Background: an optimization exercise with open tools, aiming at small area. Do not read the settings as production practice. RTL that was checked went through simulation tests only; none was proved equivalent to the original. Not every run is shown, and edits may drop behaviour that the tests do not exercise. For runs 5 and 13 to 16, only the layout was checked, not whether the RTL still works.

==> flow/design.v, too long to show whole: its modules and the start of the top module <==
// module convolutional_layer_1: 4669 lines
// module fa_cell: 4 lines
// module ha_cell: 4 lines
module convolutional_layer_1 (
  input signed [7:0] in,
  input clk, en,
  output signed [191:0] out
);
  // ...
==> flow/flow/run.sh <==
#!/bin/bash
# Standard synthesis, then the standard layout with small port buffers.
set -e
bash standard.sh synth > synth.log 2>&1
bash standard.sh BUFFER_PORTS_ARGS="-buffer_cell sky130_fd_sc_hd__buf_2" finish > layout.log 2>&1
==> flow/standard.sh <==
#!/bin/bash
# synth_recipe.tcl (not shown) runs the flow's synth.tcl, then flattens the netlist and writes it again
# the make line also repeats each setting of config.mk as NAME=value (left out here)
make -C /OpenROAD-flow-scripts/flow DESIGN_CONFIG=/design/flow/config.mk WORK_HOME=/design/flow/orfs CLKGATE_MAP_FILE= SYNTH_SCRIPT=/design/flow/synth_recipe.tcl "${@:-finish}"
==> flow/config.mk <==
export PLATFORM = sky130hd
export DESIGN_NAME = convolutional_layer_1
export DESIGN_NICKNAME = convolutional_layer_1
export VERILOG_FILES = /design/flow/design.v
export SDC_FILE = /design/flow/constraint.sdc
export NUM_CORES = 8
export LEC_CHECK = 0
export CAP_MARGIN = 20
export CORE_MARGIN = 2
export CORE_UTILIZATION = 45
export CTS_BUF_LIST = sky130_fd_sc_hd__clkbuf_16
export CTS_CLUSTER_DIAMETER = 100
export CTS_CLUSTER_SIZE = 25
export SLEW_MARGIN = 20
export SYNTH_HIERARCHICAL = 1
export SYNTH_MINIMUM_KEEP_SIZE = 0
==> flow/constraint.sdc <==
create_clock -name core_clock -period 18.0 [get_ports {clk}]
set_input_delay 3.6000 -clock core_clock [delete_from_list [all_inputs] [get_ports {clk}]]
set_output_delay 3.6000 -clock core_clock [all_outputs]
set_load 0.01 [all_outputs]
**Run 1: routed metal, one colour a layer**

Drawn at 1 px/micron. Only two layers are drawn.
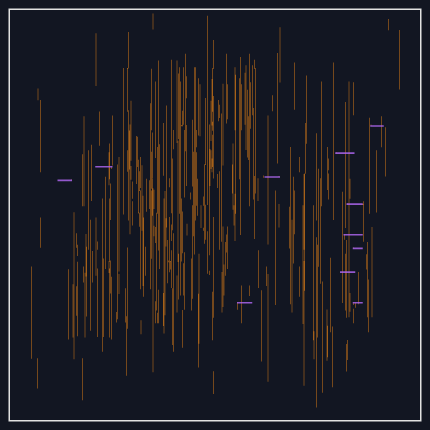
[met5] purple | wire length: 148 microns
[met4] orange | wire length: 16500 microns

**Run 1: routing congestion map**

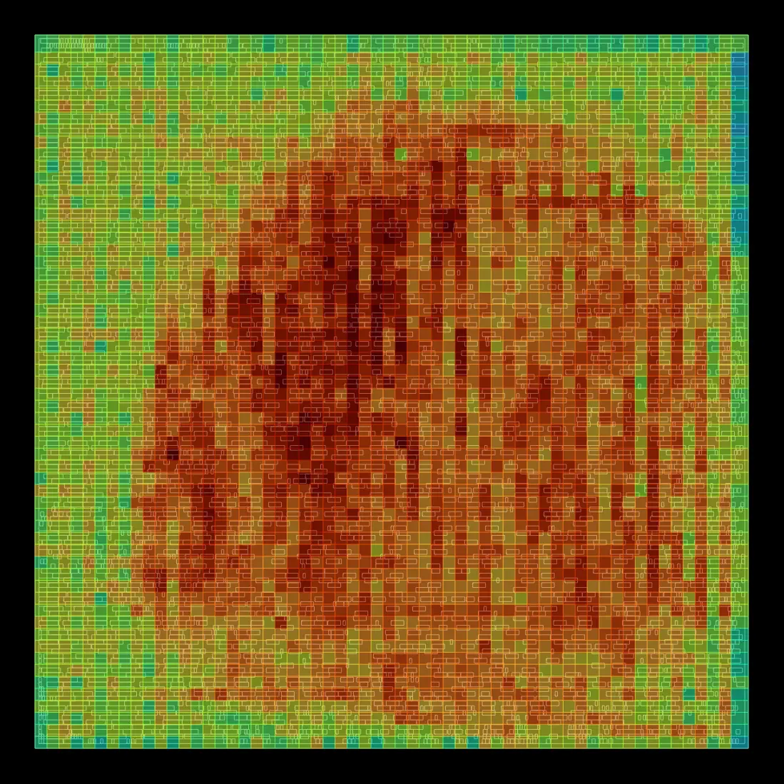
all-layer global routing usage: 37.8%
met3 usage: 12.2%
GR peak layer: met2
WL/cell: 49.6 microns
utilization after layout: 48.4%

**Run 1: clock network drawn from the DEF**

Drawn at 1 px/micron.
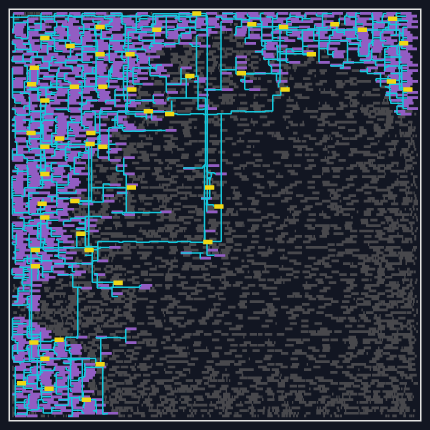
[cells driving clock nets] yellow | count: 53
[clock wires] cyan | length: 11300 microns
[flip-flops] purple | count: 1064
routed clock nets: 54

**Run 1: cell classes on the final placement**

Drawn at 1 px/micron.
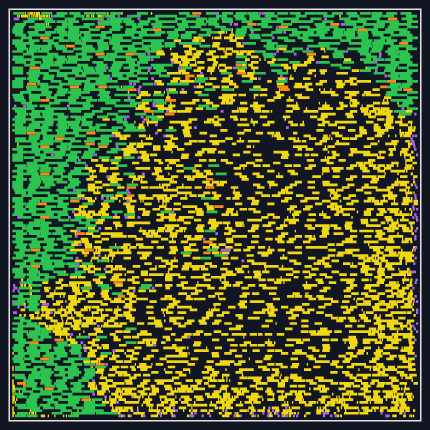
[other buffers and delay cells] purple | cells: 229 | share of their area: 1.9%
[clock drivers and dummy loads] orange | cells: 66 | share of their area: 2.0%
[all other logic] yellow | cells: 2707 | share of their area: 54%
[flip-flops] green | cells: 1064 | share of their area: 42%
CORE AREA: 164000 sq um
sequential share of cell area: 40.1%

==> notes.md, run 1 <==
- Status: no timing/DRC/antenna violations
- DR iter-0 viols: 4918
- Arrival @ worst endpoint: 14.21 ns
- Vias per cell: 5.82
- Max-cap viol count: 0
- GPL Wtd Cong: 1.08
- Most common cell after layout, fill and taps aside: fa_1
- Hold slack: 0.408 ns
- Syn Area/Cell: 19.6 sq um
- Tcrit/Tclk final: 98.9%
- Final cell count without fillers: 6264
- Nets: 6085
- Total wire length: 311000 microns
- Hold path cells: 0
- DIE HEIGHT: 410 microns
- Worst skew pair latency: 0.72 ns
- FF+latch count, synth: 1064
- Crit path capture type: primary output
- Slew @ Worst Pin: 1.29 ns
- Most area-consuming cells after synthesis: fa_1, edfxtp_1, ha_1
- Delay-heaviest family, CP: adder cells
- Initial antenna violation count: 28
- Tmin final: 17.81 ns
- Sequential fraction of the synthesis area: 43.1%
- Synth warn: 8
- Worst hold path class: flip-flop to flip-flop
- Placed cells: 6188
- Die width: 410 microns
- Hold Violations, Final: 0
- I/O Buffers: 111
- Fmax: 0.0562 GHz
- R2R depth: 1
- Global-route wire length before repair: 397000 microns
- Dpl hpwl: 274000 microns
- Synth top area share: 49.1%
-- run 1: cells by family after synthesis --
| group | Yosys count | share of synthesized area, % |
|---|---|---|
| adders and majority gates | 2020 | 52.5 |
| other | 1 | 0.00505 |
| buffers and inverters | 573 | 3.38 |
| DFF | 1064 | 43.1 |
| xor gates and xnor gates | 18 | 0.263 |
| and+or+nand+nor | 102 | 0.823 |
-- run 1: cell usage after synthesis (all sizes together) --
master and instances:
xor2 7, edfxtp 1064, buf 93, nor2 11, ha 201, and2 80
inv 477, conb 1, xnor2 11, nor2b 11, clkbuf 3, fa 1819
-- run 1: final cells by class --
class | count | area, sq um | share of cell area (%)
Multi-Input combinational cell | 2230 | 40100 | 50.3
Sequential cell | 1064 | 32000 | 40.1
Tap cell | 2189 | 2740 | 3.44
Inverter | 477 | 1790 | 2.25
Timing Repair Buffer | 229 | 1490 | 1.87
Clock buffer | 53 | 1330 | 1.67
Clock inverter | 13 | 223 | 0.280
Antenna cell | 9 | 22.5 | 0.0283
==> inputs of run 2 (changes only) <==
==> flow/flow/run.sh (replaced) <==
#!/bin/bash
# Standard synthesis, then the standard layout with small port buffers.
set -e
bash standard.sh synth > synth.log 2>&1
bash standard.sh BUFFER_PORTS_ARGS="-buffer_cell sky130_fd_sc_hd__buf_1" finish > layout.log 2>&1
**Run 2: routed metal, one colour a layer**

Drawn at 1 px/micron. Only two layers are drawn.
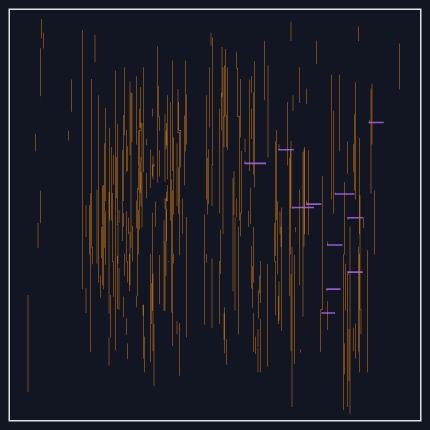
[met5] purple | wire length: 167 microns
[met4] orange | wire length: 14800 microns

**Run 2: cell classes on the final placement**

Drawn at 1 px/micron.
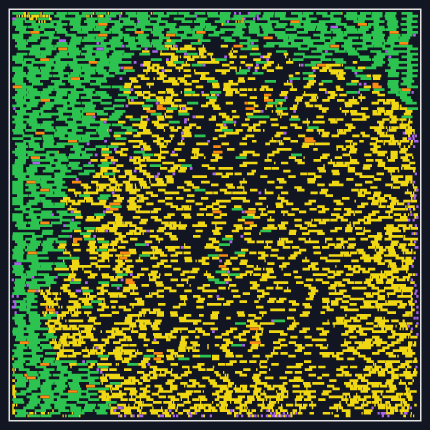
[flip-flops] green | cells: 1064 | share of their area: 42%
[all other logic] yellow | cells: 2707 | share of their area: 54%
[clock drivers and dummy loads] orange | cells: 73 | share of their area: 2.2%
[other buffers and delay cells] purple | cells: 231 | share of their area: 1.8%

==> run 2 against run 1 <==
Still clean on timing, DRC and antenna. First-iteration DRC count fell by 5.4%. Cell count rose by 0.11%. Maximum frequency increased by 1.5%. Clock skew is 0.014 ns higher.
==> notes.md, run 2 <==
- Most area-consuming cells after synthesis: fa_1, edfxtp_1, ha_1
- Die width: 410 microns
- Total wire length: 312000 microns
- Sequential fraction of the synthesis area: 43.1%
- FF+latch count, synth: 1064
- Worst skew pair latency: 0.74 ns
- Slew @ Worst Pin: 1.19 ns
- Hold path cells: 0
- GR peak layer: met2
- DIE HEIGHT: 410 microns
- Delay-heaviest family, CP: adder cells
- Tmin final: 17.55 ns
- All-layer global routing usage: 38.0%
- Utilization after layout: 48.5%
- WL/cell: 49.8 microns
- Synth warn: 8
- Final cell count without fillers: 6271
- Tcrit/Tclk final: 97.5%
- Synth cell count leaders: fa_1, edfxtp_1, inv_1
- CORE AREA: 164000 sq um
- Die area: 168000 sq um
- Nets: 6090
- Synth top area share: 49.1%
- Max-cap viol count: 0
- Arrival @ worst endpoint: 13.95 ns
- R2R depth: 1
- I/O Buffers: 111
- Area Overhead vs Synth: 7.40%
- Hold slack: 0.408 ns
- Most frequent cell after synthesis: fa_1
- DR iter-0 viols: 4653
- Fmax: 0.0570 GHz
- Syn Area/Cell: 19.6 sq um
- Initial antenna violation count: 27
- Met3 usage: 13.6%
- Status: no timing/DRC/antenna violations
- Vias per cell: 5.76
- Crit path capture type: primary output
- Netlist cell types: 16
- Ys flop type: edfxtp_1
- Global-route wire length before repair: 398000 microns
==> run 2: cell counts after synthesis <==
No cell type changed its count.
==> run 2: logic make-up (layout without fill, tap and decap cells) <==
group | after synthesis | count (layout) | synth area share, %
XOR/XNOR | 18 | 18 | 0.263
adder cells (fa/ha/maj) | 2020 | 2020 | 52.5
flip-flops | 1064 | 1064 | 43.1
buffers and inverters | 573 | 781 | 3.38
AND/OR/NAND/NOR | 102 | 102 | 0.823
other | 1 | 97 | 0.00505
==> run 2: final cells by class <==
cell class / instances / area [sq um] / share of cell area [%]
diodes: 7 / 17.5 / 0.0220
clock buffers: 56 / 1400 / 1.76
multi-input cells: 2230 / 40100 / 50.3
clock inverters: 17 / 309 / 0.388
inverters: 477 / 1790 / 2.25
flip-flops and latches: 1064 / 32000 / 40.1
well taps: 2189 / 2740 / 3.44
repair buffers: 231 / 1400 / 1.76
**Run 2: clock network drawn from the DEF**

Drawn at 1 px/micron.
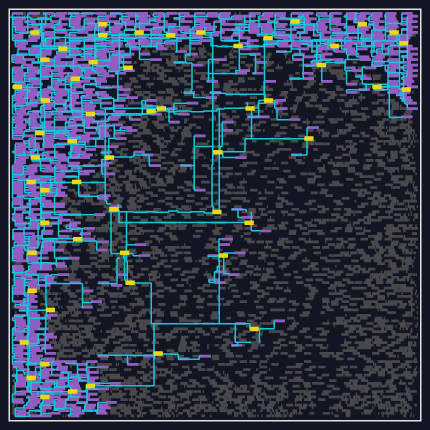

==> inputs of run 3 (changes only) <==
--- a/flow/config.mk
+++ b/flow/config.mk
@@ -8,5 +8,5 @@
 export CAP_MARGIN = 20
 export CORE_MARGIN = 2
-export CORE_UTILIZATION = 45
+export CORE_UTILIZATION = 55
 export CTS_BUF_LIST = sky130_fd_sc_hd__clkbuf_16
 export CTS_CLUSTER_DIAMETER = 100
**Run 3: clock network drawn from the DEF**

Drawn at 1 px/micron.
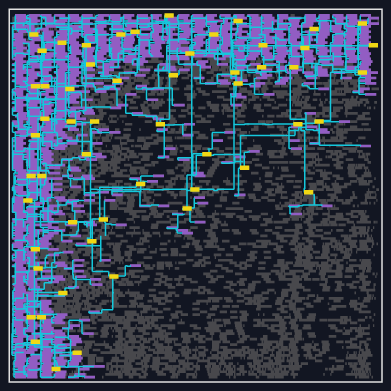
[cells driving clock nets] yellow | count: 55
[flip-flops] purple | count: 1064
[clock wires] cyan | length: 11500 microns
routed clock nets: 56
flops lie: all over the die

**Run 3: cell classes on the final placement**

Drawn at 1 px/micron.
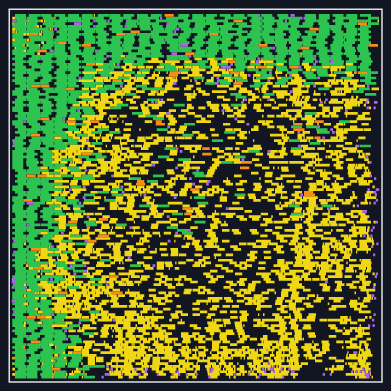
[flip-flops] green | cells: 1064 | share of their area: 42%
[clock drivers and dummy loads] orange | cells: 71 | share of their area: 2.2%
[other buffers and delay cells] purple | cells: 224 | share of their area: 1.7%
[all other logic] yellow | cells: 2707 | share of their area: 54%
utilization after layout: 59.2%
post-route cell area: 79100 sq um

==> run 3 against run 2 <==
Critical path depth decreased by 8. Sequential cell count unchanged. Count of clock-buffer cells in the layout decreased by 1. Design area shrank 0.74%. Synthesized area is the same. Non-clock buffer count is 7 lower. Clock skew decreased by 0.012 ns. Sequential share of layout area grew 0.30 points. Global-route usage up 8.3 points. Critical endpoint is now out[143]. Largest cell class unchanged.
==> notes.md, run 3 <==
- GR peak layer: met2
- I/O Buffers: 111
- Most area-consuming cells after synthesis: fa_1, edfxtp_1, ha_1
- R2R depth: 0
- Most frequent cell after synthesis: fa_1
- Arrival @ worst endpoint: 13.82 ns
- Fmax: 0.0574 GHz
- Ys async rst share: 0%
- Die width: 371 microns
- Hold Violations, Final: 0
- Synth Area in Simple Gates: 0.823%
- Total wire length: 307000 microns
- DR iter-0 viols: 5810
- Compound-cell area share of the yosys netlist: 0%
- Netlist cell types: 16
- Area Overhead vs Synth: 6.61%
- Status: no timing/DRC/antenna violations
- Final cell count without fillers: 5847
- Worst skew pair latency: 0.73 ns
- Sequential fraction of the synthesis area: 43.1%
- All-layer global routing usage: 46.4%
- Main combinational cell family by area after synthesis: adder cells
- CORE AREA: 134000 sq um
- Met3 usage: 25.0%
run 3: cell types whose count changed in the layout (fill, tap and decap cells not counted), sizes merged, moves of 2 or more:
cell,previous run,this run
buf,230,224
clkbuf,57,55
clkinv,4,6
diode,7,13
inv,490,485
run 3: area by class of cell:
cell class / instances / share of cell area (%)
Multi-Input combinational cell: 2230 / 50.7
Sequential cell: 1064 / 40.4
Tap cell: 1768 / 2.80
Inverter: 477 / 2.26
Clock buffer: 55 / 1.74
Timing Repair Buffer: 224 / 1.69
Clock inverter: 16 / 0.400
Antenna cell: 13 / 0.0411
run 3: metrics by stage:
stage	cell area (sq um)	utilization [%]	setup WS [ns]	hold WS, ns
after detailed placement	77300	57.9	1.38	0.405
after floorplan	74500	-	2.88	0.400
after global routing	79100	59.2	0.278	0.410
after global placement	77300	57.9	1.33	0.400
after CTS	79000	59.1	0.610	0.391
final	79100	59.2	0.579	0.408
**Run 3: routing congestion map**

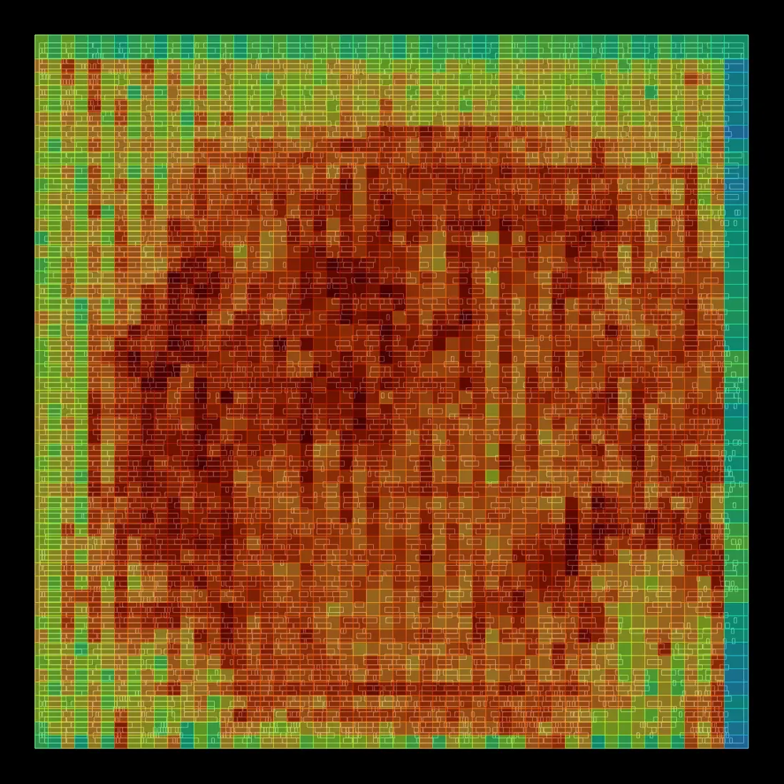

==> inputs of run 4 (changes only) <==
--- a/flow/config.mk
+++ b/flow/config.mk
@@ -6,11 +6,11 @@
 export NUM_CORES = 8
 export LEC_CHECK = 0
-export CAP_MARGIN = 20
+export CAP_MARGIN = 5
 export CORE_MARGIN = 2
-export CORE_UTILIZATION = 55
+export CORE_UTILIZATION = 45
 export CTS_BUF_LIST = sky130_fd_sc_hd__clkbuf_16
 export CTS_CLUSTER_DIAMETER = 100
 export CTS_CLUSTER_SIZE = 25
-export SLEW_MARGIN = 20
+export SLEW_MARGIN = 5
 export SYNTH_HIERARCHICAL = 1
 export SYNTH_MINIMUM_KEEP_SIZE = 0
**Run 4: routing congestion map**

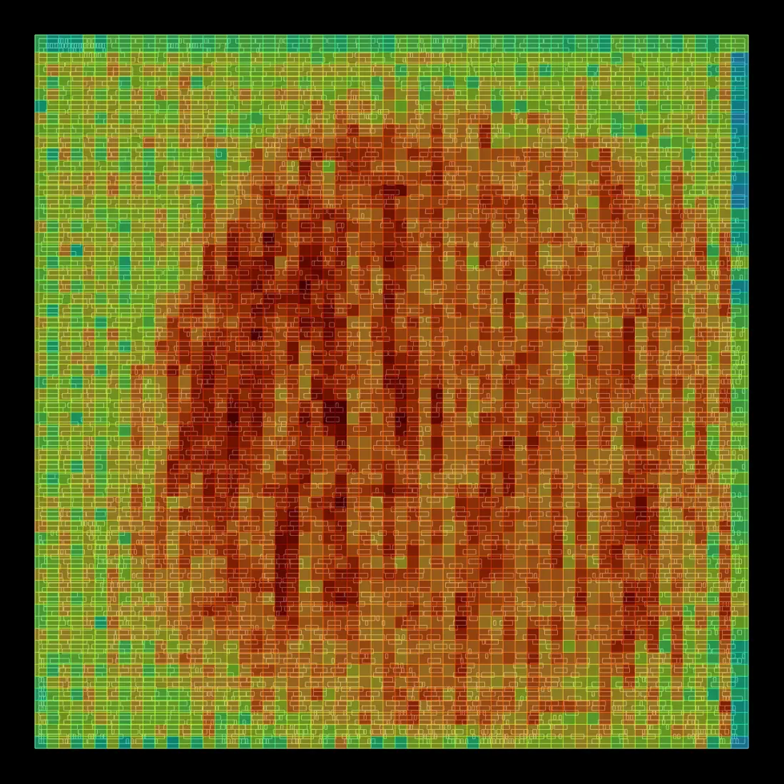
GR peak layer: met1
utilization after layout: 48.4%
met3 usage: 12.7%
GR Util met1: 54.2%

==> run 4 against run 3 <==
Largest cell class unchanged. Sequential cell count unchanged. Routed wire length increased by 1.6%. Clock skew decreased by 0.0094 ns. Setup slack got worse by 0.065 ns. Utilization decreased by 11 points.
==> notes.md, run 4 <==
- DR iter-0 viols: 4533
- Tmin final: 17.49 ns
- Setup slack after layout: 0.514 ns
- R2R depth: 1
- Dpl ws: 1.26 ns
- Most frequent cell after synthesis: fa_1
- Most area-consuming cells after synthesis: fa_1, edfxtp_1, ha_1
- Area Overhead vs Synth: 7.37%
- Clk_skew: 0.0279 ns
- Die width: 410 microns
- Fmax: 0.0572 GHz
- Nets: 6088
- Slew @ Worst Pin: 1.20 ns
- Arrival @ worst endpoint: 13.89 ns
- Final cell count without fillers: 6266
- Sequential fraction of the synthesis area: 43.1%
- EDFF count, synth: 1064
- Worst hold path class: flip-flop to flip-flop
- Max Fanout on Critical Path: 18
- Syn Area/Cell: 19.6 sq um
- Initial antenna violation count: 22
- Total wire length: 312000 microns
- FF+latch count, synth: 1064
- Most common cell after layout, fill and taps aside: fa_1
- Max-cap viol count: 0
- Placed Area: 77900 sq um
- Placed cells: 6189
- Ys async rst share: 0%
- Hold Violations, Final: 0
- Worst skew pair latency: 0.73 ns
- Hold slack: 0.405 ns
- DIE HEIGHT: 410 microns
- Status: no timing/DRC/antenna violations
- Storage cell area: 32000 sq um
- Synth warn: 8
- Synth top area share: 49.1%
- Multi-input logic area: 40100 sq um
- Ys flop type: edfxtp_1
- Dpl hpwl: 273000 microns
- Netlist cell types: 16
- I/O Buffers: 111
- Crit path capture type: primary output
- CORE AREA: 164000 sq um
- Die area: 168000 sq um
**Run 4: routed metal, one colour a layer**

Drawn at 1 px/micron. Only two layers are drawn.
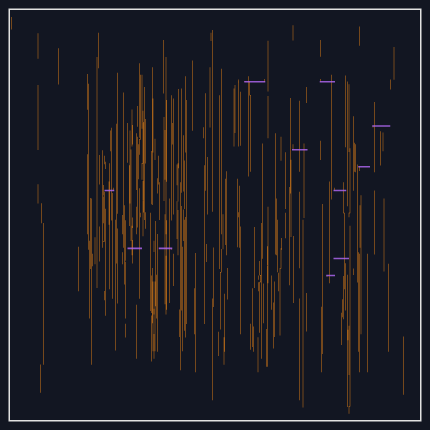
[met4] orange | wire length: 15300 microns
[met5] purple | wire length: 139 microns
all-layer global routing usage: 38.0%
WL/cell: 49.8 microns

-- run 4: cell types whose count changed in the layout (fill, tap and decap cells not counted) --
cell	change
diode_2	-8
clkinv_1	-1
buf_4	+6
buf_6	-3
clkbuf_4	+1
clkinvlp_4	-1
bufinv_16	-1
clkinv_16	-1
buf_12	+2
buf_16	-1
clkbuf_16	+1
inv_16	+3
clkinv_8	+1
-- run 4: worst max-delay path: cells and delay by family, from the launching register on --
family | cells | cell delay, ns
buffers and inverters | 5 | 0.58
adder cells (fa/ha/maj) | 23 | 11.30
AND/OR/NAND/NOR | 1 | 0.18
XOR/XNOR | 2 | 0.35
flip-flops | 1 | 0.70
-- run 4: cells by family after synthesis --
logic type	after synthesis	synth area share, %
XOR/XNOR	18	0.263
adder cells (fa/ha/maj)	2020	52.5
buffers and inverters	573	3.38
flip-flops	1064	43.1
other	1	0.00505
AND/OR/NAND/NOR	102	0.823
-- run 4: final cells by class --
cell class | count | share of cell area [%]
multi-input combinational | 2230 | 50.3
sequential | 1064 | 40.1
tap | 2189 | 3.44
inverter | 477 | 2.25
clock buffer | 56 | 1.76
timing repair buffer | 229 | 1.72
clock inverter | 16 | 0.404
antenna | 5 | 0.0157
**Run 4: clock network drawn from the DEF**

Drawn at 1 px/micron.
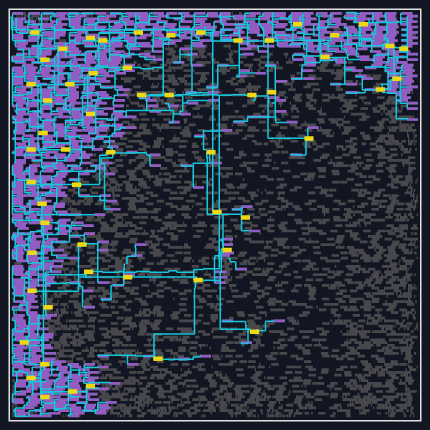

--- run 5 (changed files replaced; the others as in run 4) ---
removed: flow/flow/run.sh
removed: flow/standard.sh
==> flow/design.v <==
module adder_tree #(parameter BIT_WIDTH = 32) (
    input signed [BIT_WIDTH*25 - 1 : 0] in,
	input signed [7:0] bias,
	output signed [BIT_WIDTH - 1 : 0] out
);
    wire signed [BIT_WIDTH - 1 : 0] product [24:0];
    wire signed [BIT_WIDTH - 1 : 0] sum [22:0];
	genvar x;
	generate
		for (x = 0; x < 25; x = x + 1) begin : product_count
			assign product[x] = in[BIT_WIDTH*(x + 1) - 1 : BIT_WIDTH*x];
		end
		for (x = 0; x < 12; x = x + 1) begin : adder_tree_layer1_C1
			assign sum[x] = product[x * 2] + product[x * 2 + 1];
		end
		for (x = 0; x < 6; x = x + 1) begin : adder_tree_layer2_C1
			assign sum[x + 12] = sum[x * 2] + sum[x * 2 + 1];
		end
		for (x = 0; x < 3; x = x + 1) begin : adder_tree_layer3_C1
			assign sum[x + 18] = sum[x * 2 + 12] + sum[x * 2 + 13];
		end
		assign sum[21] = sum[18] + sum[19];
		assign sum[22] = sum[20] + product[24];
      assign out = sum[21] + sum[22] + bias;
	endgenerate
endmodule
module relu #(parameter BIT_WIDTH = 32)(
    input signed [BIT_WIDTH - 1 : 0] in,
    output signed [BIT_WIDTH - 1 : 0] out
);
    assign out = (in[BIT_WIDTH - 1]) ? 32'b0 : in;
endmodule
module multiplication #(parameter IN_WIDTH = 8, OUT_WIDTH = 32) (
    input signed [IN_WIDTH*5 - 1 : 0] in0, in1, in2, in3, in4,
    input signed [199 : 0] filter,
    output signed [OUT_WIDTH*25 - 1 : 0] out
);
    wire signed [IN_WIDTH - 1 : 0] matrix [4:0][4:0];
    wire signed [7:0] array_filter [24:0];
    genvar x, y;
    generate
		for (x = 0; x < 25; x = x + 1) begin : filter_count
			assign array_filter[x] = filter[8*(x + 1) - 1 : 8*x];
		end
      for (x = 0; x < 5; x = x + 1) begin : matrix_count
			assign matrix[0][x] = in0[IN_WIDTH*(x + 1) - 1 : IN_WIDTH*x];
         assign matrix[1][x] = in1[IN_WIDTH*(x + 1) - 1 : IN_WIDTH*x];
			assign matrix[2][x] = in2[IN_WIDTH*(x + 1) - 1 : IN_WIDTH*x];
         assign matrix[3][x] = in3[IN_WIDTH*(x + 1) - 1 : IN_WIDTH*x];
         assign matrix[4][x] = in4[IN_WIDTH*(x + 1) - 1 : IN_WIDTH*x];
			assign out[OUT_WIDTH*(x + 1) - 1 : OUT_WIDTH*x] = matrix[0][x] * array_filter[x];
			assign out[OUT_WIDTH*(x + 6) - 1 : OUT_WIDTH*(x + 5)] = matrix[1][x] * array_filter[x + 5];
			assign out[OUT_WIDTH*(x + 11) - 1 : OUT_WIDTH*(10 + x)] = matrix[2][x] * array_filter[x + 10];
			assign out[OUT_WIDTH*(x + 16) - 1 : OUT_WIDTH*(15 + x)] = matrix[3][x] * array_filter[x + 15];
			assign out[OUT_WIDTH*(x + 21) - 1 : OUT_WIDTH*(20 + x)] = matrix[4][x] * array_filter[x + 20];
		end
    endgenerate
endmodule
module row_buffer #(parameter LENGTH = 32, BIT_WIDTH = 8)(
	input [BIT_WIDTH-1:0] in,
	input clk, en,
	output [BIT_WIDTH-1:0] out
);
	reg [BIT_WIDTH-1:0] rb [LENGTH-1:0];
	integer i;
	always @(posedge clk) begin
		if (en)	begin
			for(i = LENGTH - 1; i > 0; i = i - 1) begin
				rb[i] <= rb[i-1];
			end
			rb[0] <= in;
		end
	end
	assign out = rb[LENGTH-1];
endmodule
module row_buffer_4 #(parameter LENGTH = 32, BIT_WIDTH = 8)(
	input [BIT_WIDTH-1:0] in,
	input clk, en,
	output [BIT_WIDTH-1:0] out0, out1, out2, out3
);	
	row_buffer #(.LENGTH(LENGTH), .BIT_WIDTH(BIT_WIDTH)) rb0 (
		.in(in), .clk(clk), .en(en), .out(out0)
	);
	row_buffer #(.LENGTH(LENGTH), .BIT_WIDTH(BIT_WIDTH)) rb1 (
		.in(out0), .clk(clk), .en(en), .out(out1)
	);
	row_buffer #(.LENGTH(LENGTH), .BIT_WIDTH(BIT_WIDTH)) rb2 (
		.in(out1), .clk(clk), .en(en), .out(out2)
	);
	row_buffer #(.LENGTH(LENGTH), .BIT_WIDTH(BIT_WIDTH)) rb3 (
		.in(out2), .clk(clk), .en(en), .out(out3)
	);
endmodule
module matrix_buffer #(parameter BIT_WIDTH = 8, SIZE = 32) (
    input signed [BIT_WIDTH - 1 : 0] in,
    input clk, en,
    output signed [BIT_WIDTH*5 - 1 : 0] out0, out1, out2, out3, out4
);
    reg signed [BIT_WIDTH - 1 : 0] matrix [4:0] [4:0];
    wire signed [BIT_WIDTH - 1 : 0] out_rb [3:0];
    integer i;
    row_buffer_4 #(.LENGTH(SIZE), .BIT_WIDTH(BIT_WIDTH)) rb (
        .in(in), .clk(clk), .en(en),
        .out0(out_rb[0]), .out1(out_rb[1]), .out2(out_rb[2]), .out3(out_rb[3])
    );
    always @(posedge clk) begin
        if (en) begin
            for (i = 4; i > 0; i = i - 1) begin
                matrix[0][i] <= matrix[0][i - 1];
                matrix[1][i] <= matrix[1][i - 1];
                matrix[2][i] <= matrix[2][i - 1];
                matrix[3][i] <= matrix[3][i - 1];
                matrix[4][i] <= matrix[4][i - 1];
            end
            matrix[0][0] <= in;
            matrix[1][0] <= out_rb[0];
            matrix[2][0] <= out_rb[1];
            matrix[3][0] <= out_rb[2];
            matrix[4][0] <= out_rb[3];
        end
    end
    genvar x;
    generate
        for (x = 0; x < 5; x = x + 1) begin : row_count
            assign out0[BIT_WIDTH*(x + 1) - 1 : BIT_WIDTH*x] = matrix[0][x];
            assign out1[BIT_WIDTH*(x + 1) - 1 : BIT_WIDTH*x] = matrix[1][x];
            assign out2[BIT_WIDTH*(x + 1) - 1 : BIT_WIDTH*x] = matrix[2][x];
            assign out3[BIT_WIDTH*(x + 1) - 1 : BIT_WIDTH*x] = matrix[3][x];
            assign out4[BIT_WIDTH*(x + 1) - 1 : BIT_WIDTH*x] = matrix[4][x];
        end
    endgenerate
endmodule
module weights_bias #(parameter SIZE = 26, NUM = 6, BIT_WIDTH = 8)(
	output [(BIT_WIDTH*SIZE*NUM)-1:0] out
);
	reg [BIT_WIDTH-1:0] para [SIZE*NUM - 1:0];
	genvar i;
	initial begin
		$readmemh("c1_weights_bias.hex", para);
	end
	generate
		for (i = 0; i < (SIZE*NUM); i = i + 1) begin : para_count
			assign out[BIT_WIDTH*i +: BIT_WIDTH] = para[i];
		end
	endgenerate
endmodule
module convolutional_layer_1 #(parameter IN_WIDTH = 8, OUT_WIDTH = 32, MAPS = 6) (
	input signed [IN_WIDTH - 1 : 0] in,
	input clk, en,
	output signed [OUT_WIDTH*MAPS - 1 : 0] out
);				
	genvar x, y;
	wire signed [26 * MAPS * 8 - 1 : 0] filter;
	wire signed [IN_WIDTH*5 - 1 : 0] matrix [4:0];
	wire signed [OUT_WIDTH*25 - 1 : 0] out_mul [MAPS - 1 : 0];
	wire signed [OUT_WIDTH - 1 : 0] out_add [MAPS - 1 : 0];
	weights_bias #(.SIZE(26), .NUM(MAPS)) wb (
		.out(filter)
	);
	matrix_buffer #(.BIT_WIDTH(IN_WIDTH), .SIZE(OUT_WIDTH)) mb (
		.in(in), .clk(clk), .en(en),
		.out0(matrix[0]), .out1(matrix[1]), .out2(matrix[2]), .out3(matrix[3]), .out4(matrix[4])
	);
	generate
		for (x = 0; x < MAPS; x = x + 1) begin : maps_count
			multiplication #(.IN_WIDTH(IN_WIDTH), .OUT_WIDTH(OUT_WIDTH)) mul (
				.in0(matrix[0]), .in1(matrix[1]), .in2(matrix[2]), .in3(matrix[3]), .in4(matrix[4]),
				.filter(filter[208*(x + 1) - 9 : 208*x]), .out(out_mul[x])
			);
			adder_tree #(.BIT_WIDTH(OUT_WIDTH)) add (
				.in(out_mul[x]), .bias(filter[208*(x + 1) - 1 : 208*(x + 1) - 8]), .out(out_add[x])
			);
			relu #(.BIT_WIDTH(OUT_WIDTH)) activation (
				.in(out_add[x]), .out(out[OUT_WIDTH*(x + 1) - 1 : OUT_WIDTH*x])
			);
		end
	endgenerate
endmodule
==> flow/c1_weights_bias.hex <==
ff 4e df f9 e1
22 38 c7 f2 23
ce e1 09 f7 eb
0e 28 d3 e5 1a
23 f6 e1 f0 0d
e1
0b 03 15 e3 38
c2 02 e6 bb f8
b9 ff c5 e0 e0
43 ea 43 4d 0a
3f 56 03 14 61
0a
17 c7 f1 c1 c5
d6 23 4e f5 f1
18 1b 08 dc ce
11 ee ff 10 e9
f4 1b fe 36 05
fd
f8 eb 97 13 f6
20 c6 e3 d6 5f
1a 2b e2 f5 1a
2a 4d 12 f8 f7
ea 02 dd ff 26
fa
b8 e1 b0 dd 08
d0 40 aa f4 0d
f6 19 f5 39 0c
45 f1 f5 07 0f
fe dd 13 28 cb
1a
0f 96 dd d5 18
48 0c 34 13 db
04 24 ad 24 ee
36 cd d2 09 03
f3 e2 4a b8 d8
03
==> flow/run.sh <==
#!/bin/bash
# synth_recipe.tcl (not shown) runs the flow's synth.tcl, then flattens the netlist and writes it again
# the make line also repeats each setting of config.mk as NAME=value (left out here)
make -C /OpenROAD-flow-scripts/flow DESIGN_CONFIG=/design/flow/config.mk WORK_HOME=/design/flow/orfs CLKGATE_MAP_FILE= SYNTH_SCRIPT=/design/flow/synth_recipe.tcl finish
==> flow/config.mk <==
export PLATFORM = sky130hd
export DESIGN_NAME = convolutional_layer_1
export DESIGN_NICKNAME = convolutional_layer_1
export VERILOG_FILES = /design/flow/design.v
export SDC_FILE = /design/flow/constraint.sdc
export NUM_CORES = 8
export LEC_CHECK = 0
export CAP_MARGIN = 20
export CORE_MARGIN = 2
export CORE_UTILIZATION = 45
export SLEW_MARGIN = 20
**Run 5: clock network drawn from the DEF**

Drawn at 1 px/micron.
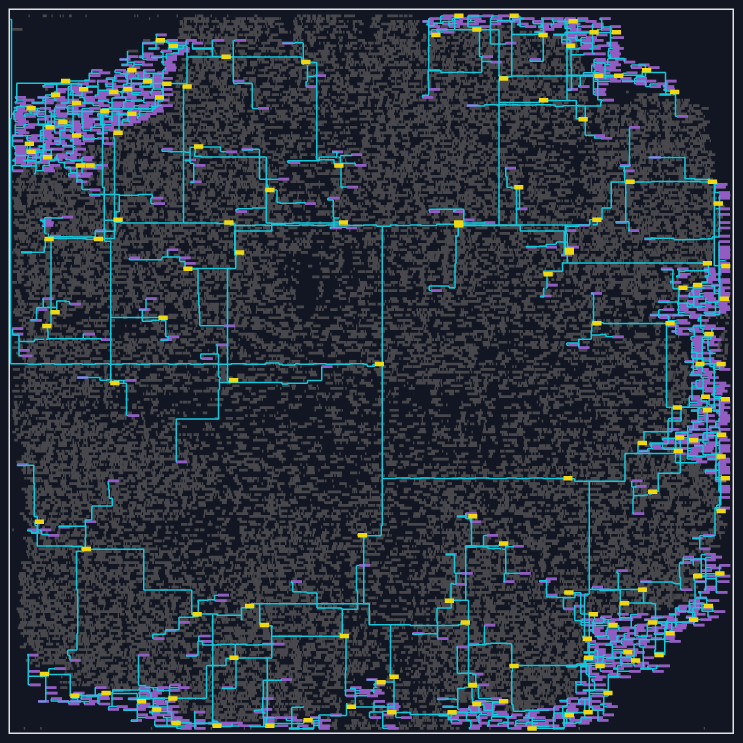
[clock wires] cyan | length: 22.0 mm
[cells driving clock nets] yellow | count: 145
[flip-flops] purple | count: 1064
flops lie: all over the die
clk_skew: 0.0947 ns
worst skew pair latency: 0.93 ns

==> run 5 against run 4 <==
Register-to-register slack got worse by 0.12 ns. Utilization up 0.46 points. Cell count increased to 4.7 times the previous value. Maximum frequency fell by 1.5%. Hold slack lost 0.032 ns. Setup slack lost 0.26 ns. Still clean on timing, DRC and antenna. Synthesized cell count rose to 5.7 times the previous value. Routed wire length grew to 2.9 times the previous value. First-iteration DRC count rose to 2.6 times the previous value. Clock skew up 0.067 ns.
==> notes.md, run 5 <==
- Status: no timing/DRC/antenna violations
- Delay-heaviest family, CP: adder cells
- GR peak layer: met2
- Vias per cell: 5.18
- Post-route cell area: 251000 sq um
- DR iter-0 viols: 11900
- Max-cap viol count: 0
- Sequential fraction of the synthesis area: 13.8%
- Placed Area: 246000 sq um
- Dpl hpwl: 801000 microns
- GR Util met1: 45.7%
- Die area: 522000 sq um
- Area Overhead vs Synth: 8.13%
- Setup slack after layout: 0.252 ns
- Ys flop type: edfxtp_1
- Worst hold path class: flip-flop to flip-flop
- Netlist cell types: 91
- GPL Wtd Cong: 1.12
- Compound-cell area share of the yosys netlist: 4.75%
- DIE HEIGHT: 723 microns
- Arrival @ worst endpoint: 14.15 ns
- Dpl ws: 1.02 ns
- Final cell count without fillers: 29300
- Mux contribution to synthesized area: 0.349%
- Hold slack: 0.373 ns
- Number of stages on the worst setup path: 41
- Nets: 31000
- Synth cell count leaders: inv_1, fa_1, ha_1
- Crit path capture type: primary output
- Synth top area share: 38.3%
- FF+latch count, synth: 1064
- Ys async rst share: 0%
- Fmax: 0.0563 GHz
- EDFF count, synth: 1064
- I/O Buffers: 171
- Synth Area in Simple Gates: 3.10%
- Tmin final: 17.75 ns
- Placed cells: 28900
- Post-Synth Adder-Cell Area: 61.5%
- Global-route wire length before repair: 1250000 microns
- Tcrit/Tclk final: 98.6%
- Worst path bufs/invs: 11
- Most area-consuming cells after synthesis: fa_1, ha_1, edfxtp_1
- Die width: 723 microns
- R2R depth: 2
**Run 5: routed metal, one colour a layer**

Drawn at 1 px/micron. Only two layers are drawn.
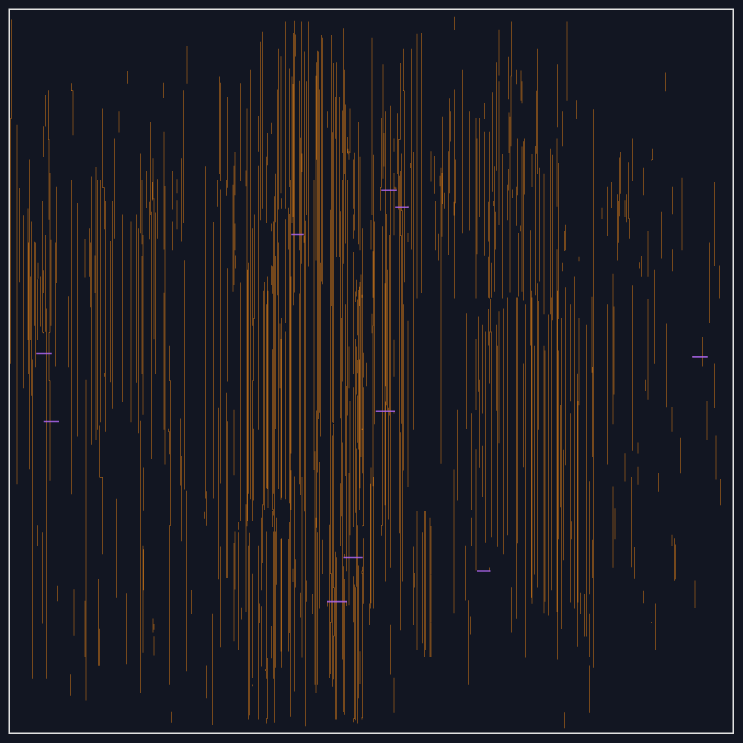
[met5] purple | wire length: 144 microns
[met4] orange | wire length: 66.2 mm
WL/cell: 30.5 microns
all-layer global routing usage: 34.8%
total wire length: 896000 microns
total via count in the routed design: 152000

==> run 5: cells by family (layout without fill, tap and decap cells) <==
family,count (synthesis),in the layout
AOI/OAI and AO/OA,1764,1764
xor gates and xnor gates,1390,1390
adders and majority gates,8762,8762
buffers and inverters,6921,7706
DFF,1064,1064
muxes,79,79
other,1,160
and+or+nand+nor,1510,1510
==> run 5: layout make-up <==
type | instances | area, sq um | area share (%)
repair buffers | 620 | 5230 | 2.08
well taps | 6890 | 8620 | 3.43
clock buffers | 165 | 3720 | 1.48
clock inverters | 93 | 1050 | 0.419
multi-input cells | 13500 | 175000 | 69.5
inverters | 6828 | 25700 | 10.2
flip-flops and latches | 1064 | 32000 | 12.7
diodes | 130 | 325 | 0.129
==> run 5: timing repair <==
action | 4_1_cts | 5_1_grt
endpoints found under the setup margin | 14 | 91
cloned | 0 | 0
buffers inserted | 0 | 38
resized for setup | 1 | 26
**Run 5: cell classes on the final placement**

Drawn at 1 px/micron.
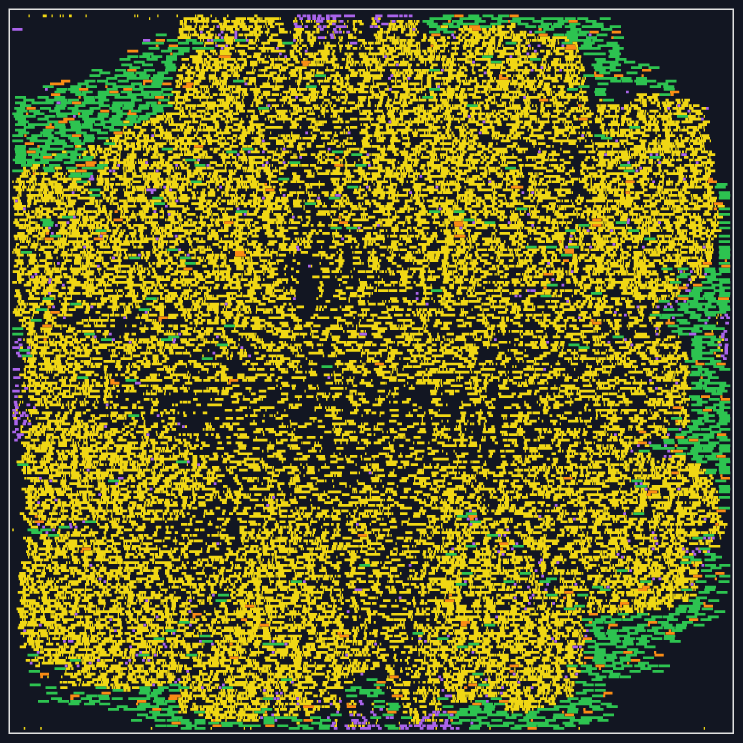

==> run 6: too many edits to list; what changed since run 5 <==
flow/design.v: 178 -> 4383 lines; modules unchanged: 0
  convolutional_layer_1: edited, 32 -> 4375 lines
  fa_cell: new, 4 lines
  ha_cell: new, 4 lines
  removed: adder_tree, relu, multiplication, row_buffer, row_buffer_4, matrix_buffer, weights_bias
==> module fa_cell as of run 6 <==
module fa_cell (input a, b, c, output s, co);
  assign s = a ^ b ^ c;
  assign co = (a & b) | (a & c) | (b & c);
endmodule
==> module ha_cell as of run 6 <==
module ha_cell (input a, b, output s, co);
  assign s = a ^ b;
  assign co = a & b;
endmodule
==> flow/flow/run.sh (new file) <==
#!/bin/bash
# Standard synthesis, then the standard layout with small port buffers.
set -e
bash standard.sh synth > synth.log 2>&1
bash standard.sh BUFFER_PORTS_ARGS="-buffer_cell sky130_fd_sc_hd__buf_1" finish > layout.log 2>&1
==> flow/standard.sh (new file) <==
#!/bin/bash
# synth_recipe.tcl (not shown) runs the flow's synth.tcl, then flattens the netlist and writes it again
# the make line also repeats each setting of config.mk as NAME=value (left out here)
make -C /OpenROAD-flow-scripts/flow DESIGN_CONFIG=/design/flow/config.mk WORK_HOME=/design/flow/orfs CLKGATE_MAP_FILE= SYNTH_SCRIPT=/design/flow/synth_recipe.tcl "${@:-finish}"
--- a/flow/config.mk
+++ b/flow/config.mk
@@ -8,4 +8,9 @@
 export CAP_MARGIN = 20
 export CORE_MARGIN = 2
-export CORE_UTILIZATION = 45
+export CORE_UTILIZATION = 55
+export CTS_BUF_LIST = sky130_fd_sc_hd__clkbuf_16
+export CTS_CLUSTER_DIAMETER = 70
+export CTS_CLUSTER_SIZE = 30
 export SLEW_MARGIN = 20
+export SYNTH_HIERARCHICAL = 1
+export SYNTH_MINIMUM_KEEP_SIZE = 0
removed: flow/c1_weights_bias.hex
removed: flow/run.sh
**Run 6: cell classes on the final placement**

Drawn at 1 px/micron.
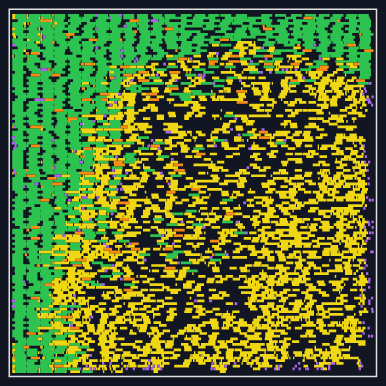
[all other logic] yellow | cells: 2523 | share of their area: 53%
[flip-flops] green | cells: 1064 | share of their area: 42%
[other buffers and delay cells] purple | cells: 221 | share of their area: 1.7%
[clock drivers and dummy loads] orange | cells: 115 | share of their area: 3.3%

==> run 6 against run 5 <==
Still clean on timing, DRC and antenna. Critical path depth is 11 lower. First-iteration DRC count is 54% lower. Synthesized cell count is 83% lower. Non-clock buffer count is 399 lower. Sequential share of layout area is 28 points higher. Count of clock-buffer cells in the layout is 99 lower. Register-to-register slack better by 0.32 ns. Critical endpoint is now out[2]. Highest routed layer unchanged.
==> notes.md, run 6 <==
- Synth warn: 8
- Die area: 134000 sq um
- Synth cell count leaders: fa_1, edfxtp_1, inv_1
- Max-cap viol count: 0
- # Post-CTS Setup Buffers: 0
- GPL Wtd Cong: 1.13
- Syn Area/Cell: 20.0 sq um
- Sequential fraction of the synthesis area: 44.4%
- Crit path capture type: primary output
- Worst path bufs/invs: 4
- Most area-consuming cells after synthesis: fa_1, edfxtp_1, ha_1
- Multi-input logic area: 38000 sq um
- Final cell count without fillers: 5673
- Hold path cells: 0
- Cts repair resizes: 0
- Worst skew pair latency: 0.72 ns
- Status: no timing/DRC/antenna violations
- Synth top area share: 48.9%
- Die width: 366 microns
- Worst hold path class: flip-flop to flip-flop
- Initial antenna violation count: 18
- Placed cells: 5549
- Dpl ws: 1.07 ns
- Delay-heaviest family, CP: adder cells
- Netlist cell types: 16
- Global-route wire length before repair: 372000 microns
- Storage cell area: 32000 sq um
- Met3 usage: 21.3%
- Dpl hpwl: 246000 microns
- I/O Buffers: 111
- Total via count in the routed design: 36800
- Vias per cell: 6.49
- DR iter-0 viols: 5523
- Ys async rst share: 0%
- RSZ-0062 raised after global routing: false
- Fmax: 0.0563 GHz
- Tcrit/Tclk final: 98.7%
- Tmin final: 17.77 ns
- DIE HEIGHT: 366 microns
- Setup slack after layout: 0.231 ns
- EDFF count, synth: 1064
- Total wire length: 290000 microns
- Nets: 5786
- Max Fanout on Critical Path: 18
- Most frequent cell after synthesis: fa_1
- GR Util met1: 58.3%
- Most common cell after layout, fill and taps aside: fa_1
- Hold Violations, Final: 0
- FF+latch count, synth: 1064
- Clk_skew: 0.0844 ns
**Run 6: routing congestion map**

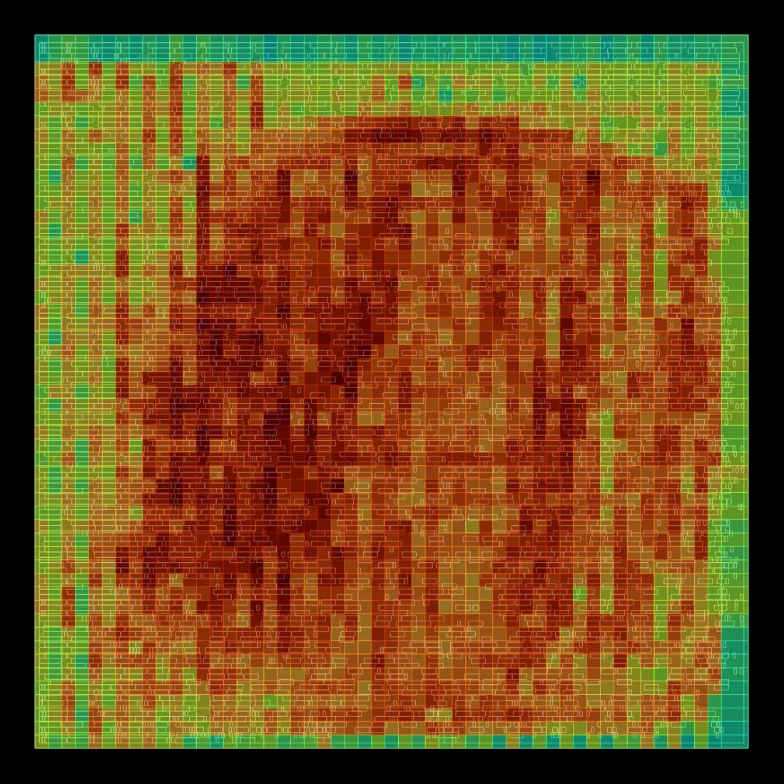
met2 Resource Use GR: 63.4%
GR peak layer: met2
WL/cell: 51.1 microns
all-layer global routing usage: 44.9%

[run 6: cell types whose count changed in the layout (fill, tap and decap cells not counted), sizes merged, moves of 358 or more]
cell / delta
fa: -2687
ha: -4175
o21ai: -375
inv: -6405
nor2: -427
xor2: -411
nand2: -358
a21oi: -633
xnor2: -970
[run 6: cells by family after synthesis]
kind of cell / Yosys count / share of synthesized area (%)
AND/OR/NAND/NOR: 102 / 0.875
adder cells (fa/ha/maj): 1900 / 51.4
flip-flops: 1064 / 44.4
buffers and inverters: 518 / 3.19
XOR/XNOR: 8 / 0.118
other: 1 / 0.00521
[run 6: final cells by class]
| class | count | area share (%) |
|---|---|---|
| clock buffer | 66 | 2.13 |
| antenna | 8 | 0.0258 |
| clock inverter | 49 | 1.07 |
| sequential | 1064 | 41.2 |
| tap | 1742 | 2.81 |
| multi-input combinational | 2100 | 49.0 |
| timing repair buffer | 221 | 1.69 |
| inverter | 423 | 2.05 |
[run 6: through the flow]
step	utilization, %	area (sq um)
CTS	59.8	77500
global route	59.8	77600
finish	59.8	77600
global placement	57.9	75000
floorplan	-	72300
detailed placement	57.9	75000
**Run 6: clock network drawn from the DEF**

Drawn at 1 px/micron.
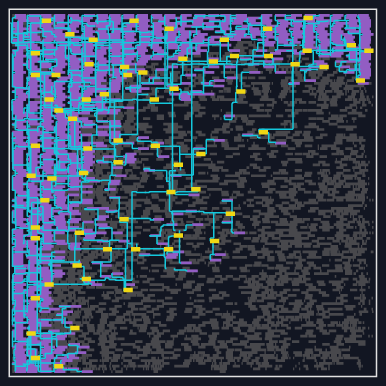

==> inputs of run 7 (changes only) <==
--- a/flow/config.mk
+++ b/flow/config.mk
@@ -10,6 +10,6 @@
 export CORE_UTILIZATION = 55
 export CTS_BUF_LIST = sky130_fd_sc_hd__clkbuf_16
-export CTS_CLUSTER_DIAMETER = 70
-export CTS_CLUSTER_SIZE = 30
+export CTS_CLUSTER_DIAMETER = 60
+export CTS_CLUSTER_SIZE = 35
 export SLEW_MARGIN = 20
 export SYNTH_HIERARCHICAL = 1
**Run 7: clock network drawn from the DEF**

Drawn at 1 px/micron.
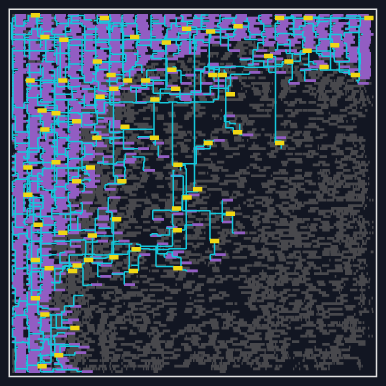
[flip-flops] purple | count: 1064
[cells driving clock nets] yellow | count: 73
[clock wires] cyan | length: 11500 microns
routed clock nets: 74

**Run 7: routing congestion map**

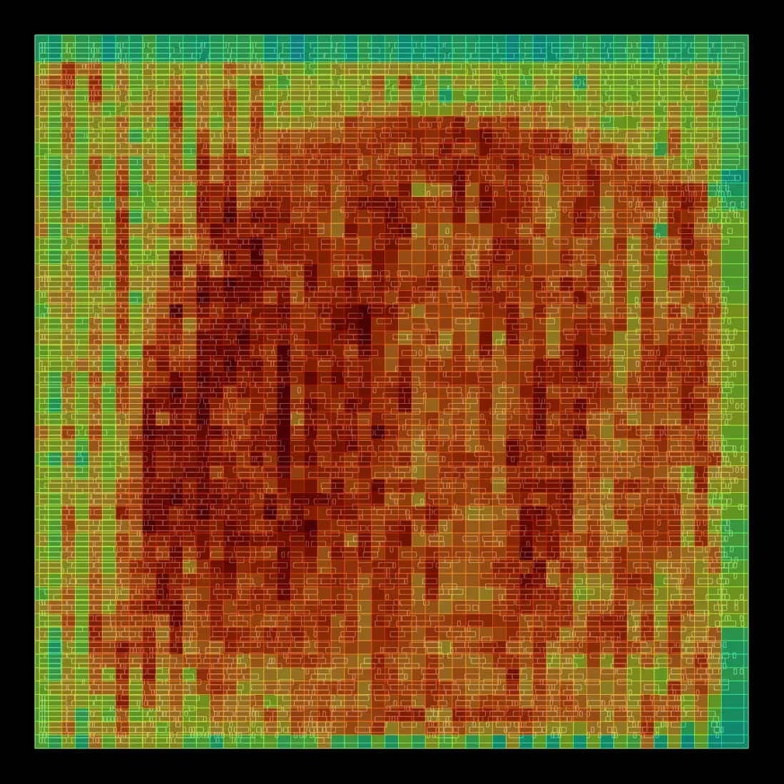
WL/cell: 50.7 microns
met3 usage: 21.5%
GR Util met1: 58.4%
utilization after layout: 60.1%
all-layer global routing usage: 44.8%

==> run 7 against run 6 <==
Largest cell class unchanged. Maximum frequency up 0.86%. Die area unchanged. Register-to-register slack about the same. Routed wire length down 0.52%. Critical endpoint unchanged. Sequential share of layout area down 0.17 points. Non-clock buffer count unchanged. Cell count up 0.26%. Still clean on timing, DRC and antenna. Utilization up 0.25 points. Count of clock-buffer cells in the layout up 7. Hold slack worse by 0.015 ns.
==> notes.md, run 7 <==
- Die width: 366 microns
- Tcrit/Tclk final: 97.9%
- Setup slack after layout: 0.383 ns
- Total wire length: 288000 microns
- Clk_skew: 0.105 ns
- Inverters: 423
- DIE HEIGHT: 366 microns
- Sequential fraction of the synthesis area: 44.4%
- Number of stages on the worst setup path: 30
- Delay-heaviest family, CP: adder cells
- Sequential cell count: 1064
- DR iter-0 viols: 5868
- Antenna Cells: 3
- Fraction of area in multi-input gates: 48.8%
- Nets: 5793
- Ys flop type: edfxtp_1
- Global-route wire length before repair: 372000 microns
- Leading cell kind: multi-input gates
- Tmin final: 17.62 ns
- Clock Buffer Count: 73
- EDFF count, synth: 1064
- Synth warn: 8
- #MultiIn Comb: 2100
- Vias per cell: 6.43
- Dpl hpwl: 246000 microns
- Status: no timing/DRC/antenna violations
- Max Fanout on Critical Path: 17
- GPL Wtd Cong: 1.13
- Most area-consuming cells after synthesis: fa_1, edfxtp_1, ha_1
- Slew @ Worst Pin: 1.23 ns
- Syn Area/Cell: 20.0 sq um
- Most frequent cell after synthesis: fa_1
- Initial antenna violation count: 18
- Arrival @ worst endpoint: 14.02 ns
- Buffers excl. clock: 221
- CORE AREA: 130000 sq um
- Hold path cells: 0
-- run 7: changes by cell type in the layout (fill, tap and decap cells not counted), moves of 2 or more --
cell / change
clkbuf_16: +7
inv_8: +7
clkinv_16: -6
inv_12: +6
inv_16: +6
diode_2: -5
inv_1: -3
clkinv_1: -2
clkinv_4: +2
inv_6: +2
-- run 7: stage by stage --
| stage | cell area, sq um | util, % |
|---|---|---|
| global route | 77900 | 60.1 |
| global placement | 75000 | 57.9 |
| finish | 77900 | 60.1 |
| CTS | 77900 | 60.1 |
| detailed placement | 75000 | 57.9 |
| floorplan | 72300 | - |
-- run 7: cells by family after synthesis --
logic type | share of synthesized area (%)
other | 0.00521
buffers and inverters | 3.19
xor gates and xnor gates | 0.118
adders and majority gates | 51.4
DFF | 44.4
and+or+nand+nor | 0.875
-- run 7: what timing repair did --
action	in CTS	in global routing
hold endpoints to repair	0	0
resized for setup	0	1
endpoints found under the setup margin	0	3
-- run 7: per-layer routing --
metal	vias to the layer above	track usage [%]	routed length [microns]
met1	20300	58.4	102000
li1	12100	-	-
met2	3318	62.8	123000
met3	847	21.5	43400
met4	22	23.3	19200
met5	-	0.254	173
**Run 7: routed metal, one colour a layer**

Drawn at 1 px/micron. Only two layers are drawn.
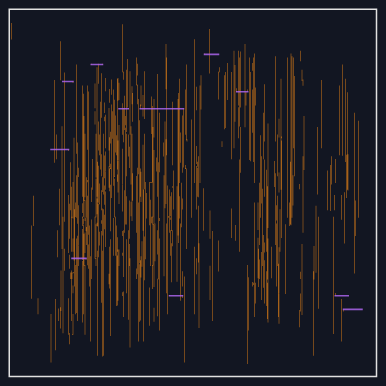

==> inputs of run 8 (changes only) <==
--- a/flow/config.mk
+++ b/flow/config.mk
@@ -10,6 +10,6 @@
 export CORE_UTILIZATION = 55
 export CTS_BUF_LIST = sky130_fd_sc_hd__clkbuf_16
-export CTS_CLUSTER_DIAMETER = 60
-export CTS_CLUSTER_SIZE = 35
+export CTS_CLUSTER_DIAMETER = 150
+export CTS_CLUSTER_SIZE = 25
 export SLEW_MARGIN = 20
 export SYNTH_HIERARCHICAL = 1
**Run 8: routed metal, one colour a layer**

Drawn at 1 px/micron. Only two layers are drawn.
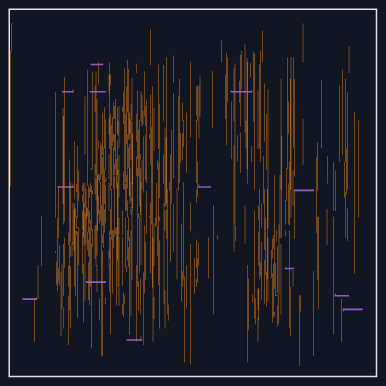
[met5] purple | wire length: 184 microns
[met4] orange | wire length: 19100 microns
WL/cell: 51.7 microns
total via count in the routed design: 36500
total wire length: 290000 microns
all-layer global routing usage: 44.8%

**Run 8: cell classes on the final placement**

Drawn at 1 px/micron.
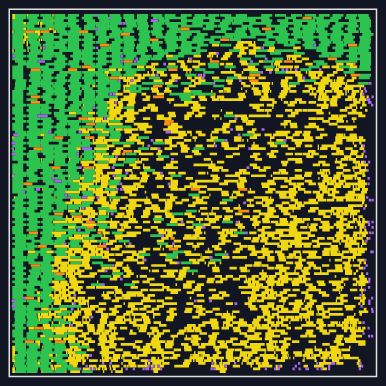
[other buffers and delay cells] purple | cells: 222 | share of their area: 1.8%
[flip-flops] green | cells: 1064 | share of their area: 43%
[all other logic] yellow | cells: 2523 | share of their area: 53%
[clock drivers and dummy loads] orange | cells: 60 | share of their area: 1.9%
utilization after layout: 59.0%
CORE AREA: 130000 sq um

==> run 8 against run 7 <==
First-iteration DRC count shrank 0.20%. Cell count shrank 1.3%. Via count shrank 0.17%. Utilization shrank 1.1 points. Critical endpoint unchanged.
==> notes.md, run 8 <==
- Crit path capture type: primary output
- DR iter-0 viols: 5856
- Placed cells: 5549
- Worst skew pair latency: 0.71 ns
- Placed Area: 75000 sq um
- Most frequent cell after synthesis: fa_1
- Final cell count without fillers: 5612
- Die width: 366 microns
- FF+latch count, synth: 1064
- Status: no timing/DRC/antenna violations
- Synth warn: 8
- Cts repair resizes: 0
- Ys flop type: edfxtp_1
- GPL Wtd Cong: 1.13
- DIE HEIGHT: 366 microns
- Nets: 5771
- Arrival @ worst endpoint: 14.20 ns
- Netlist cell types: 16
- I/O Buffers: 111
- Ys async rst share: 0%
- Fmax: 0.0562 GHz
- Hold path cells: 0
- R2R depth: 0
- Most area-consuming cells after synthesis: fa_1, edfxtp_1, ha_1
- Global-route wire length before repair: 373000 microns
- Setup slack after layout: 0.195 ns
- Hold Violations, Final: 0
- Most common cell after layout, fill and taps aside: fa_1
run 8: cell counts after synthesis:
Identical to the previous run, type by type.
run 8: layout make-up:
| type | instances | area share (%) |
|---|---|---|
| multi-input cells | 2100 | 49.7 |
| clock buffers | 50 | 1.64 |
| inverters | 423 | 2.08 |
| flip-flops and latches | 1064 | 41.8 |
| clock inverters | 10 | 0.216 |
| repair buffers | 222 | 1.74 |
| diodes | 1 | 0.00327 |
| well taps | 1742 | 2.85 |
run 8: critical path, delay by kind of cell, from the launching register on:
kind                     cells  cell delay [ns]
XOR/XNOR                     1             0.16
adder cells (fa/ha/maj)     24            11.56
buffers and inverters        4             0.78
flip-flops                   1             0.74
AND/OR/NAND/NOR              1             0.19
run 8: metrics by stage:
| step | hold slack (ns) | utilization [%] |
|---|---|---|
| finish | 0.390 | 59.0 |
| floorplan | 0.400 | - |
| global route | 0.400 | 59.0 |
| detailed placement | 0.405 | 57.9 |
| CTS | 0.394 | 59.0 |
| global placement | 0.400 | 57.9 |
run 8: routing by layer:
metal	up-vias	wire [microns]
met2	3247	125000
li1	12000	-
met4	26	19100
met1	20400	102000
met5	-	184
met3	847	43200
**Run 8: clock network drawn from the DEF**

Drawn at 1 px/micron.
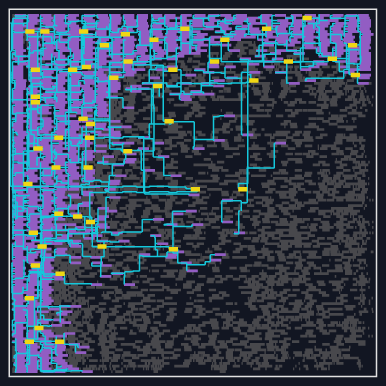

==> inputs of run 9 (changes only) <==
--- a/flow/config.mk
+++ b/flow/config.mk
@@ -10,5 +10,5 @@
 export CORE_UTILIZATION = 55
 export CTS_BUF_LIST = sky130_fd_sc_hd__clkbuf_16
-export CTS_CLUSTER_DIAMETER = 150
+export CTS_CLUSTER_DIAMETER = 100
 export CTS_CLUSTER_SIZE = 25
 export SLEW_MARGIN = 20
**Run 9: clock network drawn from the DEF**

Drawn at 1 px/micron.
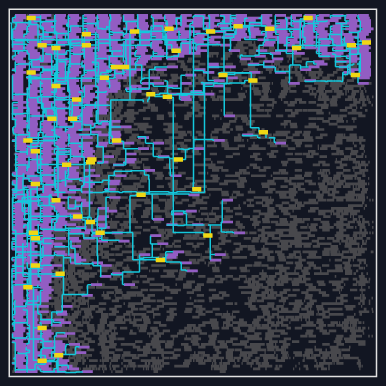
[cells driving clock nets] yellow | count: 53
[clock wires] cyan | length: 11200 microns
[flip-flops] purple | count: 1064
flops lie: all over the die
routed clock nets: 54
clk_skew: 0.0553 ns

**Run 9: routed metal, one colour a layer**

Drawn at 1 px/micron. Only two layers are drawn.
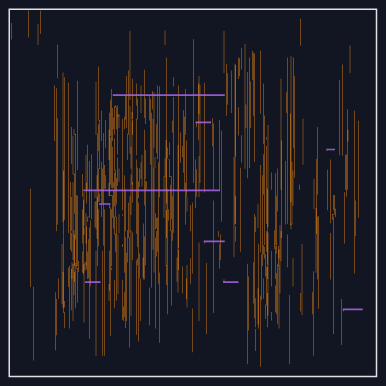
[met5] purple | wire length: 342 microns
[met4] orange | wire length: 18600 microns
total via count in the routed design: 36300
all-layer global routing usage: 44.7%
total wire length: 289000 microns
WL/cell: 51.4 microns

==> run 9 against run 8 <==
Still clean on timing, DRC and antenna. Cell count increased by 0.16%. Synthesized cell count unchanged. Hold slack improved by 0.016 ns. Sequential share of layout area about the same. Count of clock-buffer cells in the layout increased by 3. Sequential cell count unchanged. First-iteration DRC count decreased by 5.9%. Clock skew increased by 0.0097 ns. Die area unchanged. Critical path depth unchanged. Critical path type unchanged. Highest routed layer unchanged.
==> notes.md, run 9 <==
- Most area-consuming cells after synthesis: fa_1, edfxtp_1, ha_1
- Crit path capture type: primary output
- FF+latch count, synth: 1064
- Most frequent cell after synthesis: fa_1
- Placed Area: 75000 sq um
- Max-cap viol count: 0
- Die area: 134000 sq um
- Initial antenna violation count: 16
- Fmax: 0.0567 GHz
- Ys async rst share: 0%
- Synth Area in Simple Gates: 0.875%
- RSZ-0062 raised after global routing: false
- Status: no timing/DRC/antenna violations
- Sequential fraction of the synthesis area: 44.4%
- Worst hold path class: flip-flop to flip-flop
- CORE AREA: 130000 sq um
- EDFF count, synth: 1064
- Post-Synth Adder-Cell Area: 51.4%
- Compound-cell area share of the yosys netlist: 0%
- Most common cell after layout, fill and taps aside: fa_1
- DR iter-0 viols: 5508
- Tcrit/Tclk final: 98.0%
- Netlist cell types: 16
- XOR/XNOR share of the synthesized area: 0.118%
- Hold Violations, Final: 0
- Utilization after layout: 59.1%
- R2R depth: 0
- Global-route wire length before repair: 372000 microns
- Slew @ Worst Pin: 1.23 ns
- # Post-CTS Setup Buffers: 0
## run 9: layout make-up
class | count | share of cell area (%)
Clock inverter | 11 | 0.253
Tap cell | 1742 | 2.85
Clock buffer | 53 | 1.73
Timing Repair Buffer | 220 | 1.67
Sequential cell | 1064 | 41.7
Antenna cell | 8 | 0.0261
Multi-Input combinational cell | 2100 | 49.7
Inverter | 423 | 2.07
## run 9: worst max-delay path: cells and delay by family (launching register included)
| kind | cells | cell delay [ns] |
|---|---|---|
| adders and majority gates | 24 | 11.37 |
| xor gates and xnor gates | 1 | 0.16 |
| DFF | 1 | 0.75 |
| buffers and inverters | 4 | 0.81 |
| and+or+nand+nor | 1 | 0.19 |
## run 9: routing by layer
metal | vias up | GRT usage (%) | wire, microns
met5 | - | 1.31 | 342
met4 | 18 | 22.7 | 18600
met3 | 794 | 21.6 | 43100
met2 | 3119 | 63.2 | 125000
met1 | 20400 | 57.9 | 102000
li1 | 12000 | - | -
**Run 9: routing congestion map**

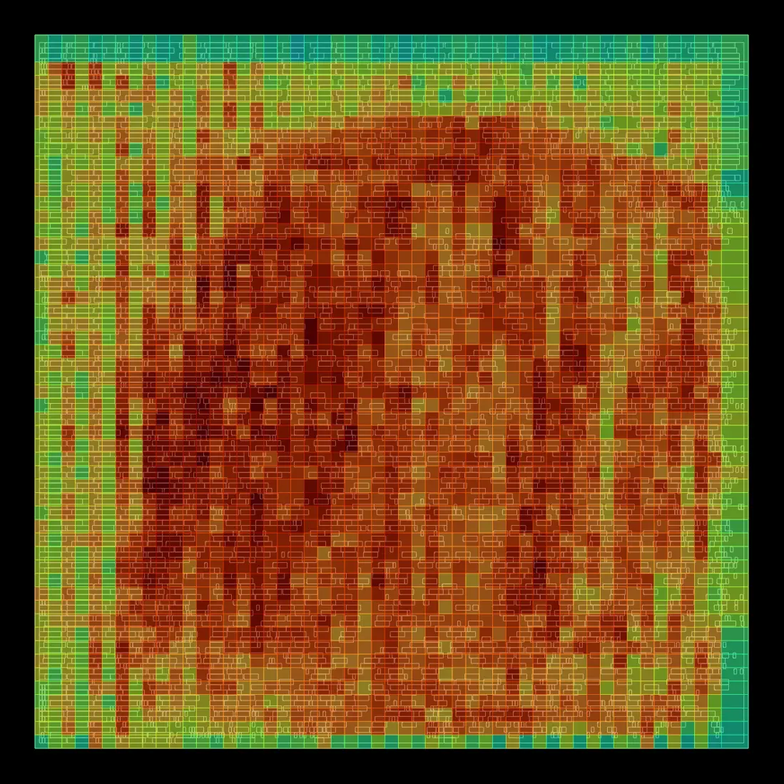

==> inputs of run 10 (changes only) <==
==> flow/flow/run.sh (replaced) <==
#!/bin/bash
# Standard synthesis, then the standard layout with small port buffers.
set -e
bash standard.sh synth > synth.log 2>&1
bash standard.sh BUFFER_PORTS_ARGS="-buffer_cell sky130_fd_sc_hd__buf_1" GPL_KEEP_OVERFLOW=0 finish > layout.log 2>&1
**Run 10: routing congestion map**

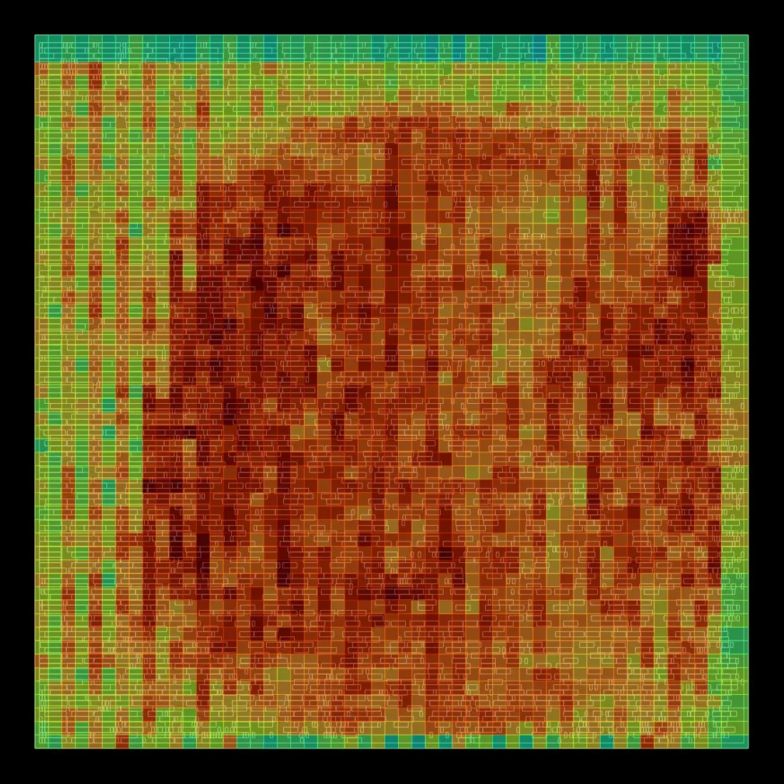
utilization after layout: 59.3%
all-layer global routing usage: 44.9%
met2 Resource Use GR: 63.0%
GR Util met1: 59.7%
WL/cell: 51.9 microns

==> run 10 against run 9 <==
Sequential cell count did not move. Critical endpoint is now out[0]. Setup slack got worse by 0.17 ns.
==> notes.md, run 10 <==
- XOR/XNOR share of the synthesized area: 0.118%
- Top layer in use: met5
- Delay-heaviest family, CP: adder cells
- Met1 WL: 105000 microns
- Hold slack: 0.409 ns
- Placed Area: 75100 sq um
- Dpl hpwl: 247000 microns
- I/O Buffers: 111
- Arrival @ worst endpoint: 14.21 ns
- Mux contribution to synthesized area: 0%
- GPL Wtd Cong: 1.16
- Worst path bufs/invs: 4
- Netlist cell types: 16
- Final cell count without fillers: 5571
- EDFF count, synth: 1064
- Sequential fraction of the synthesis area: 44.4%
- Status: no timing/DRC/antenna violations
- # Post-CTS Setup Buffers: 0
- Synth top area share: 48.9%
- Ys async rst share: 0%
- Cts repair resizes: 0
- Ys flop type: edfxtp_1
- DIE HEIGHT: 366 microns
- Post-Synth Adder-Cell Area: 51.4%
- Die area: 134000 sq um
- Routed wl met3: 40900 microns
- Worst hold path class: flip-flop to flip-flop
- Fmax: 0.0561 GHz
- Main combinational cell family by area after synthesis: adder cells
- Most common cell after layout, fill and taps aside: fa_1
- Slew @ Worst Pin: 1.31 ns
- CORE AREA: 130000 sq um
**Run 10: routed metal, one colour a layer**

Drawn at 1 px/micron. Only two layers are drawn.
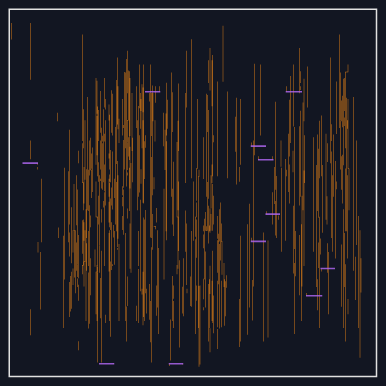
[met4] orange | wire length: 19600 microns
[met5] purple | wire length: 151 microns
total via count in the routed design: 36200
total wire length: 289000 microns

[run 10: area by class of cell]
cell class                 count  area (sq um)
fill                        9171         52800
multi-input combinational   2100         38100
sequential                  1064         32000
tap                         1742          2180
inverter                     423          1590
clock buffer                  56          1400
timing repair buffer         161          1390
clock inverter                17           300
antenna                        8          20.0
[run 10: metrics by stage]
| step | setup WS [ns] | utilization [%] |
|---|---|---|
| 5_1_grt | 0.127 | 59.3 |
| 6_report | 0.190 | 59.3 |
| 4_1_cts | 0.157 | 59.2 |
| 2_1_floorplan | 2.83 | - |
| 3_3_place_gp | -23.55 | 57.2 |
| 3_5_place_dp | 1.03 | 57.9 |
[run 10: layer usage]
metal	GRT usage, %	vias up
met5	0	-
met3	19.5	824
li1	-	11900
met4	24.2	22
met1	59.7	20300
met2	63.0	3180
**Run 10: cell classes on the final placement**

Drawn at 1 px/micron.
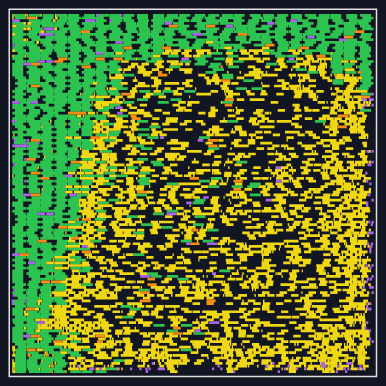

==> inputs of run 11 (changes only) <==
==> flow/flow/run.sh (replaced) <==
#!/bin/bash
# Standard synthesis, then the standard layout with small port buffers.
set -e
bash standard.sh synth > synth.log 2>&1
bash standard.sh BUFFER_PORTS_ARGS="-buffer_cell sky130_fd_sc_hd__buf_1" finish > layout.log 2>&1
--- a/flow/config.mk
+++ b/flow/config.mk
@@ -9,7 +9,7 @@
 export CORE_MARGIN = 2
 export CORE_UTILIZATION = 55
-export CTS_BUF_LIST = sky130_fd_sc_hd__clkbuf_16
-export CTS_CLUSTER_DIAMETER = 100
-export CTS_CLUSTER_SIZE = 25
+export CTS_BUF_LIST = sky130_fd_sc_hd__clkbuf_8
+export CTS_CLUSTER_DIAMETER = 80
+export CTS_CLUSTER_SIZE = 16
 export SLEW_MARGIN = 20
 export SYNTH_HIERARCHICAL = 1
**Run 11: cell classes on the final placement**

Drawn at 1 px/micron.
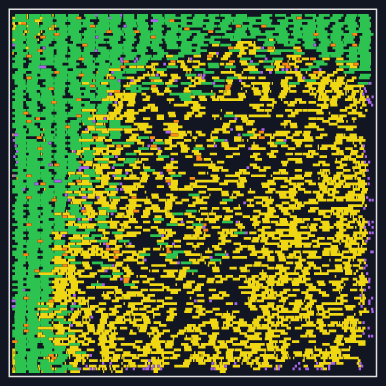
[all other logic] yellow | cells: 2523 | share of their area: 53%
[flip-flops] green | cells: 1064 | share of their area: 43%
[clock drivers and dummy loads] orange | cells: 104 | share of their area: 1.9%
[other buffers and delay cells] purple | cells: 221 | share of their area: 1.8%
site row count: 132
utilization after layout: 59.0%
sequential share of cell area: 41.7%
post-route cell area: 76500 sq um

**Run 11: routing congestion map**

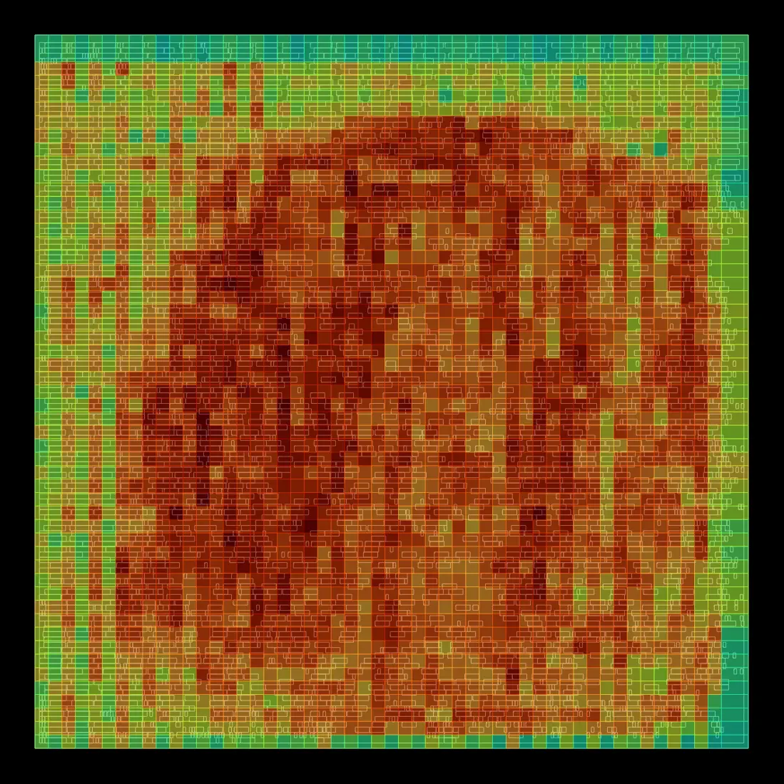
WL/cell: 50.2 microns
met2 Resource Use GR: 61.7%

==> run 11 against run 10 <==
Design area decreased by 0.47%. Synthesized area unchanged. Largest cell class unchanged. Register-to-register slack better by 0.03 ns. Sequential share of layout area grew 0.19 points. Via count is 0.40% lower. Cell count rose by 1.7%. Critical path depth did not move. First-iteration DRC count grew 0.28%. Utilization shrank 0.28 points. Die area unchanged.
==> notes.md, run 11 <==
- Netlist cell types: 16
- Hold slack: 0.370 ns
- Most frequent cell after synthesis: fa_1
- Count of filler cells inserted in the layout: 9169
- CORE AREA: 130000 sq um
- #MultiIn Comb: 2100
- Max Fanout on Critical Path: 17
- DR WL met2: 121000 microns
- Inverters: 423
- RSZ-0062 raised after global routing: false
- R2R depth: 0
- GR Util met1: 56.8%
- Nets: 5804
- Placed cells: 5549
- Total via count in the routed design: 36100
- Buffers excl. clock: 221
- Tcrit/Tclk final: 98.4%
- Max-cap viol count: 0
- Slew @ Worst Pin: 1.23 ns
- Tmin final: 17.72 ns
- Multi-input logic area: 38000 sq um
- DR iter-0 viols: 5333
- Status: no timing/DRC/antenna violations
- Leading cell kind: multi-input gates
- Arrival @ worst endpoint: 14.12 ns
- Hold path cells: 0
==> run 11: cell count changes in the layout (fill, tap and decap cells not counted), moves of 5 or more <==
| cell | before | now |
|---|---|---|
| buf_16 | 7 | 1 |
| buf_12 | 29 | 3 |
| buf_4 | 0 | 105 |
| inv_16 | 6 | 1 |
| clkbuf_16 | 56 | 0 |
| buf_8 | 10 | 0 |
| clkbuf_8 | 0 | 85 |
| inv_12 | 1 | 7 |
==> run 11: repair_timing <==
item / 4_1_cts / 5_1_grt
endpoints found under the setup margin: 0 / 17
setup buffers: 0 / 0
resized for setup: 0 / 1
==> run 11: worst max-delay path: cells and delay by family, from the launching register on <==
| kind | cells | cell delay [ns] |
|---|---|---|
| fa+ha+maj | 24 | 11.36 |
| simple gates | 1 | 0.19 |
| buf+inv | 4 | 0.81 |
| flops | 1 | 0.75 |
| xor+xnor | 1 | 0.16 |
==> run 11: cells by family after synthesis <==
logic type                 share of synthesized area [%]
adders and majority gates                           51.4
other                                            0.00521
DFF                                                 44.4
buffers and inverters                               3.19
xor gates and xnor gates                           0.118
and+or+nand+nor                                    0.875
**Run 11: routed metal, one colour a layer**

Drawn at 1 px/micron. Only two layers are drawn.
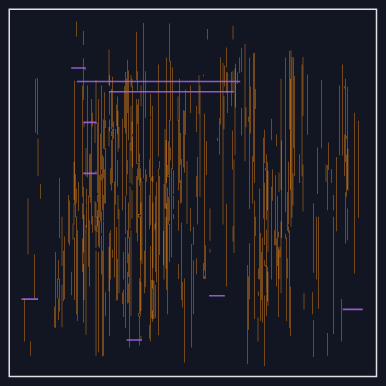

==> run 12: too many edits to list; what changed since run 11 <==
flow/design.v: 4383 -> 4357 lines; modules unchanged: 2
  convolutional_layer_1: edited, 4375 -> 4349 lines
--- a/flow/config.mk
+++ b/flow/config.mk
@@ -9,7 +9,7 @@
 export CORE_MARGIN = 2
 export CORE_UTILIZATION = 55
-export CTS_BUF_LIST = sky130_fd_sc_hd__clkbuf_8
-export CTS_CLUSTER_DIAMETER = 80
-export CTS_CLUSTER_SIZE = 16
+export CTS_BUF_LIST = sky130_fd_sc_hd__clkbuf_16
+export CTS_CLUSTER_DIAMETER = 100
+export CTS_CLUSTER_SIZE = 25
 export SLEW_MARGIN = 20
 export SYNTH_HIERARCHICAL = 1
**Run 12: routed metal, one colour a layer**

Drawn at 1 px/micron. Only two layers are drawn.
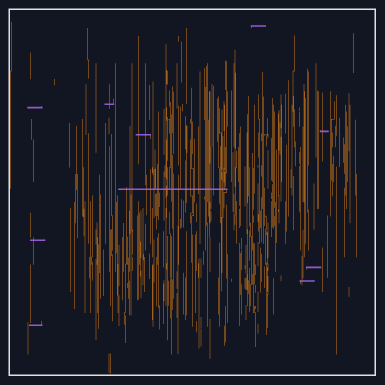
[met5] purple | wire length: 218 microns
[met4] orange | wire length: 19800 microns
total wire length: 277000 microns
total via count in the routed design: 35600
WL/cell: 49.4 microns
all-layer global routing usage: 43.2%

==> run 12 against run 11 <==
Still clean. Global-route usage shrank 0.88 points. Synthesized area down 0.64%. Design area decreased by 0.34%. Via count down 1.3%. Non-clock buffer count shrank 13. Register-to-register slack better by 0.11 ns. First-iteration DRC count is 5.4% lower. Critical path depth rose by 2. Critical path type unchanged. Critical endpoint is now out[128]. Highest routed layer unchanged.
==> notes.md, run 12 <==
- I/O Buffers: 111
- # Post-CTS Setup Buffers: 0
- Most common cell after layout, fill and taps aside: fa_1
- Vias per cell: 6.36
- Tmin final: 17.44 ns
- Die width: 365 microns
- Synth warn: 8
- Ys async rst share: 0%
- Most frequent cell after synthesis: fa_1
- Netlist cell types: 18
- Sequential fraction of the synthesis area: 44.7%
- Clock Buffer Count: 57
- Max Fanout on Critical Path: 14
- Number of stages on the worst setup path: 32
- Status: no timing/DRC/antenna violations
- Clock-cell share: 2.31%
- Worst hold path class: flip-flop to flip-flop
- Dpl hpwl: 236000 microns
- Buffering overhead: 1.57%
- Sequential share of cell area: 41.9%
- #MultiIn Comb: 2082
- RSZ-0062 raised after global routing: false
- Cts repair resizes: 0
- Global-route wire length before repair: 360000 microns
- DIE HEIGHT: 365 microns
- Delay-heaviest family, CP: adder cells
- Buffers excl. clock: 208
- Synth top area share: 48.1%
- FF+latch count, synth: 1064
- Slew @ Worst Pin: 1.15 ns
- GPL Wtd Cong: 1.18
- Hold path cells: 0
- Synth cell count leaders: fa_1, edfxtp_1, inv_1
- Dpl ws: 1.33 ns
- Worst path bufs/invs: 7
- Inverters: 429
**Run 12: clock network drawn from the DEF**

Drawn at 1 px/micron.
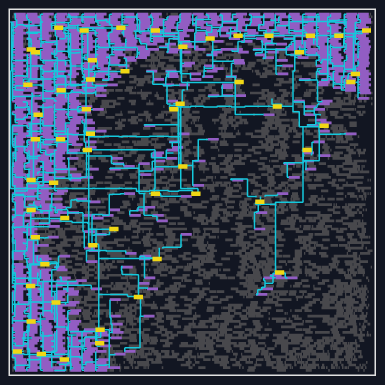
[cells driving clock nets] yellow | count: 56
[flip-flops] purple | count: 1064
[clock wires] cyan | length: 11400 microns
routed clock nets: 57
worst skew pair latency: 0.72 ns
clk_skew: 0.0569 ns

-- run 12: layer usage --
metal  share of wire, %  routed length (microns)  global-route usage, %  up-vias
met5              0.079                      218                  0.690        -
met4                7.2                    19800                   24.1       20
met3                 15                    41000                   21.8      795
met2                 43                   118000                   60.3     2903
met1                 35                    98000                   55.1    19900
li1                   -                        -                      -    12000
-- run 12: cell families (layout without fill, tap and decap cells) --
kind of cell | Yosys count | count (layout) | synth area share, %
adder cells (fa/ha/maj) | 1884 | 1884 | 51.0
XOR/XNOR | 6 | 6 | 0.116
buffers and inverters | 525 | 709 | 3.25
flip-flops | 1064 | 1064 | 44.7
other | 1 | 98 | 0.00525
AND/OR/NAND/NOR | 102 | 102 | 0.924
-- run 12: through the flow --
stage	std cells	cell area (sq um)
finish	5605	76300
detailed placement	5525	74500
global route	5597	76200
floorplan	3671	71800
global placement	5525	74500
CTS	5597	76200
**Run 12: cell classes on the final placement**

Drawn at 1 px/micron.
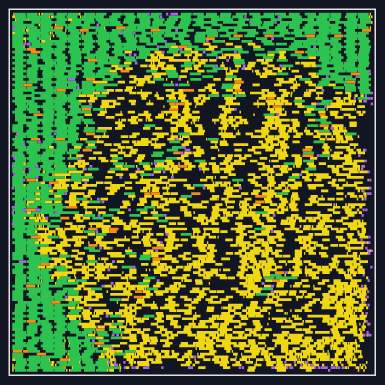

==> inputs of run 13 (changes only) <==
--- a/flow/design.v
+++ b/flow/design.v
@@ -6,9 +6,23 @@
   reg [7:0] u [0:132];
   integer i;
-  always @(posedge clk) begin
-    if (en) begin
-      u[0] <= {~in[7], in[6:0]};
-      for (i = 1; i < 133; i = i + 1) u[i] <= u[i-1];
+  wire en_n = ~en;
+  wire [7:0] prv [0:132];
+  wire [7:0] nxt [0:132];
+  assign prv[0] = {~in[7], in[6:0]};
+  genvar g, b;
+  generate
+    for (g = 0; g < 133; g = g + 1) begin : hold
+      if (g > 0) begin : link
+        assign prv[g] = u[g-1];
+      end
+      for (b = 0; b < 8; b = b + 1) begin : bt
+        wire y;
+        hold_mux h (.d(prv[g][b]), .q(u[g][b]), .e(en), .e_n(en_n), .y(y));
+        assign nxt[g][b] = y;
+      end
     end
+  endgenerate
+  always @(posedge clk) begin
+    for (i = 0; i < 133; i = i + 1) u[i] <= nxt[i];
   end
   wire [7:0] x0 = u[0];
@@ -4356,2 +4370,5 @@
   assign co = a & b;
 endmodule
+module hold_mux (input d, q, e, e_n, output y);
+  assign y = (d & e) | (q & e_n);
+endmodule
==> flow/flow/run.sh (replaced) <==
#!/bin/bash
# Standard synthesis and layout with small port buffers; after placement the constant
# output ports of each map share one tie cell.
set -e
bash standard.sh synth > synth.log 2>&1
bash standard.sh BUFFER_PORTS_ARGS="-buffer_cell sky130_fd_sc_hd__buf_1" place > place.log 2>&1
ODB=orfs/results/sky130hd/convolutional_layer_1/base/3_place.odb openroad -no_init -exit flow/merge_ties.tcl > merge_ties.log 2>&1
bash standard.sh BUFFER_PORTS_ARGS="-buffer_cell sky130_fd_sc_hd__buf_1" finish > layout.log 2>&1
==> flow/flow/merge_ties.tcl (new file) <==
# Let one tie cell drive all the constant output ports of a map instead of one tie cell each.
read_db $::env(ODB)
set block [[[ord::get_db] getChip] getBlock]
array set keep {}
set removed 0
foreach inst [$block getInsts] {
  if {[[$inst getMaster] getName] ne "sky130_fd_sc_hd__conb_1"} { continue }
  set net "NULL"
  set pin ""
  foreach it [$inst getITerms] {
    set n [$it getNet]
    if {$n ne "NULL" && [[$it getMTerm] getName] in {LO HI}} { set net $n; set pin [[$it getMTerm] getName] }
  }
  if {$net eq "NULL"} { continue }
  set bts [$net getBTerms]
  if {[llength $bts] != 1 || [llength [$net getITerms]] != 1} { continue }
  set name [[lindex $bts 0] getName]
  if {![regexp {^out\[(\d+)\]$} $name -> idx]} { continue }
  set key "$pin[expr {$idx / 32}]"
  if {![info exists keep($key)]} { set keep($key) $net; continue }
  set bt [lindex $bts 0]
  $bt disconnect
  $bt connect $keep($key)
  odb::dbInst_destroy $inst
  odb::dbNet_destroy $net
  incr removed
}
puts "merge_ties: removed $removed tie cells"
write_db $::env(ODB)
--- a/flow/config.mk
+++ b/flow/config.mk
@@ -12,5 +12,5 @@
 export CTS_CLUSTER_DIAMETER = 100
 export CTS_CLUSTER_SIZE = 25
-export SLEW_MARGIN = 20
+export SLEW_MARGIN = 50
 export SYNTH_HIERARCHICAL = 1
 export SYNTH_MINIMUM_KEEP_SIZE = 0
**Run 13: cell classes on the final placement**

Drawn at 1 px/micron.
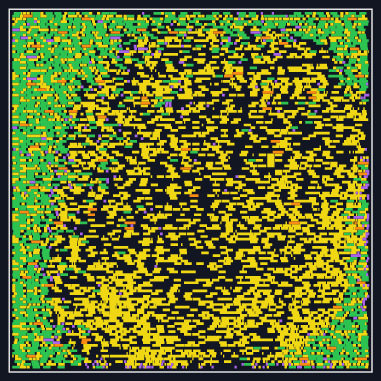
[flip-flops] green | cells: 1064 | share of their area: 29%
[all other logic] yellow | cells: 3492 | share of their area: 66%
[other buffers and delay cells] purple | cells: 261 | share of their area: 2.5%
[clock drivers and dummy loads] orange | cells: 68 | share of their area: 2.3%
sequential share of cell area: 28.4%
utilization after layout: 59.2%
CORE AREA: 127000 sq um

==> run 13 against run 12 <==
Still clean on timing, DRC and antenna. Design area down 1.4%. Utilization up 0.22 points. Synthesized area down 1.9%. Hold slack better by 0.086 ns. Global-route usage up 5.2 points. First-iteration DRC count up 22%. Sequential cell count unchanged. Critical path depth down 1. Register-to-register slack better by 0.12 ns. Highest routed layer unchanged.
==> notes.md, run 13 <==
- Status: no timing/DRC/antenna violations
- RSZ-0062 raised after global routing: false
- Post-route cell area: 75200 sq um
- Site row count: 131
- Final cell count without fillers: 6557
- Most common cell after layout, fill and taps aside: fa_1
- Hold slack: 0.472 ns
- Ys flop type: dfxtp_1
- Nets: 6767
- Post-Synth Adder-Cell Area: 52.0%
- GR Util met1: 62.5%
- I/O Buffers: 111
- GR peak layer: met2
- Worst hold path class: flip-flop to flip-flop
- Dpl hpwl: 259000 microns
- Tcrit/Tclk final: 97.1%
- Arrival @ worst endpoint: 13.87 ns
- Placed Area: 73700 sq um
- Most area-consuming cells after synthesis: fa_1, dfxtp_1, a22o_1
- Vias per cell: 6.85
- R2R depth: 2
- Met1 WL: 115000 microns
- Synth cell count leaders: fa_1, a22o_1, dfxtp_1
- Met3 usage: 20.2%
- Area Overhead vs Synth: 7.19%
- Compound-cell area share of the yosys netlist: 13.3%
- Max-cap viol count: 0
- Syn Area/Cell: 15.1 sq um
**Run 13: routed metal, one colour a layer**

Drawn at 1 px/micron. Only two layers are drawn.
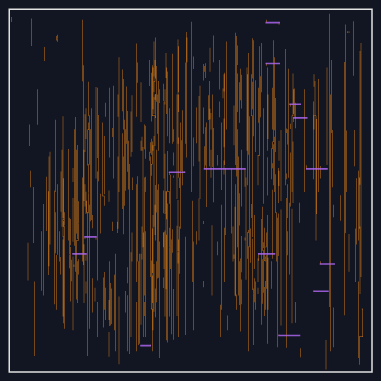
[met5] purple | wire length: 221 microns
[met4] orange | wire length: 22.7 mm

## run 13: area by class of cell
type	count	area, sq um
fill	9529	51800
antenna	10	25.0
timing repair buffer	261	1850
clock buffer	54	1350
sequential	1064	21300
tap	1662	2080
clock inverter	14	320
multi-input combinational	3062	46600
inverter	430	1620
## run 13: cells by family after synthesis
family,Yosys count
buffers and inverters,526
and+or+nand+nor,102
other,1
xor gates and xnor gates,6
AOI/OAI and AO/OA,1064
adders and majority gates,1884
DFF,1064
## run 13: critical path, delay by kind of cell (launching register included)
kind          cells  cell delay (ns)
flops             1             0.71
simple gates      1             0.19
buf+inv           5             0.65
fa+ha+maj        24            11.39
xor+xnor          1             0.14
**Run 13: clock network drawn from the DEF**

Drawn at 1 px/micron.
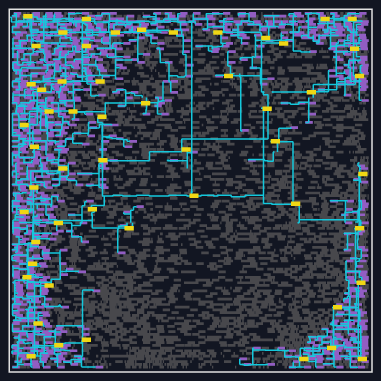

==> inputs of run 14 (changes only) <==
--- a/flow/config.mk
+++ b/flow/config.mk
@@ -12,5 +12,5 @@
 export CTS_CLUSTER_DIAMETER = 100
 export CTS_CLUSTER_SIZE = 25
-export SLEW_MARGIN = 50
+export SLEW_MARGIN = 30
 export SYNTH_HIERARCHICAL = 1
 export SYNTH_MINIMUM_KEEP_SIZE = 0
**Run 14: clock network drawn from the DEF**

Drawn at 1 px/micron.
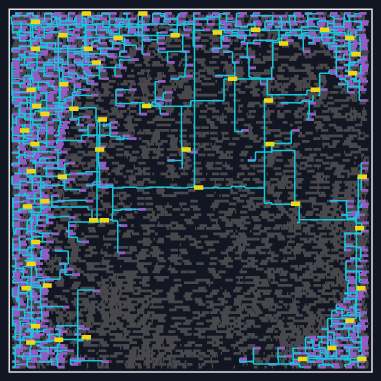
[flip-flops] purple | count: 1064
[clock wires] cyan | length: 10700 microns
[cells driving clock nets] yellow | count: 54
routed clock nets: 55
flops lie: all over the die
clk_skew: 0.0584 ns

==> run 14 against run 13 <==
Clock skew is 0.020 ns lower. Maximum frequency is 0.13% lower. Non-clock buffer count is 6 lower. Cell count down 0.15%. Hold slack gained 0.012 ns. Largest cell class unchanged. Critical path depth stayed put. Still clean on timing, DRC and antenna. Setup slack worse by 0.022 ns. Synthesized area stayed put.
==> notes.md, run 14 <==
- Status: no timing/DRC/antenna violations
- Tmin final: 17.49 ns
- I/O Buffers: 111
- Die width: 361 microns
- Utilization after layout: 59.0%
- Synth top area share: 49.0%
- R2R depth: 1
- Slew @ Worst Pin: 1.18 ns
- Setup slack after layout: 0.509 ns
- DIE HEIGHT: 361 microns
- Hold path cells: 1
- Placed Area: 73500 sq um
- Worst path bufs/invs: 5
- Max-cap viol count: 0
- Total wire length: 311000 microns
- Netlist cell types: 19
- Die area: 130000 sq um
- Vias per cell: 6.80
- FF+latch count, synth: 1064
- Syn Area/Cell: 15.1 sq um
- Ys async rst share: 0%
- Synth cell count leaders: fa_1, a22o_1, dfxtp_1
- Crit path capture type: primary output
- WL/cell: 47.5 microns
- DR iter-0 viols: 6248
- Max Fanout on Critical Path: 17
- Worst hold path class: flip-flop to flip-flop
- Area Overhead vs Synth: 6.78%
- Nets: 6761
- All-layer global routing usage: 48.4%
- EDFF count, synth: 0
- Global-route wire length before repair: 413000 microns
- Sequential fraction of the synthesis area: 30.4%
- Arrival @ worst endpoint: 13.89 ns
- Cts repair resizes: 0
- Most frequent cell after synthesis: fa_1
- Worst skew pair latency: 0.72 ns
- Number of stages on the worst setup path: 31
- Final cell count without fillers: 6547
- Fmax: 0.0572 GHz
**Run 14: routed metal, one colour a layer**

Drawn at 1 px/micron. Only two layers are drawn.
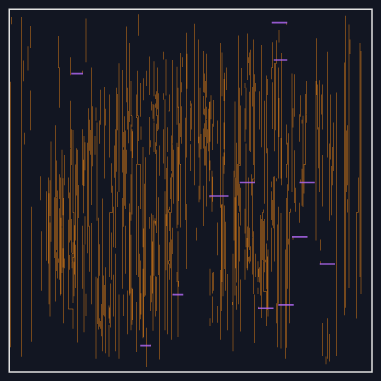
[met5] purple | wire length: 155 microns
[met4] orange | wire length: 23.6 mm

-- run 14: logic make-up after synthesis --
group	share of synthesized area, %
XOR/XNOR	0.118
adder cells (fa/ha/maj)	52.0
flip-flops	30.4
other	0.00535
AND/OR/NAND/NOR	0.942
buffers and inverters	3.32
AO/OA/AOI/OAI	13.3
-- run 14: layout make-up --
cell class                      instances  area, sq um
Clock inverter                         15          314
Clock buffer                           54         1350
Antenna cell                            5         12.5
Sequential cell                      1064        21300
Fill cell                            9561        52100
Tap cell                             1662         2080
Inverter                              430         1620
Multi-Input combinational cell       3062        46600
Timing Repair Buffer                  255         1650
-- run 14: per-layer routing --
metal	vias up	global-route usage, %	wire length, microns
met5	-	0	154
met3	898	20.5	42300
met2	3201	68.4	131000
met1	24100	62.3	114000
met4	24	28.4	23600
li1	16300	-	-
**Run 14: routing congestion map**

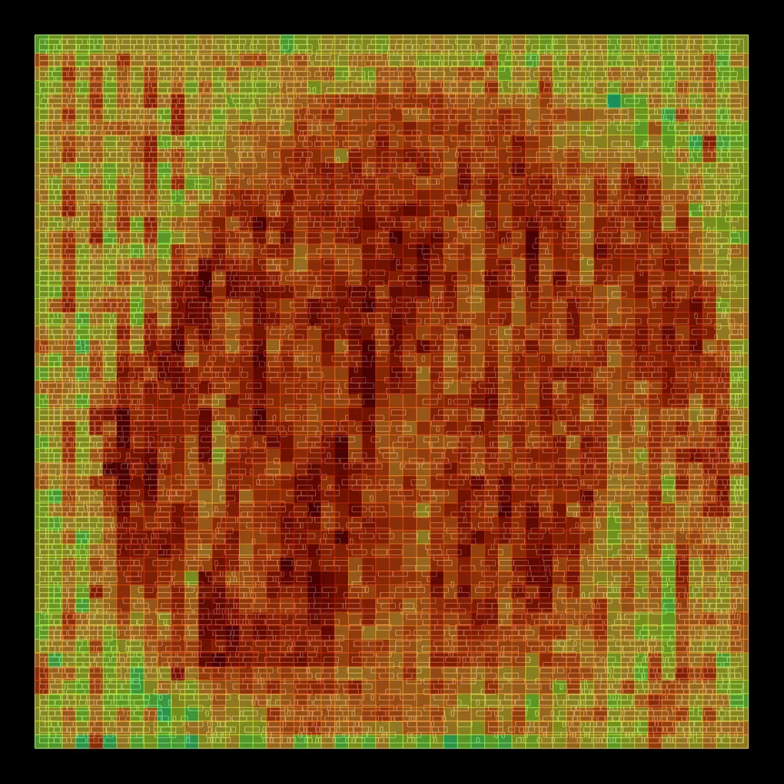

==> inputs of run 15 (changes only) <==
--- a/flow/design.v
+++ b/flow/design.v
@@ -6,9 +6,15 @@
   reg [7:0] u [0:132];
   integer i;
-  wire en_n = ~en;
+  wire [16:0] en_n, en_p;
+  genvar g, b;
+  generate
+    for (g = 0; g < 17; g = g + 1) begin : sel
+      inv_cell in0 (.a(en), .y(en_n[g]));
+      inv_cell in1 (.a(en_n[g]), .y(en_p[g]));
+    end
+  endgenerate
   wire [7:0] prv [0:132];
   wire [7:0] nxt [0:132];
   assign prv[0] = {~in[7], in[6:0]};
-  genvar g, b;
   generate
     for (g = 0; g < 133; g = g + 1) begin : hold
@@ -18,5 +24,5 @@
       for (b = 0; b < 8; b = b + 1) begin : bt
         wire y;
-        hold_mux h (.d(prv[g][b]), .q(u[g][b]), .e(en), .e_n(en_n), .y(y));
+        hold_mux h (.d(prv[g][b]), .q(u[g][b]), .e(en_p[g / 8]), .e_n(en_n[g / 8]), .y(y));
         assign nxt[g][b] = y;
       end
@@ -4373,2 +4379,5 @@
   assign y = (d & e) | (q & e_n);
 endmodule
+module inv_cell (input a, output y);
+  assign y = ~a;
+endmodule
--- a/flow/config.mk
+++ b/flow/config.mk
@@ -12,5 +12,5 @@
 export CTS_CLUSTER_DIAMETER = 100
 export CTS_CLUSTER_SIZE = 25
-export SLEW_MARGIN = 30
+export SLEW_MARGIN = 20
 export SYNTH_HIERARCHICAL = 1
 export SYNTH_MINIMUM_KEEP_SIZE = 0
**Run 15: routing congestion map**

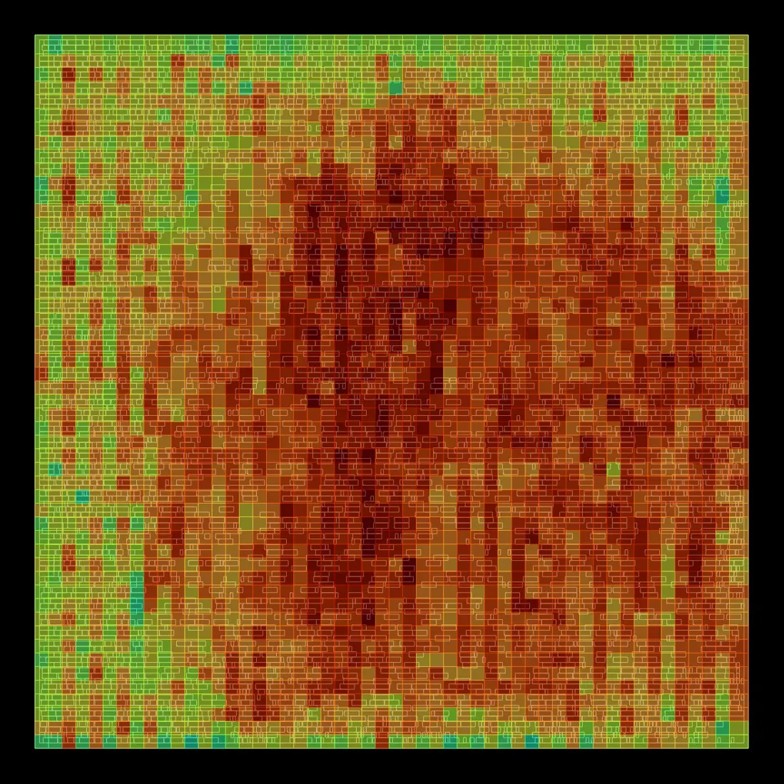
all-layer global routing usage: 46.6%
met3 usage: 21.7%
GR Util met1: 58.3%

**Run 15: clock network drawn from the DEF**

Drawn at 1 px/micron.
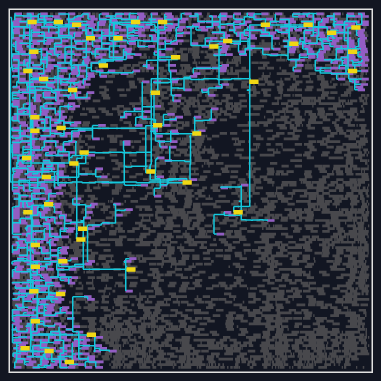
[clock wires] cyan | length: 10400 microns
[flip-flops] purple | count: 1064
[cells driving clock nets] yellow | count: 51
routed clock nets: 52
clk_skew: 0.0294 ns

==> run 15 against run 14 <==
Utilization shrank 0.26 points. Critical path depth shrank 2. First-iteration DRC count shrank 11%. Setup slack lost 0.096 ns. Count of clock-buffer cells in the layout shrank 2. Maximum frequency shrank 0.55%. Synthesized area grew 0.18%. Hold slack lost 0.0080 ns. Routed wire length shrank 3.5%. Synthesized cell count grew 0.71%.
==> notes.md, run 15 <==
- Status: no timing/DRC/antenna violations
- Post-Synth Adder-Cell Area: 51.9%
- Ys flop type: dfxtp_1
- Worst skew pair latency: 0.69 ns
- Sequential cell count: 1064
- Dpl ws: 1.34 ns
- Nets: 6789
- Antenna Cells: 12
- Synth warn: 9
- Most frequent cell after synthesis: fa_1
- Total via count in the routed design: 44200
- Site row count: 131
- Tapcell count: 1662
- Buffering overhead: 1.99%
- Leading cell kind: multi-input gates
- XOR/XNOR share of the synthesized area: 0.118%
- Inverters: 463
- Netlist cell types: 19
- Tmin final: 17.59 ns
- Most area-consuming cells after synthesis: fa_1, dfxtp_1, a22o_1
- Max Fanout on Critical Path: 18
- Storage cell area: 21300 sq um
- Synth top area share: 48.9%
- Global-route wire length before repair: 400000 microns
- Mux contribution to synthesized area: 0%
- #MultiIn Comb: 3062
## run 15: metrics by stage
stage | instance area (sq um) | utilization, % | cells | hold WS (ns)
floorplan | 70600 | - | 4769 | 0.443
global placement | 73500 | 57.8 | 6588 | 0.456
finish | 74700 | 58.7 | 6577 | 0.476
global route | 74600 | 58.7 | 6567 | 0.495
detailed placement | 73500 | 57.8 | 6588 | 0.455
CTS | 74600 | 58.7 | 6565 | 0.484
## run 15: critical path: cells and delay by family (launching register included)
family                   cells  cell delay [ns]
XOR/XNOR                     1             0.81
buffers and inverters        3             0.30
AND/OR/NAND/NOR              1             0.23
adder cells (fa/ha/maj)     24            11.47
flip-flops                   1             0.42
## run 15: per-layer routing
| metal | GRT usage, % | share of wire [%] |
|---|---|---|
| met5 | 2.15 | 0.17 |
| met4 | 26.3 | 7.3 |
| met3 | 21.7 | 13 |
| met2 | 66.6 | 43 |
| met1 | 58.3 | 37 |
**Run 15: routed metal, one colour a layer**

Drawn at 1 px/micron. Only two layers are drawn.
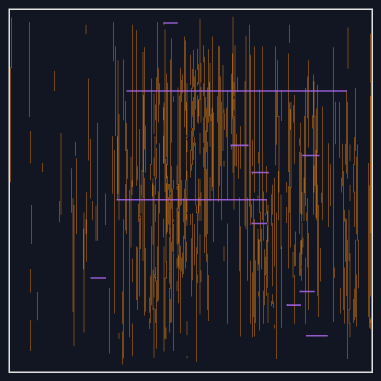

==> inputs of run 16 (changes only) <==
==> flow/flow/run.sh (replaced) <==
#!/bin/bash
# Standard synthesis and layout with small port buffers; after placement the constant
# output ports of each map share one tie cell.
set -e
bash standard.sh synth > synth.log 2>&1
bash standard.sh BUFFER_PORTS_ARGS="-buffer_cell sky130_fd_sc_hd__buf_1" GPL_KEEP_OVERFLOW=0 place > place.log 2>&1
ODB=orfs/results/sky130hd/convolutional_layer_1/base/3_place.odb openroad -no_init -exit flow/merge_ties.tcl > merge_ties.log 2>&1
bash standard.sh BUFFER_PORTS_ARGS="-buffer_cell sky130_fd_sc_hd__buf_1" GPL_KEEP_OVERFLOW=0 finish > layout.log 2>&1
**Run 16: routed metal, one colour a layer**

Drawn at 1 px/micron. Only two layers are drawn.
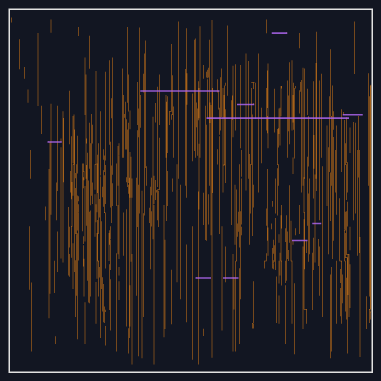
[met5] purple | wire length: 328 microns
[met4] orange | wire length: 22.7 mm

==> run 16 against run 15 <==
Clock skew increased by 0.026 ns. Synthesized area unchanged. Sequential cell count stayed put. Via count is 0.84% lower. Critical path depth increased by 3. First-iteration DRC count is 2.7% higher. Synthesized cell count did not move. Critical endpoint is now out[43].
==> notes.md, run 16 <==
- Clk_skew: 0.0554 ns
- Total wire length: 305000 microns
- I/O Buffers: 111
- Sequential fraction of the synthesis area: 30.3%
- Final cell count without fillers: 6465
- Total via count in the routed design: 43800
- Synth cell count leaders: fa_1, a22o_1, dfxtp_1
- WL/cell: 47.1 microns
- RSZ-0062 raised after global routing: false
- Most frequent cell after synthesis: fa_1
- Synth warn: 9
- Vias per cell: 6.78
- Mux contribution to synthesized area: 0%
- Dpl hpwl: 255000 microns
- Hold path cells: 1
- GR peak layer: met2
- Initial antenna violation count: 17
- XOR/XNOR share of the synthesized area: 0.118%
- Syn Area/Cell: 15.0 sq um
- Crit path capture type: primary output
- Status: no timing/DRC/antenna violations
- EDFF count, synth: 0
- Netlist cell types: 19
- Tcrit/Tclk final: 97.6%
- Compound-cell area share of the yosys netlist: 13.3%
- Hold Violations, Final: 0
- Synth top area share: 48.9%
**Run 16: cell classes on the final placement**

Drawn at 1 px/micron.
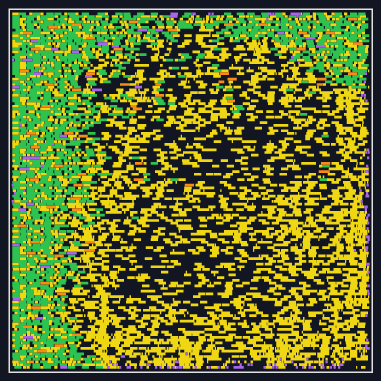
[flip-flops] green | cells: 1064 | share of their area: 29%
[other buffers and delay cells] purple | cells: 147 | share of their area: 1.7%
[clock drivers and dummy loads] orange | cells: 62 | share of their area: 2.1%
[all other logic] yellow | cells: 3525 | share of their area: 67%
sequential share of cell area: 28.6%
site row count: 131
CORE AREA: 127000 sq um
post-route cell area: 74500 sq um
utilization after layout: 58.6%

==> run 16: cell count changes in the layout (fill, tap and decap cells not counted), sizes merged <==
cell      change
buf         -105
clkbuf        -1
inv           +5
clkinvlp      -1
clkinv        -3
diode         -7
==> run 16: logic make-up after synthesis <==
logic type / count (synthesis)
other cells: 1
simple gates: 102
xor+xnor: 6
fa+ha+maj: 1884
flops: 1064
buf+inv: 559
compound gates: 1064
==> run 16: critical path, delay by kind of cell, from the launching register on <==
family	cells	cell delay (ns)
simple gates	1	0.26
fa+ha+maj	27	11.34
xor+xnor	1	0.71
buf+inv	3	0.22
flops	1	0.69
==> run 16: cell type report <==
class                   instances  area (sq um)  area share [%]
multi-input cells            3062         46600            62.6
well taps                    1662          2080            2.79
clock inverters                10           206           0.277
diodes                          5          12.5          0.0168
inverters                     463          1760            2.36
repair buffers                147          1210            1.62
flip-flops and latches       1064         21300            28.6
clock buffers                  52          1300            1.75
==> run 16: metrics by stage <==
stage | setup slack (ns) | cell area, sq um
after floorplan | 3.07 | 70600
after global placement | 0.164 | 72400
after detailed placement | 1.36 | 73300
after CTS | 0.582 | 74500
after global routing | 0.342 | 74500
final | 0.424 | 74500
**Run 16: routing congestion map**

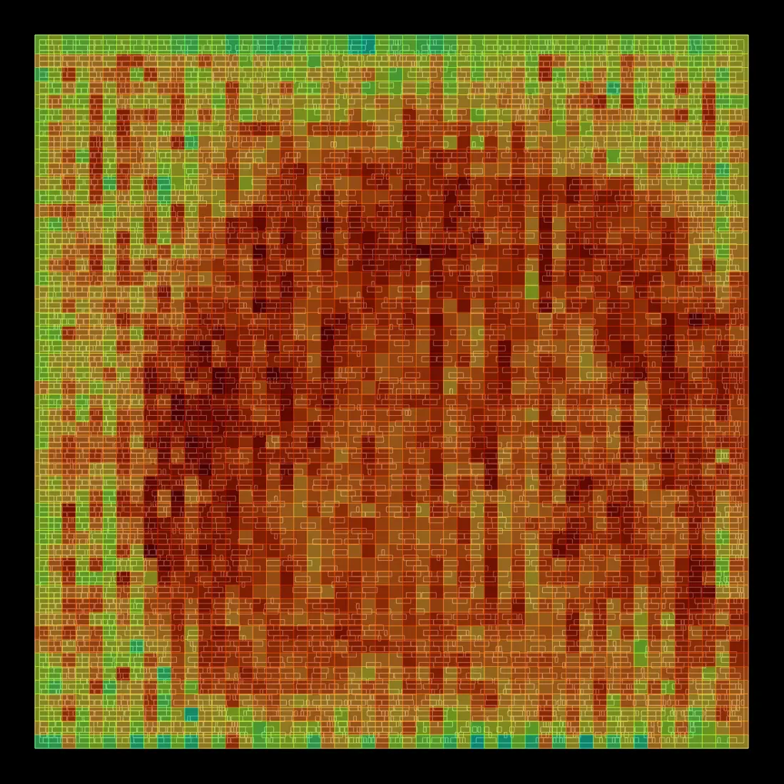

==> inputs of run 17 (changes only) <==
--- a/flow/design.v
+++ b/flow/design.v
@@ -6,29 +6,9 @@
   reg [7:0] u [0:132];
   integer i;
-  wire [16:0] en_n, en_p;
-  genvar g, b;
-  generate
-    for (g = 0; g < 17; g = g + 1) begin : sel
-      inv_cell in0 (.a(en), .y(en_n[g]));
-      inv_cell in1 (.a(en_n[g]), .y(en_p[g]));
-    end
-  endgenerate
-  wire [7:0] prv [0:132];
-  wire [7:0] nxt [0:132];
-  assign prv[0] = {~in[7], in[6:0]};
-  generate
-    for (g = 0; g < 133; g = g + 1) begin : hold
-      if (g > 0) begin : link
-        assign prv[g] = u[g-1];
-      end
-      for (b = 0; b < 8; b = b + 1) begin : bt
-        wire y;
-        hold_mux h (.d(prv[g][b]), .q(u[g][b]), .e(en_p[g / 8]), .e_n(en_n[g / 8]), .y(y));
-        assign nxt[g][b] = y;
-      end
-    end
-  endgenerate
   always @(posedge clk) begin
-    for (i = 0; i < 133; i = i + 1) u[i] <= nxt[i];
+    if (en) begin
+      u[0] <= {~in[7], in[6:0]};
+      for (i = 1; i < 133; i = i + 1) u[i] <= u[i-1];
+    end
   end
   wire [7:0] x0 = u[0];
@@ -4376,8 +4356,2 @@
   assign co = a & b;
 endmodule
-module hold_mux (input d, q, e, e_n, output y);
-  assign y = (d & e) | (q & e_n);
-endmodule
-module inv_cell (input a, output y);
-  assign y = ~a;
-endmodule
==> flow/flow/run.sh (replaced) <==
#!/bin/bash
# Standard synthesis and layout with small port buffers; after placement the constant
# output ports of each map share one tie cell.
set -e
bash standard.sh synth > synth.log 2>&1
bash standard.sh BUFFER_PORTS_ARGS="-buffer_cell sky130_fd_sc_hd__buf_1" place > place.log 2>&1
ODB=orfs/results/sky130hd/convolutional_layer_1/base/3_place.odb openroad -no_init -exit flow/merge_ties.tcl > merge_ties.log 2>&1
bash standard.sh BUFFER_PORTS_ARGS="-buffer_cell sky130_fd_sc_hd__buf_1" finish > layout.log 2>&1
**Run 17: routing congestion map**

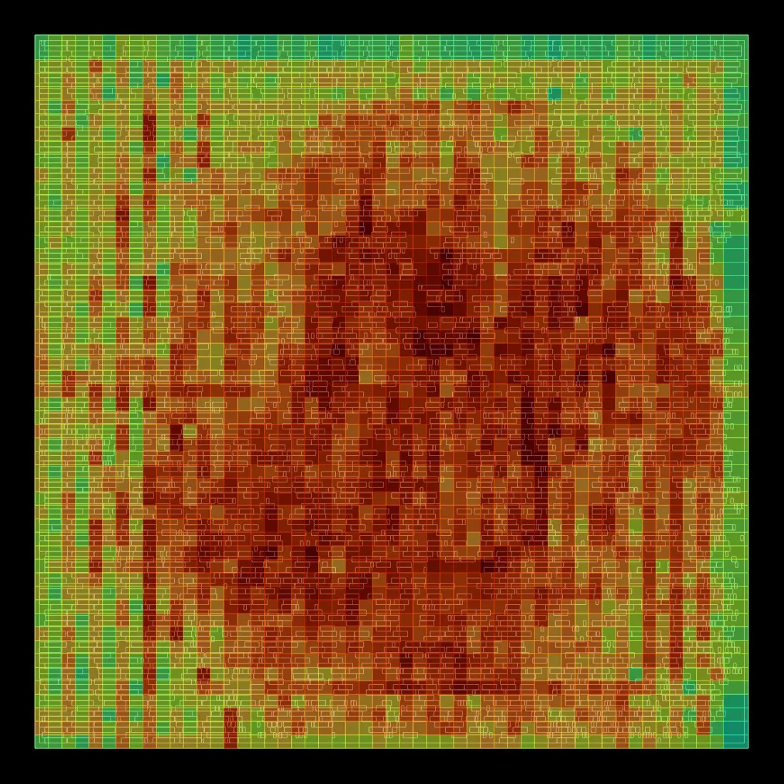
GR Util met1: 56.0%
utilization after layout: 58.7%
WL/cell: 50.9 microns

==> run 17 against run 16 <==
Still clean on timing, DRC and antenna. Setup slack gained 0.082 ns. Cell count is 15% lower. Utilization increased by 0.17 points. Synthesized cell count decreased by 23%. Global-route usage fell by 3.4 points. Sequential share of layout area is 13 points higher. Critical path depth is 1 lower. Hold slack got worse by 0.070 ns. Design area increased by 2.0%. Largest cell class unchanged.
==> notes.md, run 17 <==
- Delay-heaviest family, CP: adder cells
- Synth warn: 8
- Initial antenna violation count: 17
- Hold slack: 0.387 ns
- Max Fanout on Critical Path: 4
- DIE HEIGHT: 365 microns
- Total wire length: 280000 microns
- Crit path capture type: primary output
- Max-cap viol count: 0
- R2R depth: 0
- Netlist cell types: 18
- Slew @ Worst Pin: 1.22 ns
- Ys flop type: edfxtp_1
- Site row count: 132
- Number of stages on the worst setup path: 31
- Most frequent cell after synthesis: fa_1
- Status: no timing/DRC/antenna violations
- Synth cell count leaders: fa_1, edfxtp_1, inv_1
- Post-route cell area: 75900 sq um
- Placed Area: 74500 sq um
- Worst path bufs/invs: 7
- Global-route wire length before repair: 364000 microns
- I/O Buffers: 111
- Tcrit/Tclk final: 97.2%
- Die area: 133000 sq um
- CORE AREA: 129000 sq um
- Dpl ws: 1.33 ns
- Ys async rst share: 0%
- Area Overhead vs Synth: 6.23%
- Tmin final: 17.49 ns
**Run 17: routed metal, one colour a layer**

Drawn at 1 px/micron. Only two layers are drawn.
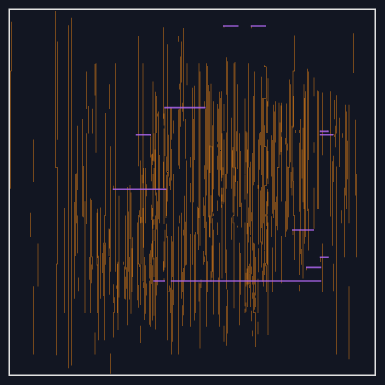
[met5] purple | wire length: 353 microns
[met4] orange | wire length: 21.3 mm
all-layer global routing usage: 43.9%
total via count in the routed design: 35500

run 17: area by class of cell:
type / instances / area [sq um]
Fill cell: 9336 / 53400
Multi-Input combinational cell: 1998 / 37200
Sequential cell: 1064 / 32000
Tap cell: 1742 / 2180
Inverter: 429 / 1610
Clock buffer: 57 / 1430
Timing Repair Buffer: 208 / 1190
Clock inverter: 15 / 335
Antenna cell: 1 / 2.50
run 17: cell families after synthesis:
logic type                 synth area share [%]
xor gates and xnor gates                  0.116
DFF                                        44.7
buffers and inverters                      3.25
and+or+nand+nor                           0.924
adders and majority gates                  51.0
other                                   0.00525
run 17: through the flow:
| step | instances | util, % |
|---|---|---|
| after floorplan | 3671 | - |
| after global placement | 5525 | 57.6 |
| after global routing | 5513 | 58.7 |
| final | 5514 | 58.7 |
| after detailed placement | 5525 | 57.6 |
| after CTS | 5513 | 58.7 |
run 17: metal layers:
metal	up-vias	wire length [microns]	track usage (%)
met5	-	353	1.27
met4	24	21300	25.1
met3	851	42300	22.7
met1	19900	99000	56.0
li1	11900	-	-
met2	2869	118000	60.6

==> layout pictures side by side <==
Cell classes on the final placement.
Drawn at 1 px/micron.
panel A
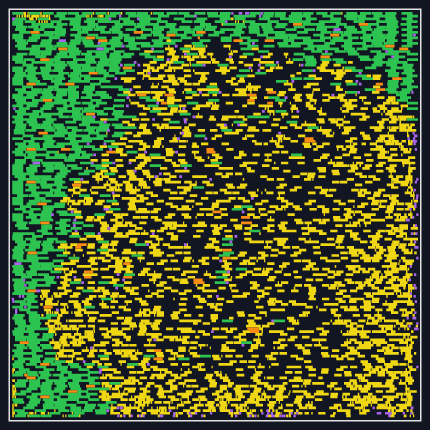
panel B
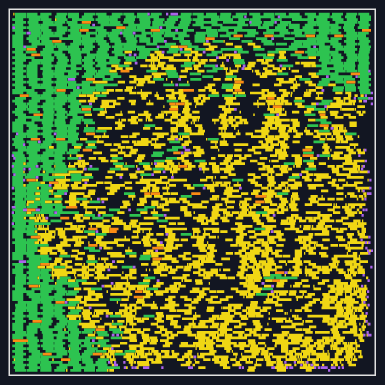
panel C
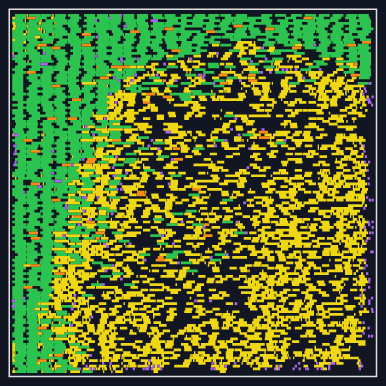
panel D
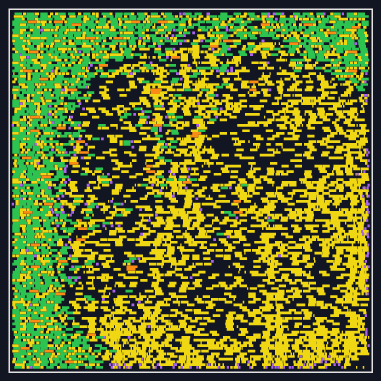
panel E
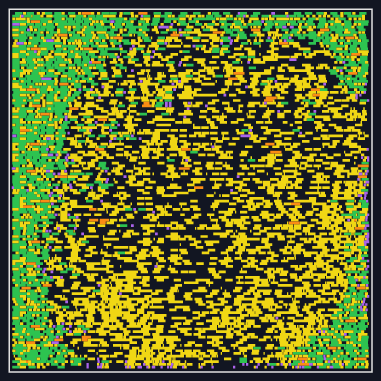
The one with the largest die is panel A.
The one with the lowest utilization is panel A.
- run 9 = panel C
- run 14 = panel E
- run 17 = panel B
- run 4 = panel A
- run 15 = panel D

Key to panel B:
[clock drivers and dummy loads] orange | cells: 72 | share of their area: 2.4%
[all other logic] yellow | cells: 2427 | share of their area: 53%
[other buffers and delay cells] purple | cells: 208 | share of their area: 1.6%
[flip-flops] green | cells: 1064 | share of their area: 43%


## Gallery

Routing congestion map.
Plate I
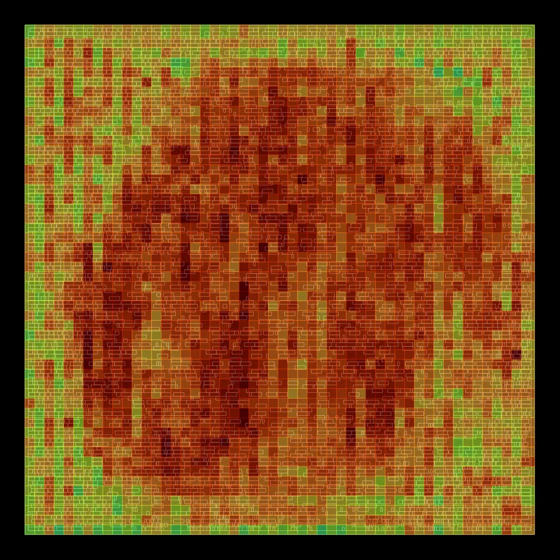
Plate II
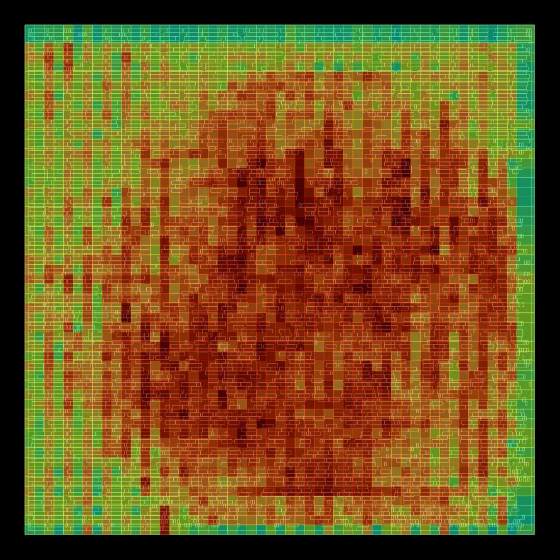
Plate III
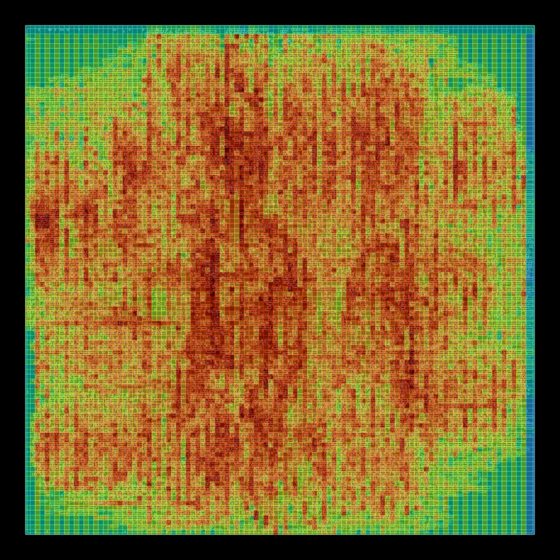
Plate IV
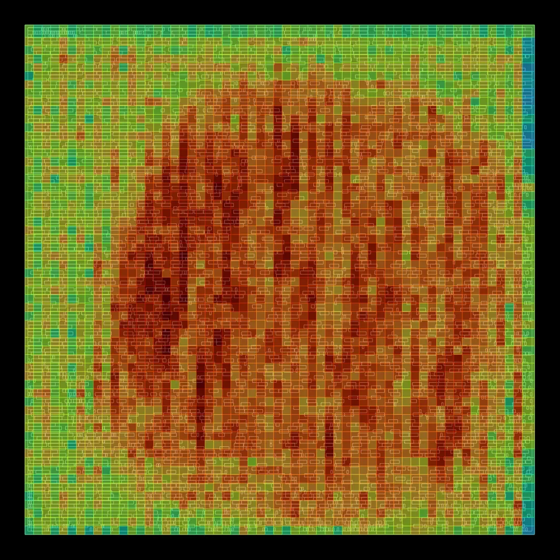
run 2 -> Plate IV
run 12 -> Plate II
run 5 -> Plate III
run 13 -> Plate I

re-timing with driven ports:
No port has a modelled driver above. Below, the same layouts with a new extraction and two added sets of constraints.
Step 1 (the two cells are an assumption about what drives the block):
set clk [get_ports {clk}]
set_driving_cell -lib_cell sky130_fd_sc_hd__clkbuf_16 $clk
set_driving_cell -lib_cell sky130_fd_sc_hd__buf_2 [delete_from_list [all_inputs] $clk]
Step 2, shift: input delay + t, output delay - t, t = (earliest + latest rising clock arrival at the registers) / 2. This alone moves slack from input paths to output paths.
Slacks: no drivers / after step 1 / after step 2; pairs: no drivers / after step 1.
run	t, ns	setup slack, ns	worst setup path at the end	worst register clock-pin slew, ns	worst data-port slew with drivers (ns)
run 1	0.790	0.193 / 0.106 / 0.896	register to output	0.11 / 0.11	0.05
run 2	0.790	0.449 / 0.362 / 1.152	register to output	0.11 / 0.11	0.08
run 3	0.791	0.579 / 0.494 / 1.286	register to output	0.11 / 0.11	0.05
run 4	0.795	0.514 / 0.427 / 1.223	register to output	0.12 / 0.12	0.06
run 5	1.029	0.252 / 0.121 / 1.150	register to output	0.09 / 0.09	0.08
run 6	0.762	0.231 / 0.147 / 0.908	register to output	0.11 / 0.11	0.04
run 7	0.761	0.383 / 0.301 / 1.062	register to output	0.12 / 0.12	0.04
run 8	0.772	0.195 / 0.115 / 0.887	register to output	0.12 / 0.12	0.05
run 9	0.764	0.363 / 0.280 / 1.044	register to output	0.11 / 0.11	0.05
run 10	0.791	0.190 / 0.107 / 0.898	register to output	0.12 / 0.12	0.04
run 11	0.890	0.283 / 0.203 / 1.093	register to output	0.12 / 0.12	0.04
run 12	0.779	0.559 / 0.480 / 1.259	register to output	0.11 / 0.11	0.04
run 13	0.796	0.531 / 0.439 / 1.235	register to output	0.11 / 0.11	0.08
run 14	0.786	0.509 / 0.419 / 1.205	register to output	0.11 / 0.11	0.07
run 15	0.754	0.412 / 0.335 / 1.089	register to output	0.11 / 0.11	0.09
run 16	0.770	0.424 / 0.339 / 1.109	register to output	0.10 / 0.10	0.08
run 17	0.778	0.507 / 0.427 / 1.205	register to output	0.10 / 0.10	0.04
After both steps every run listed still meets setup and hold.
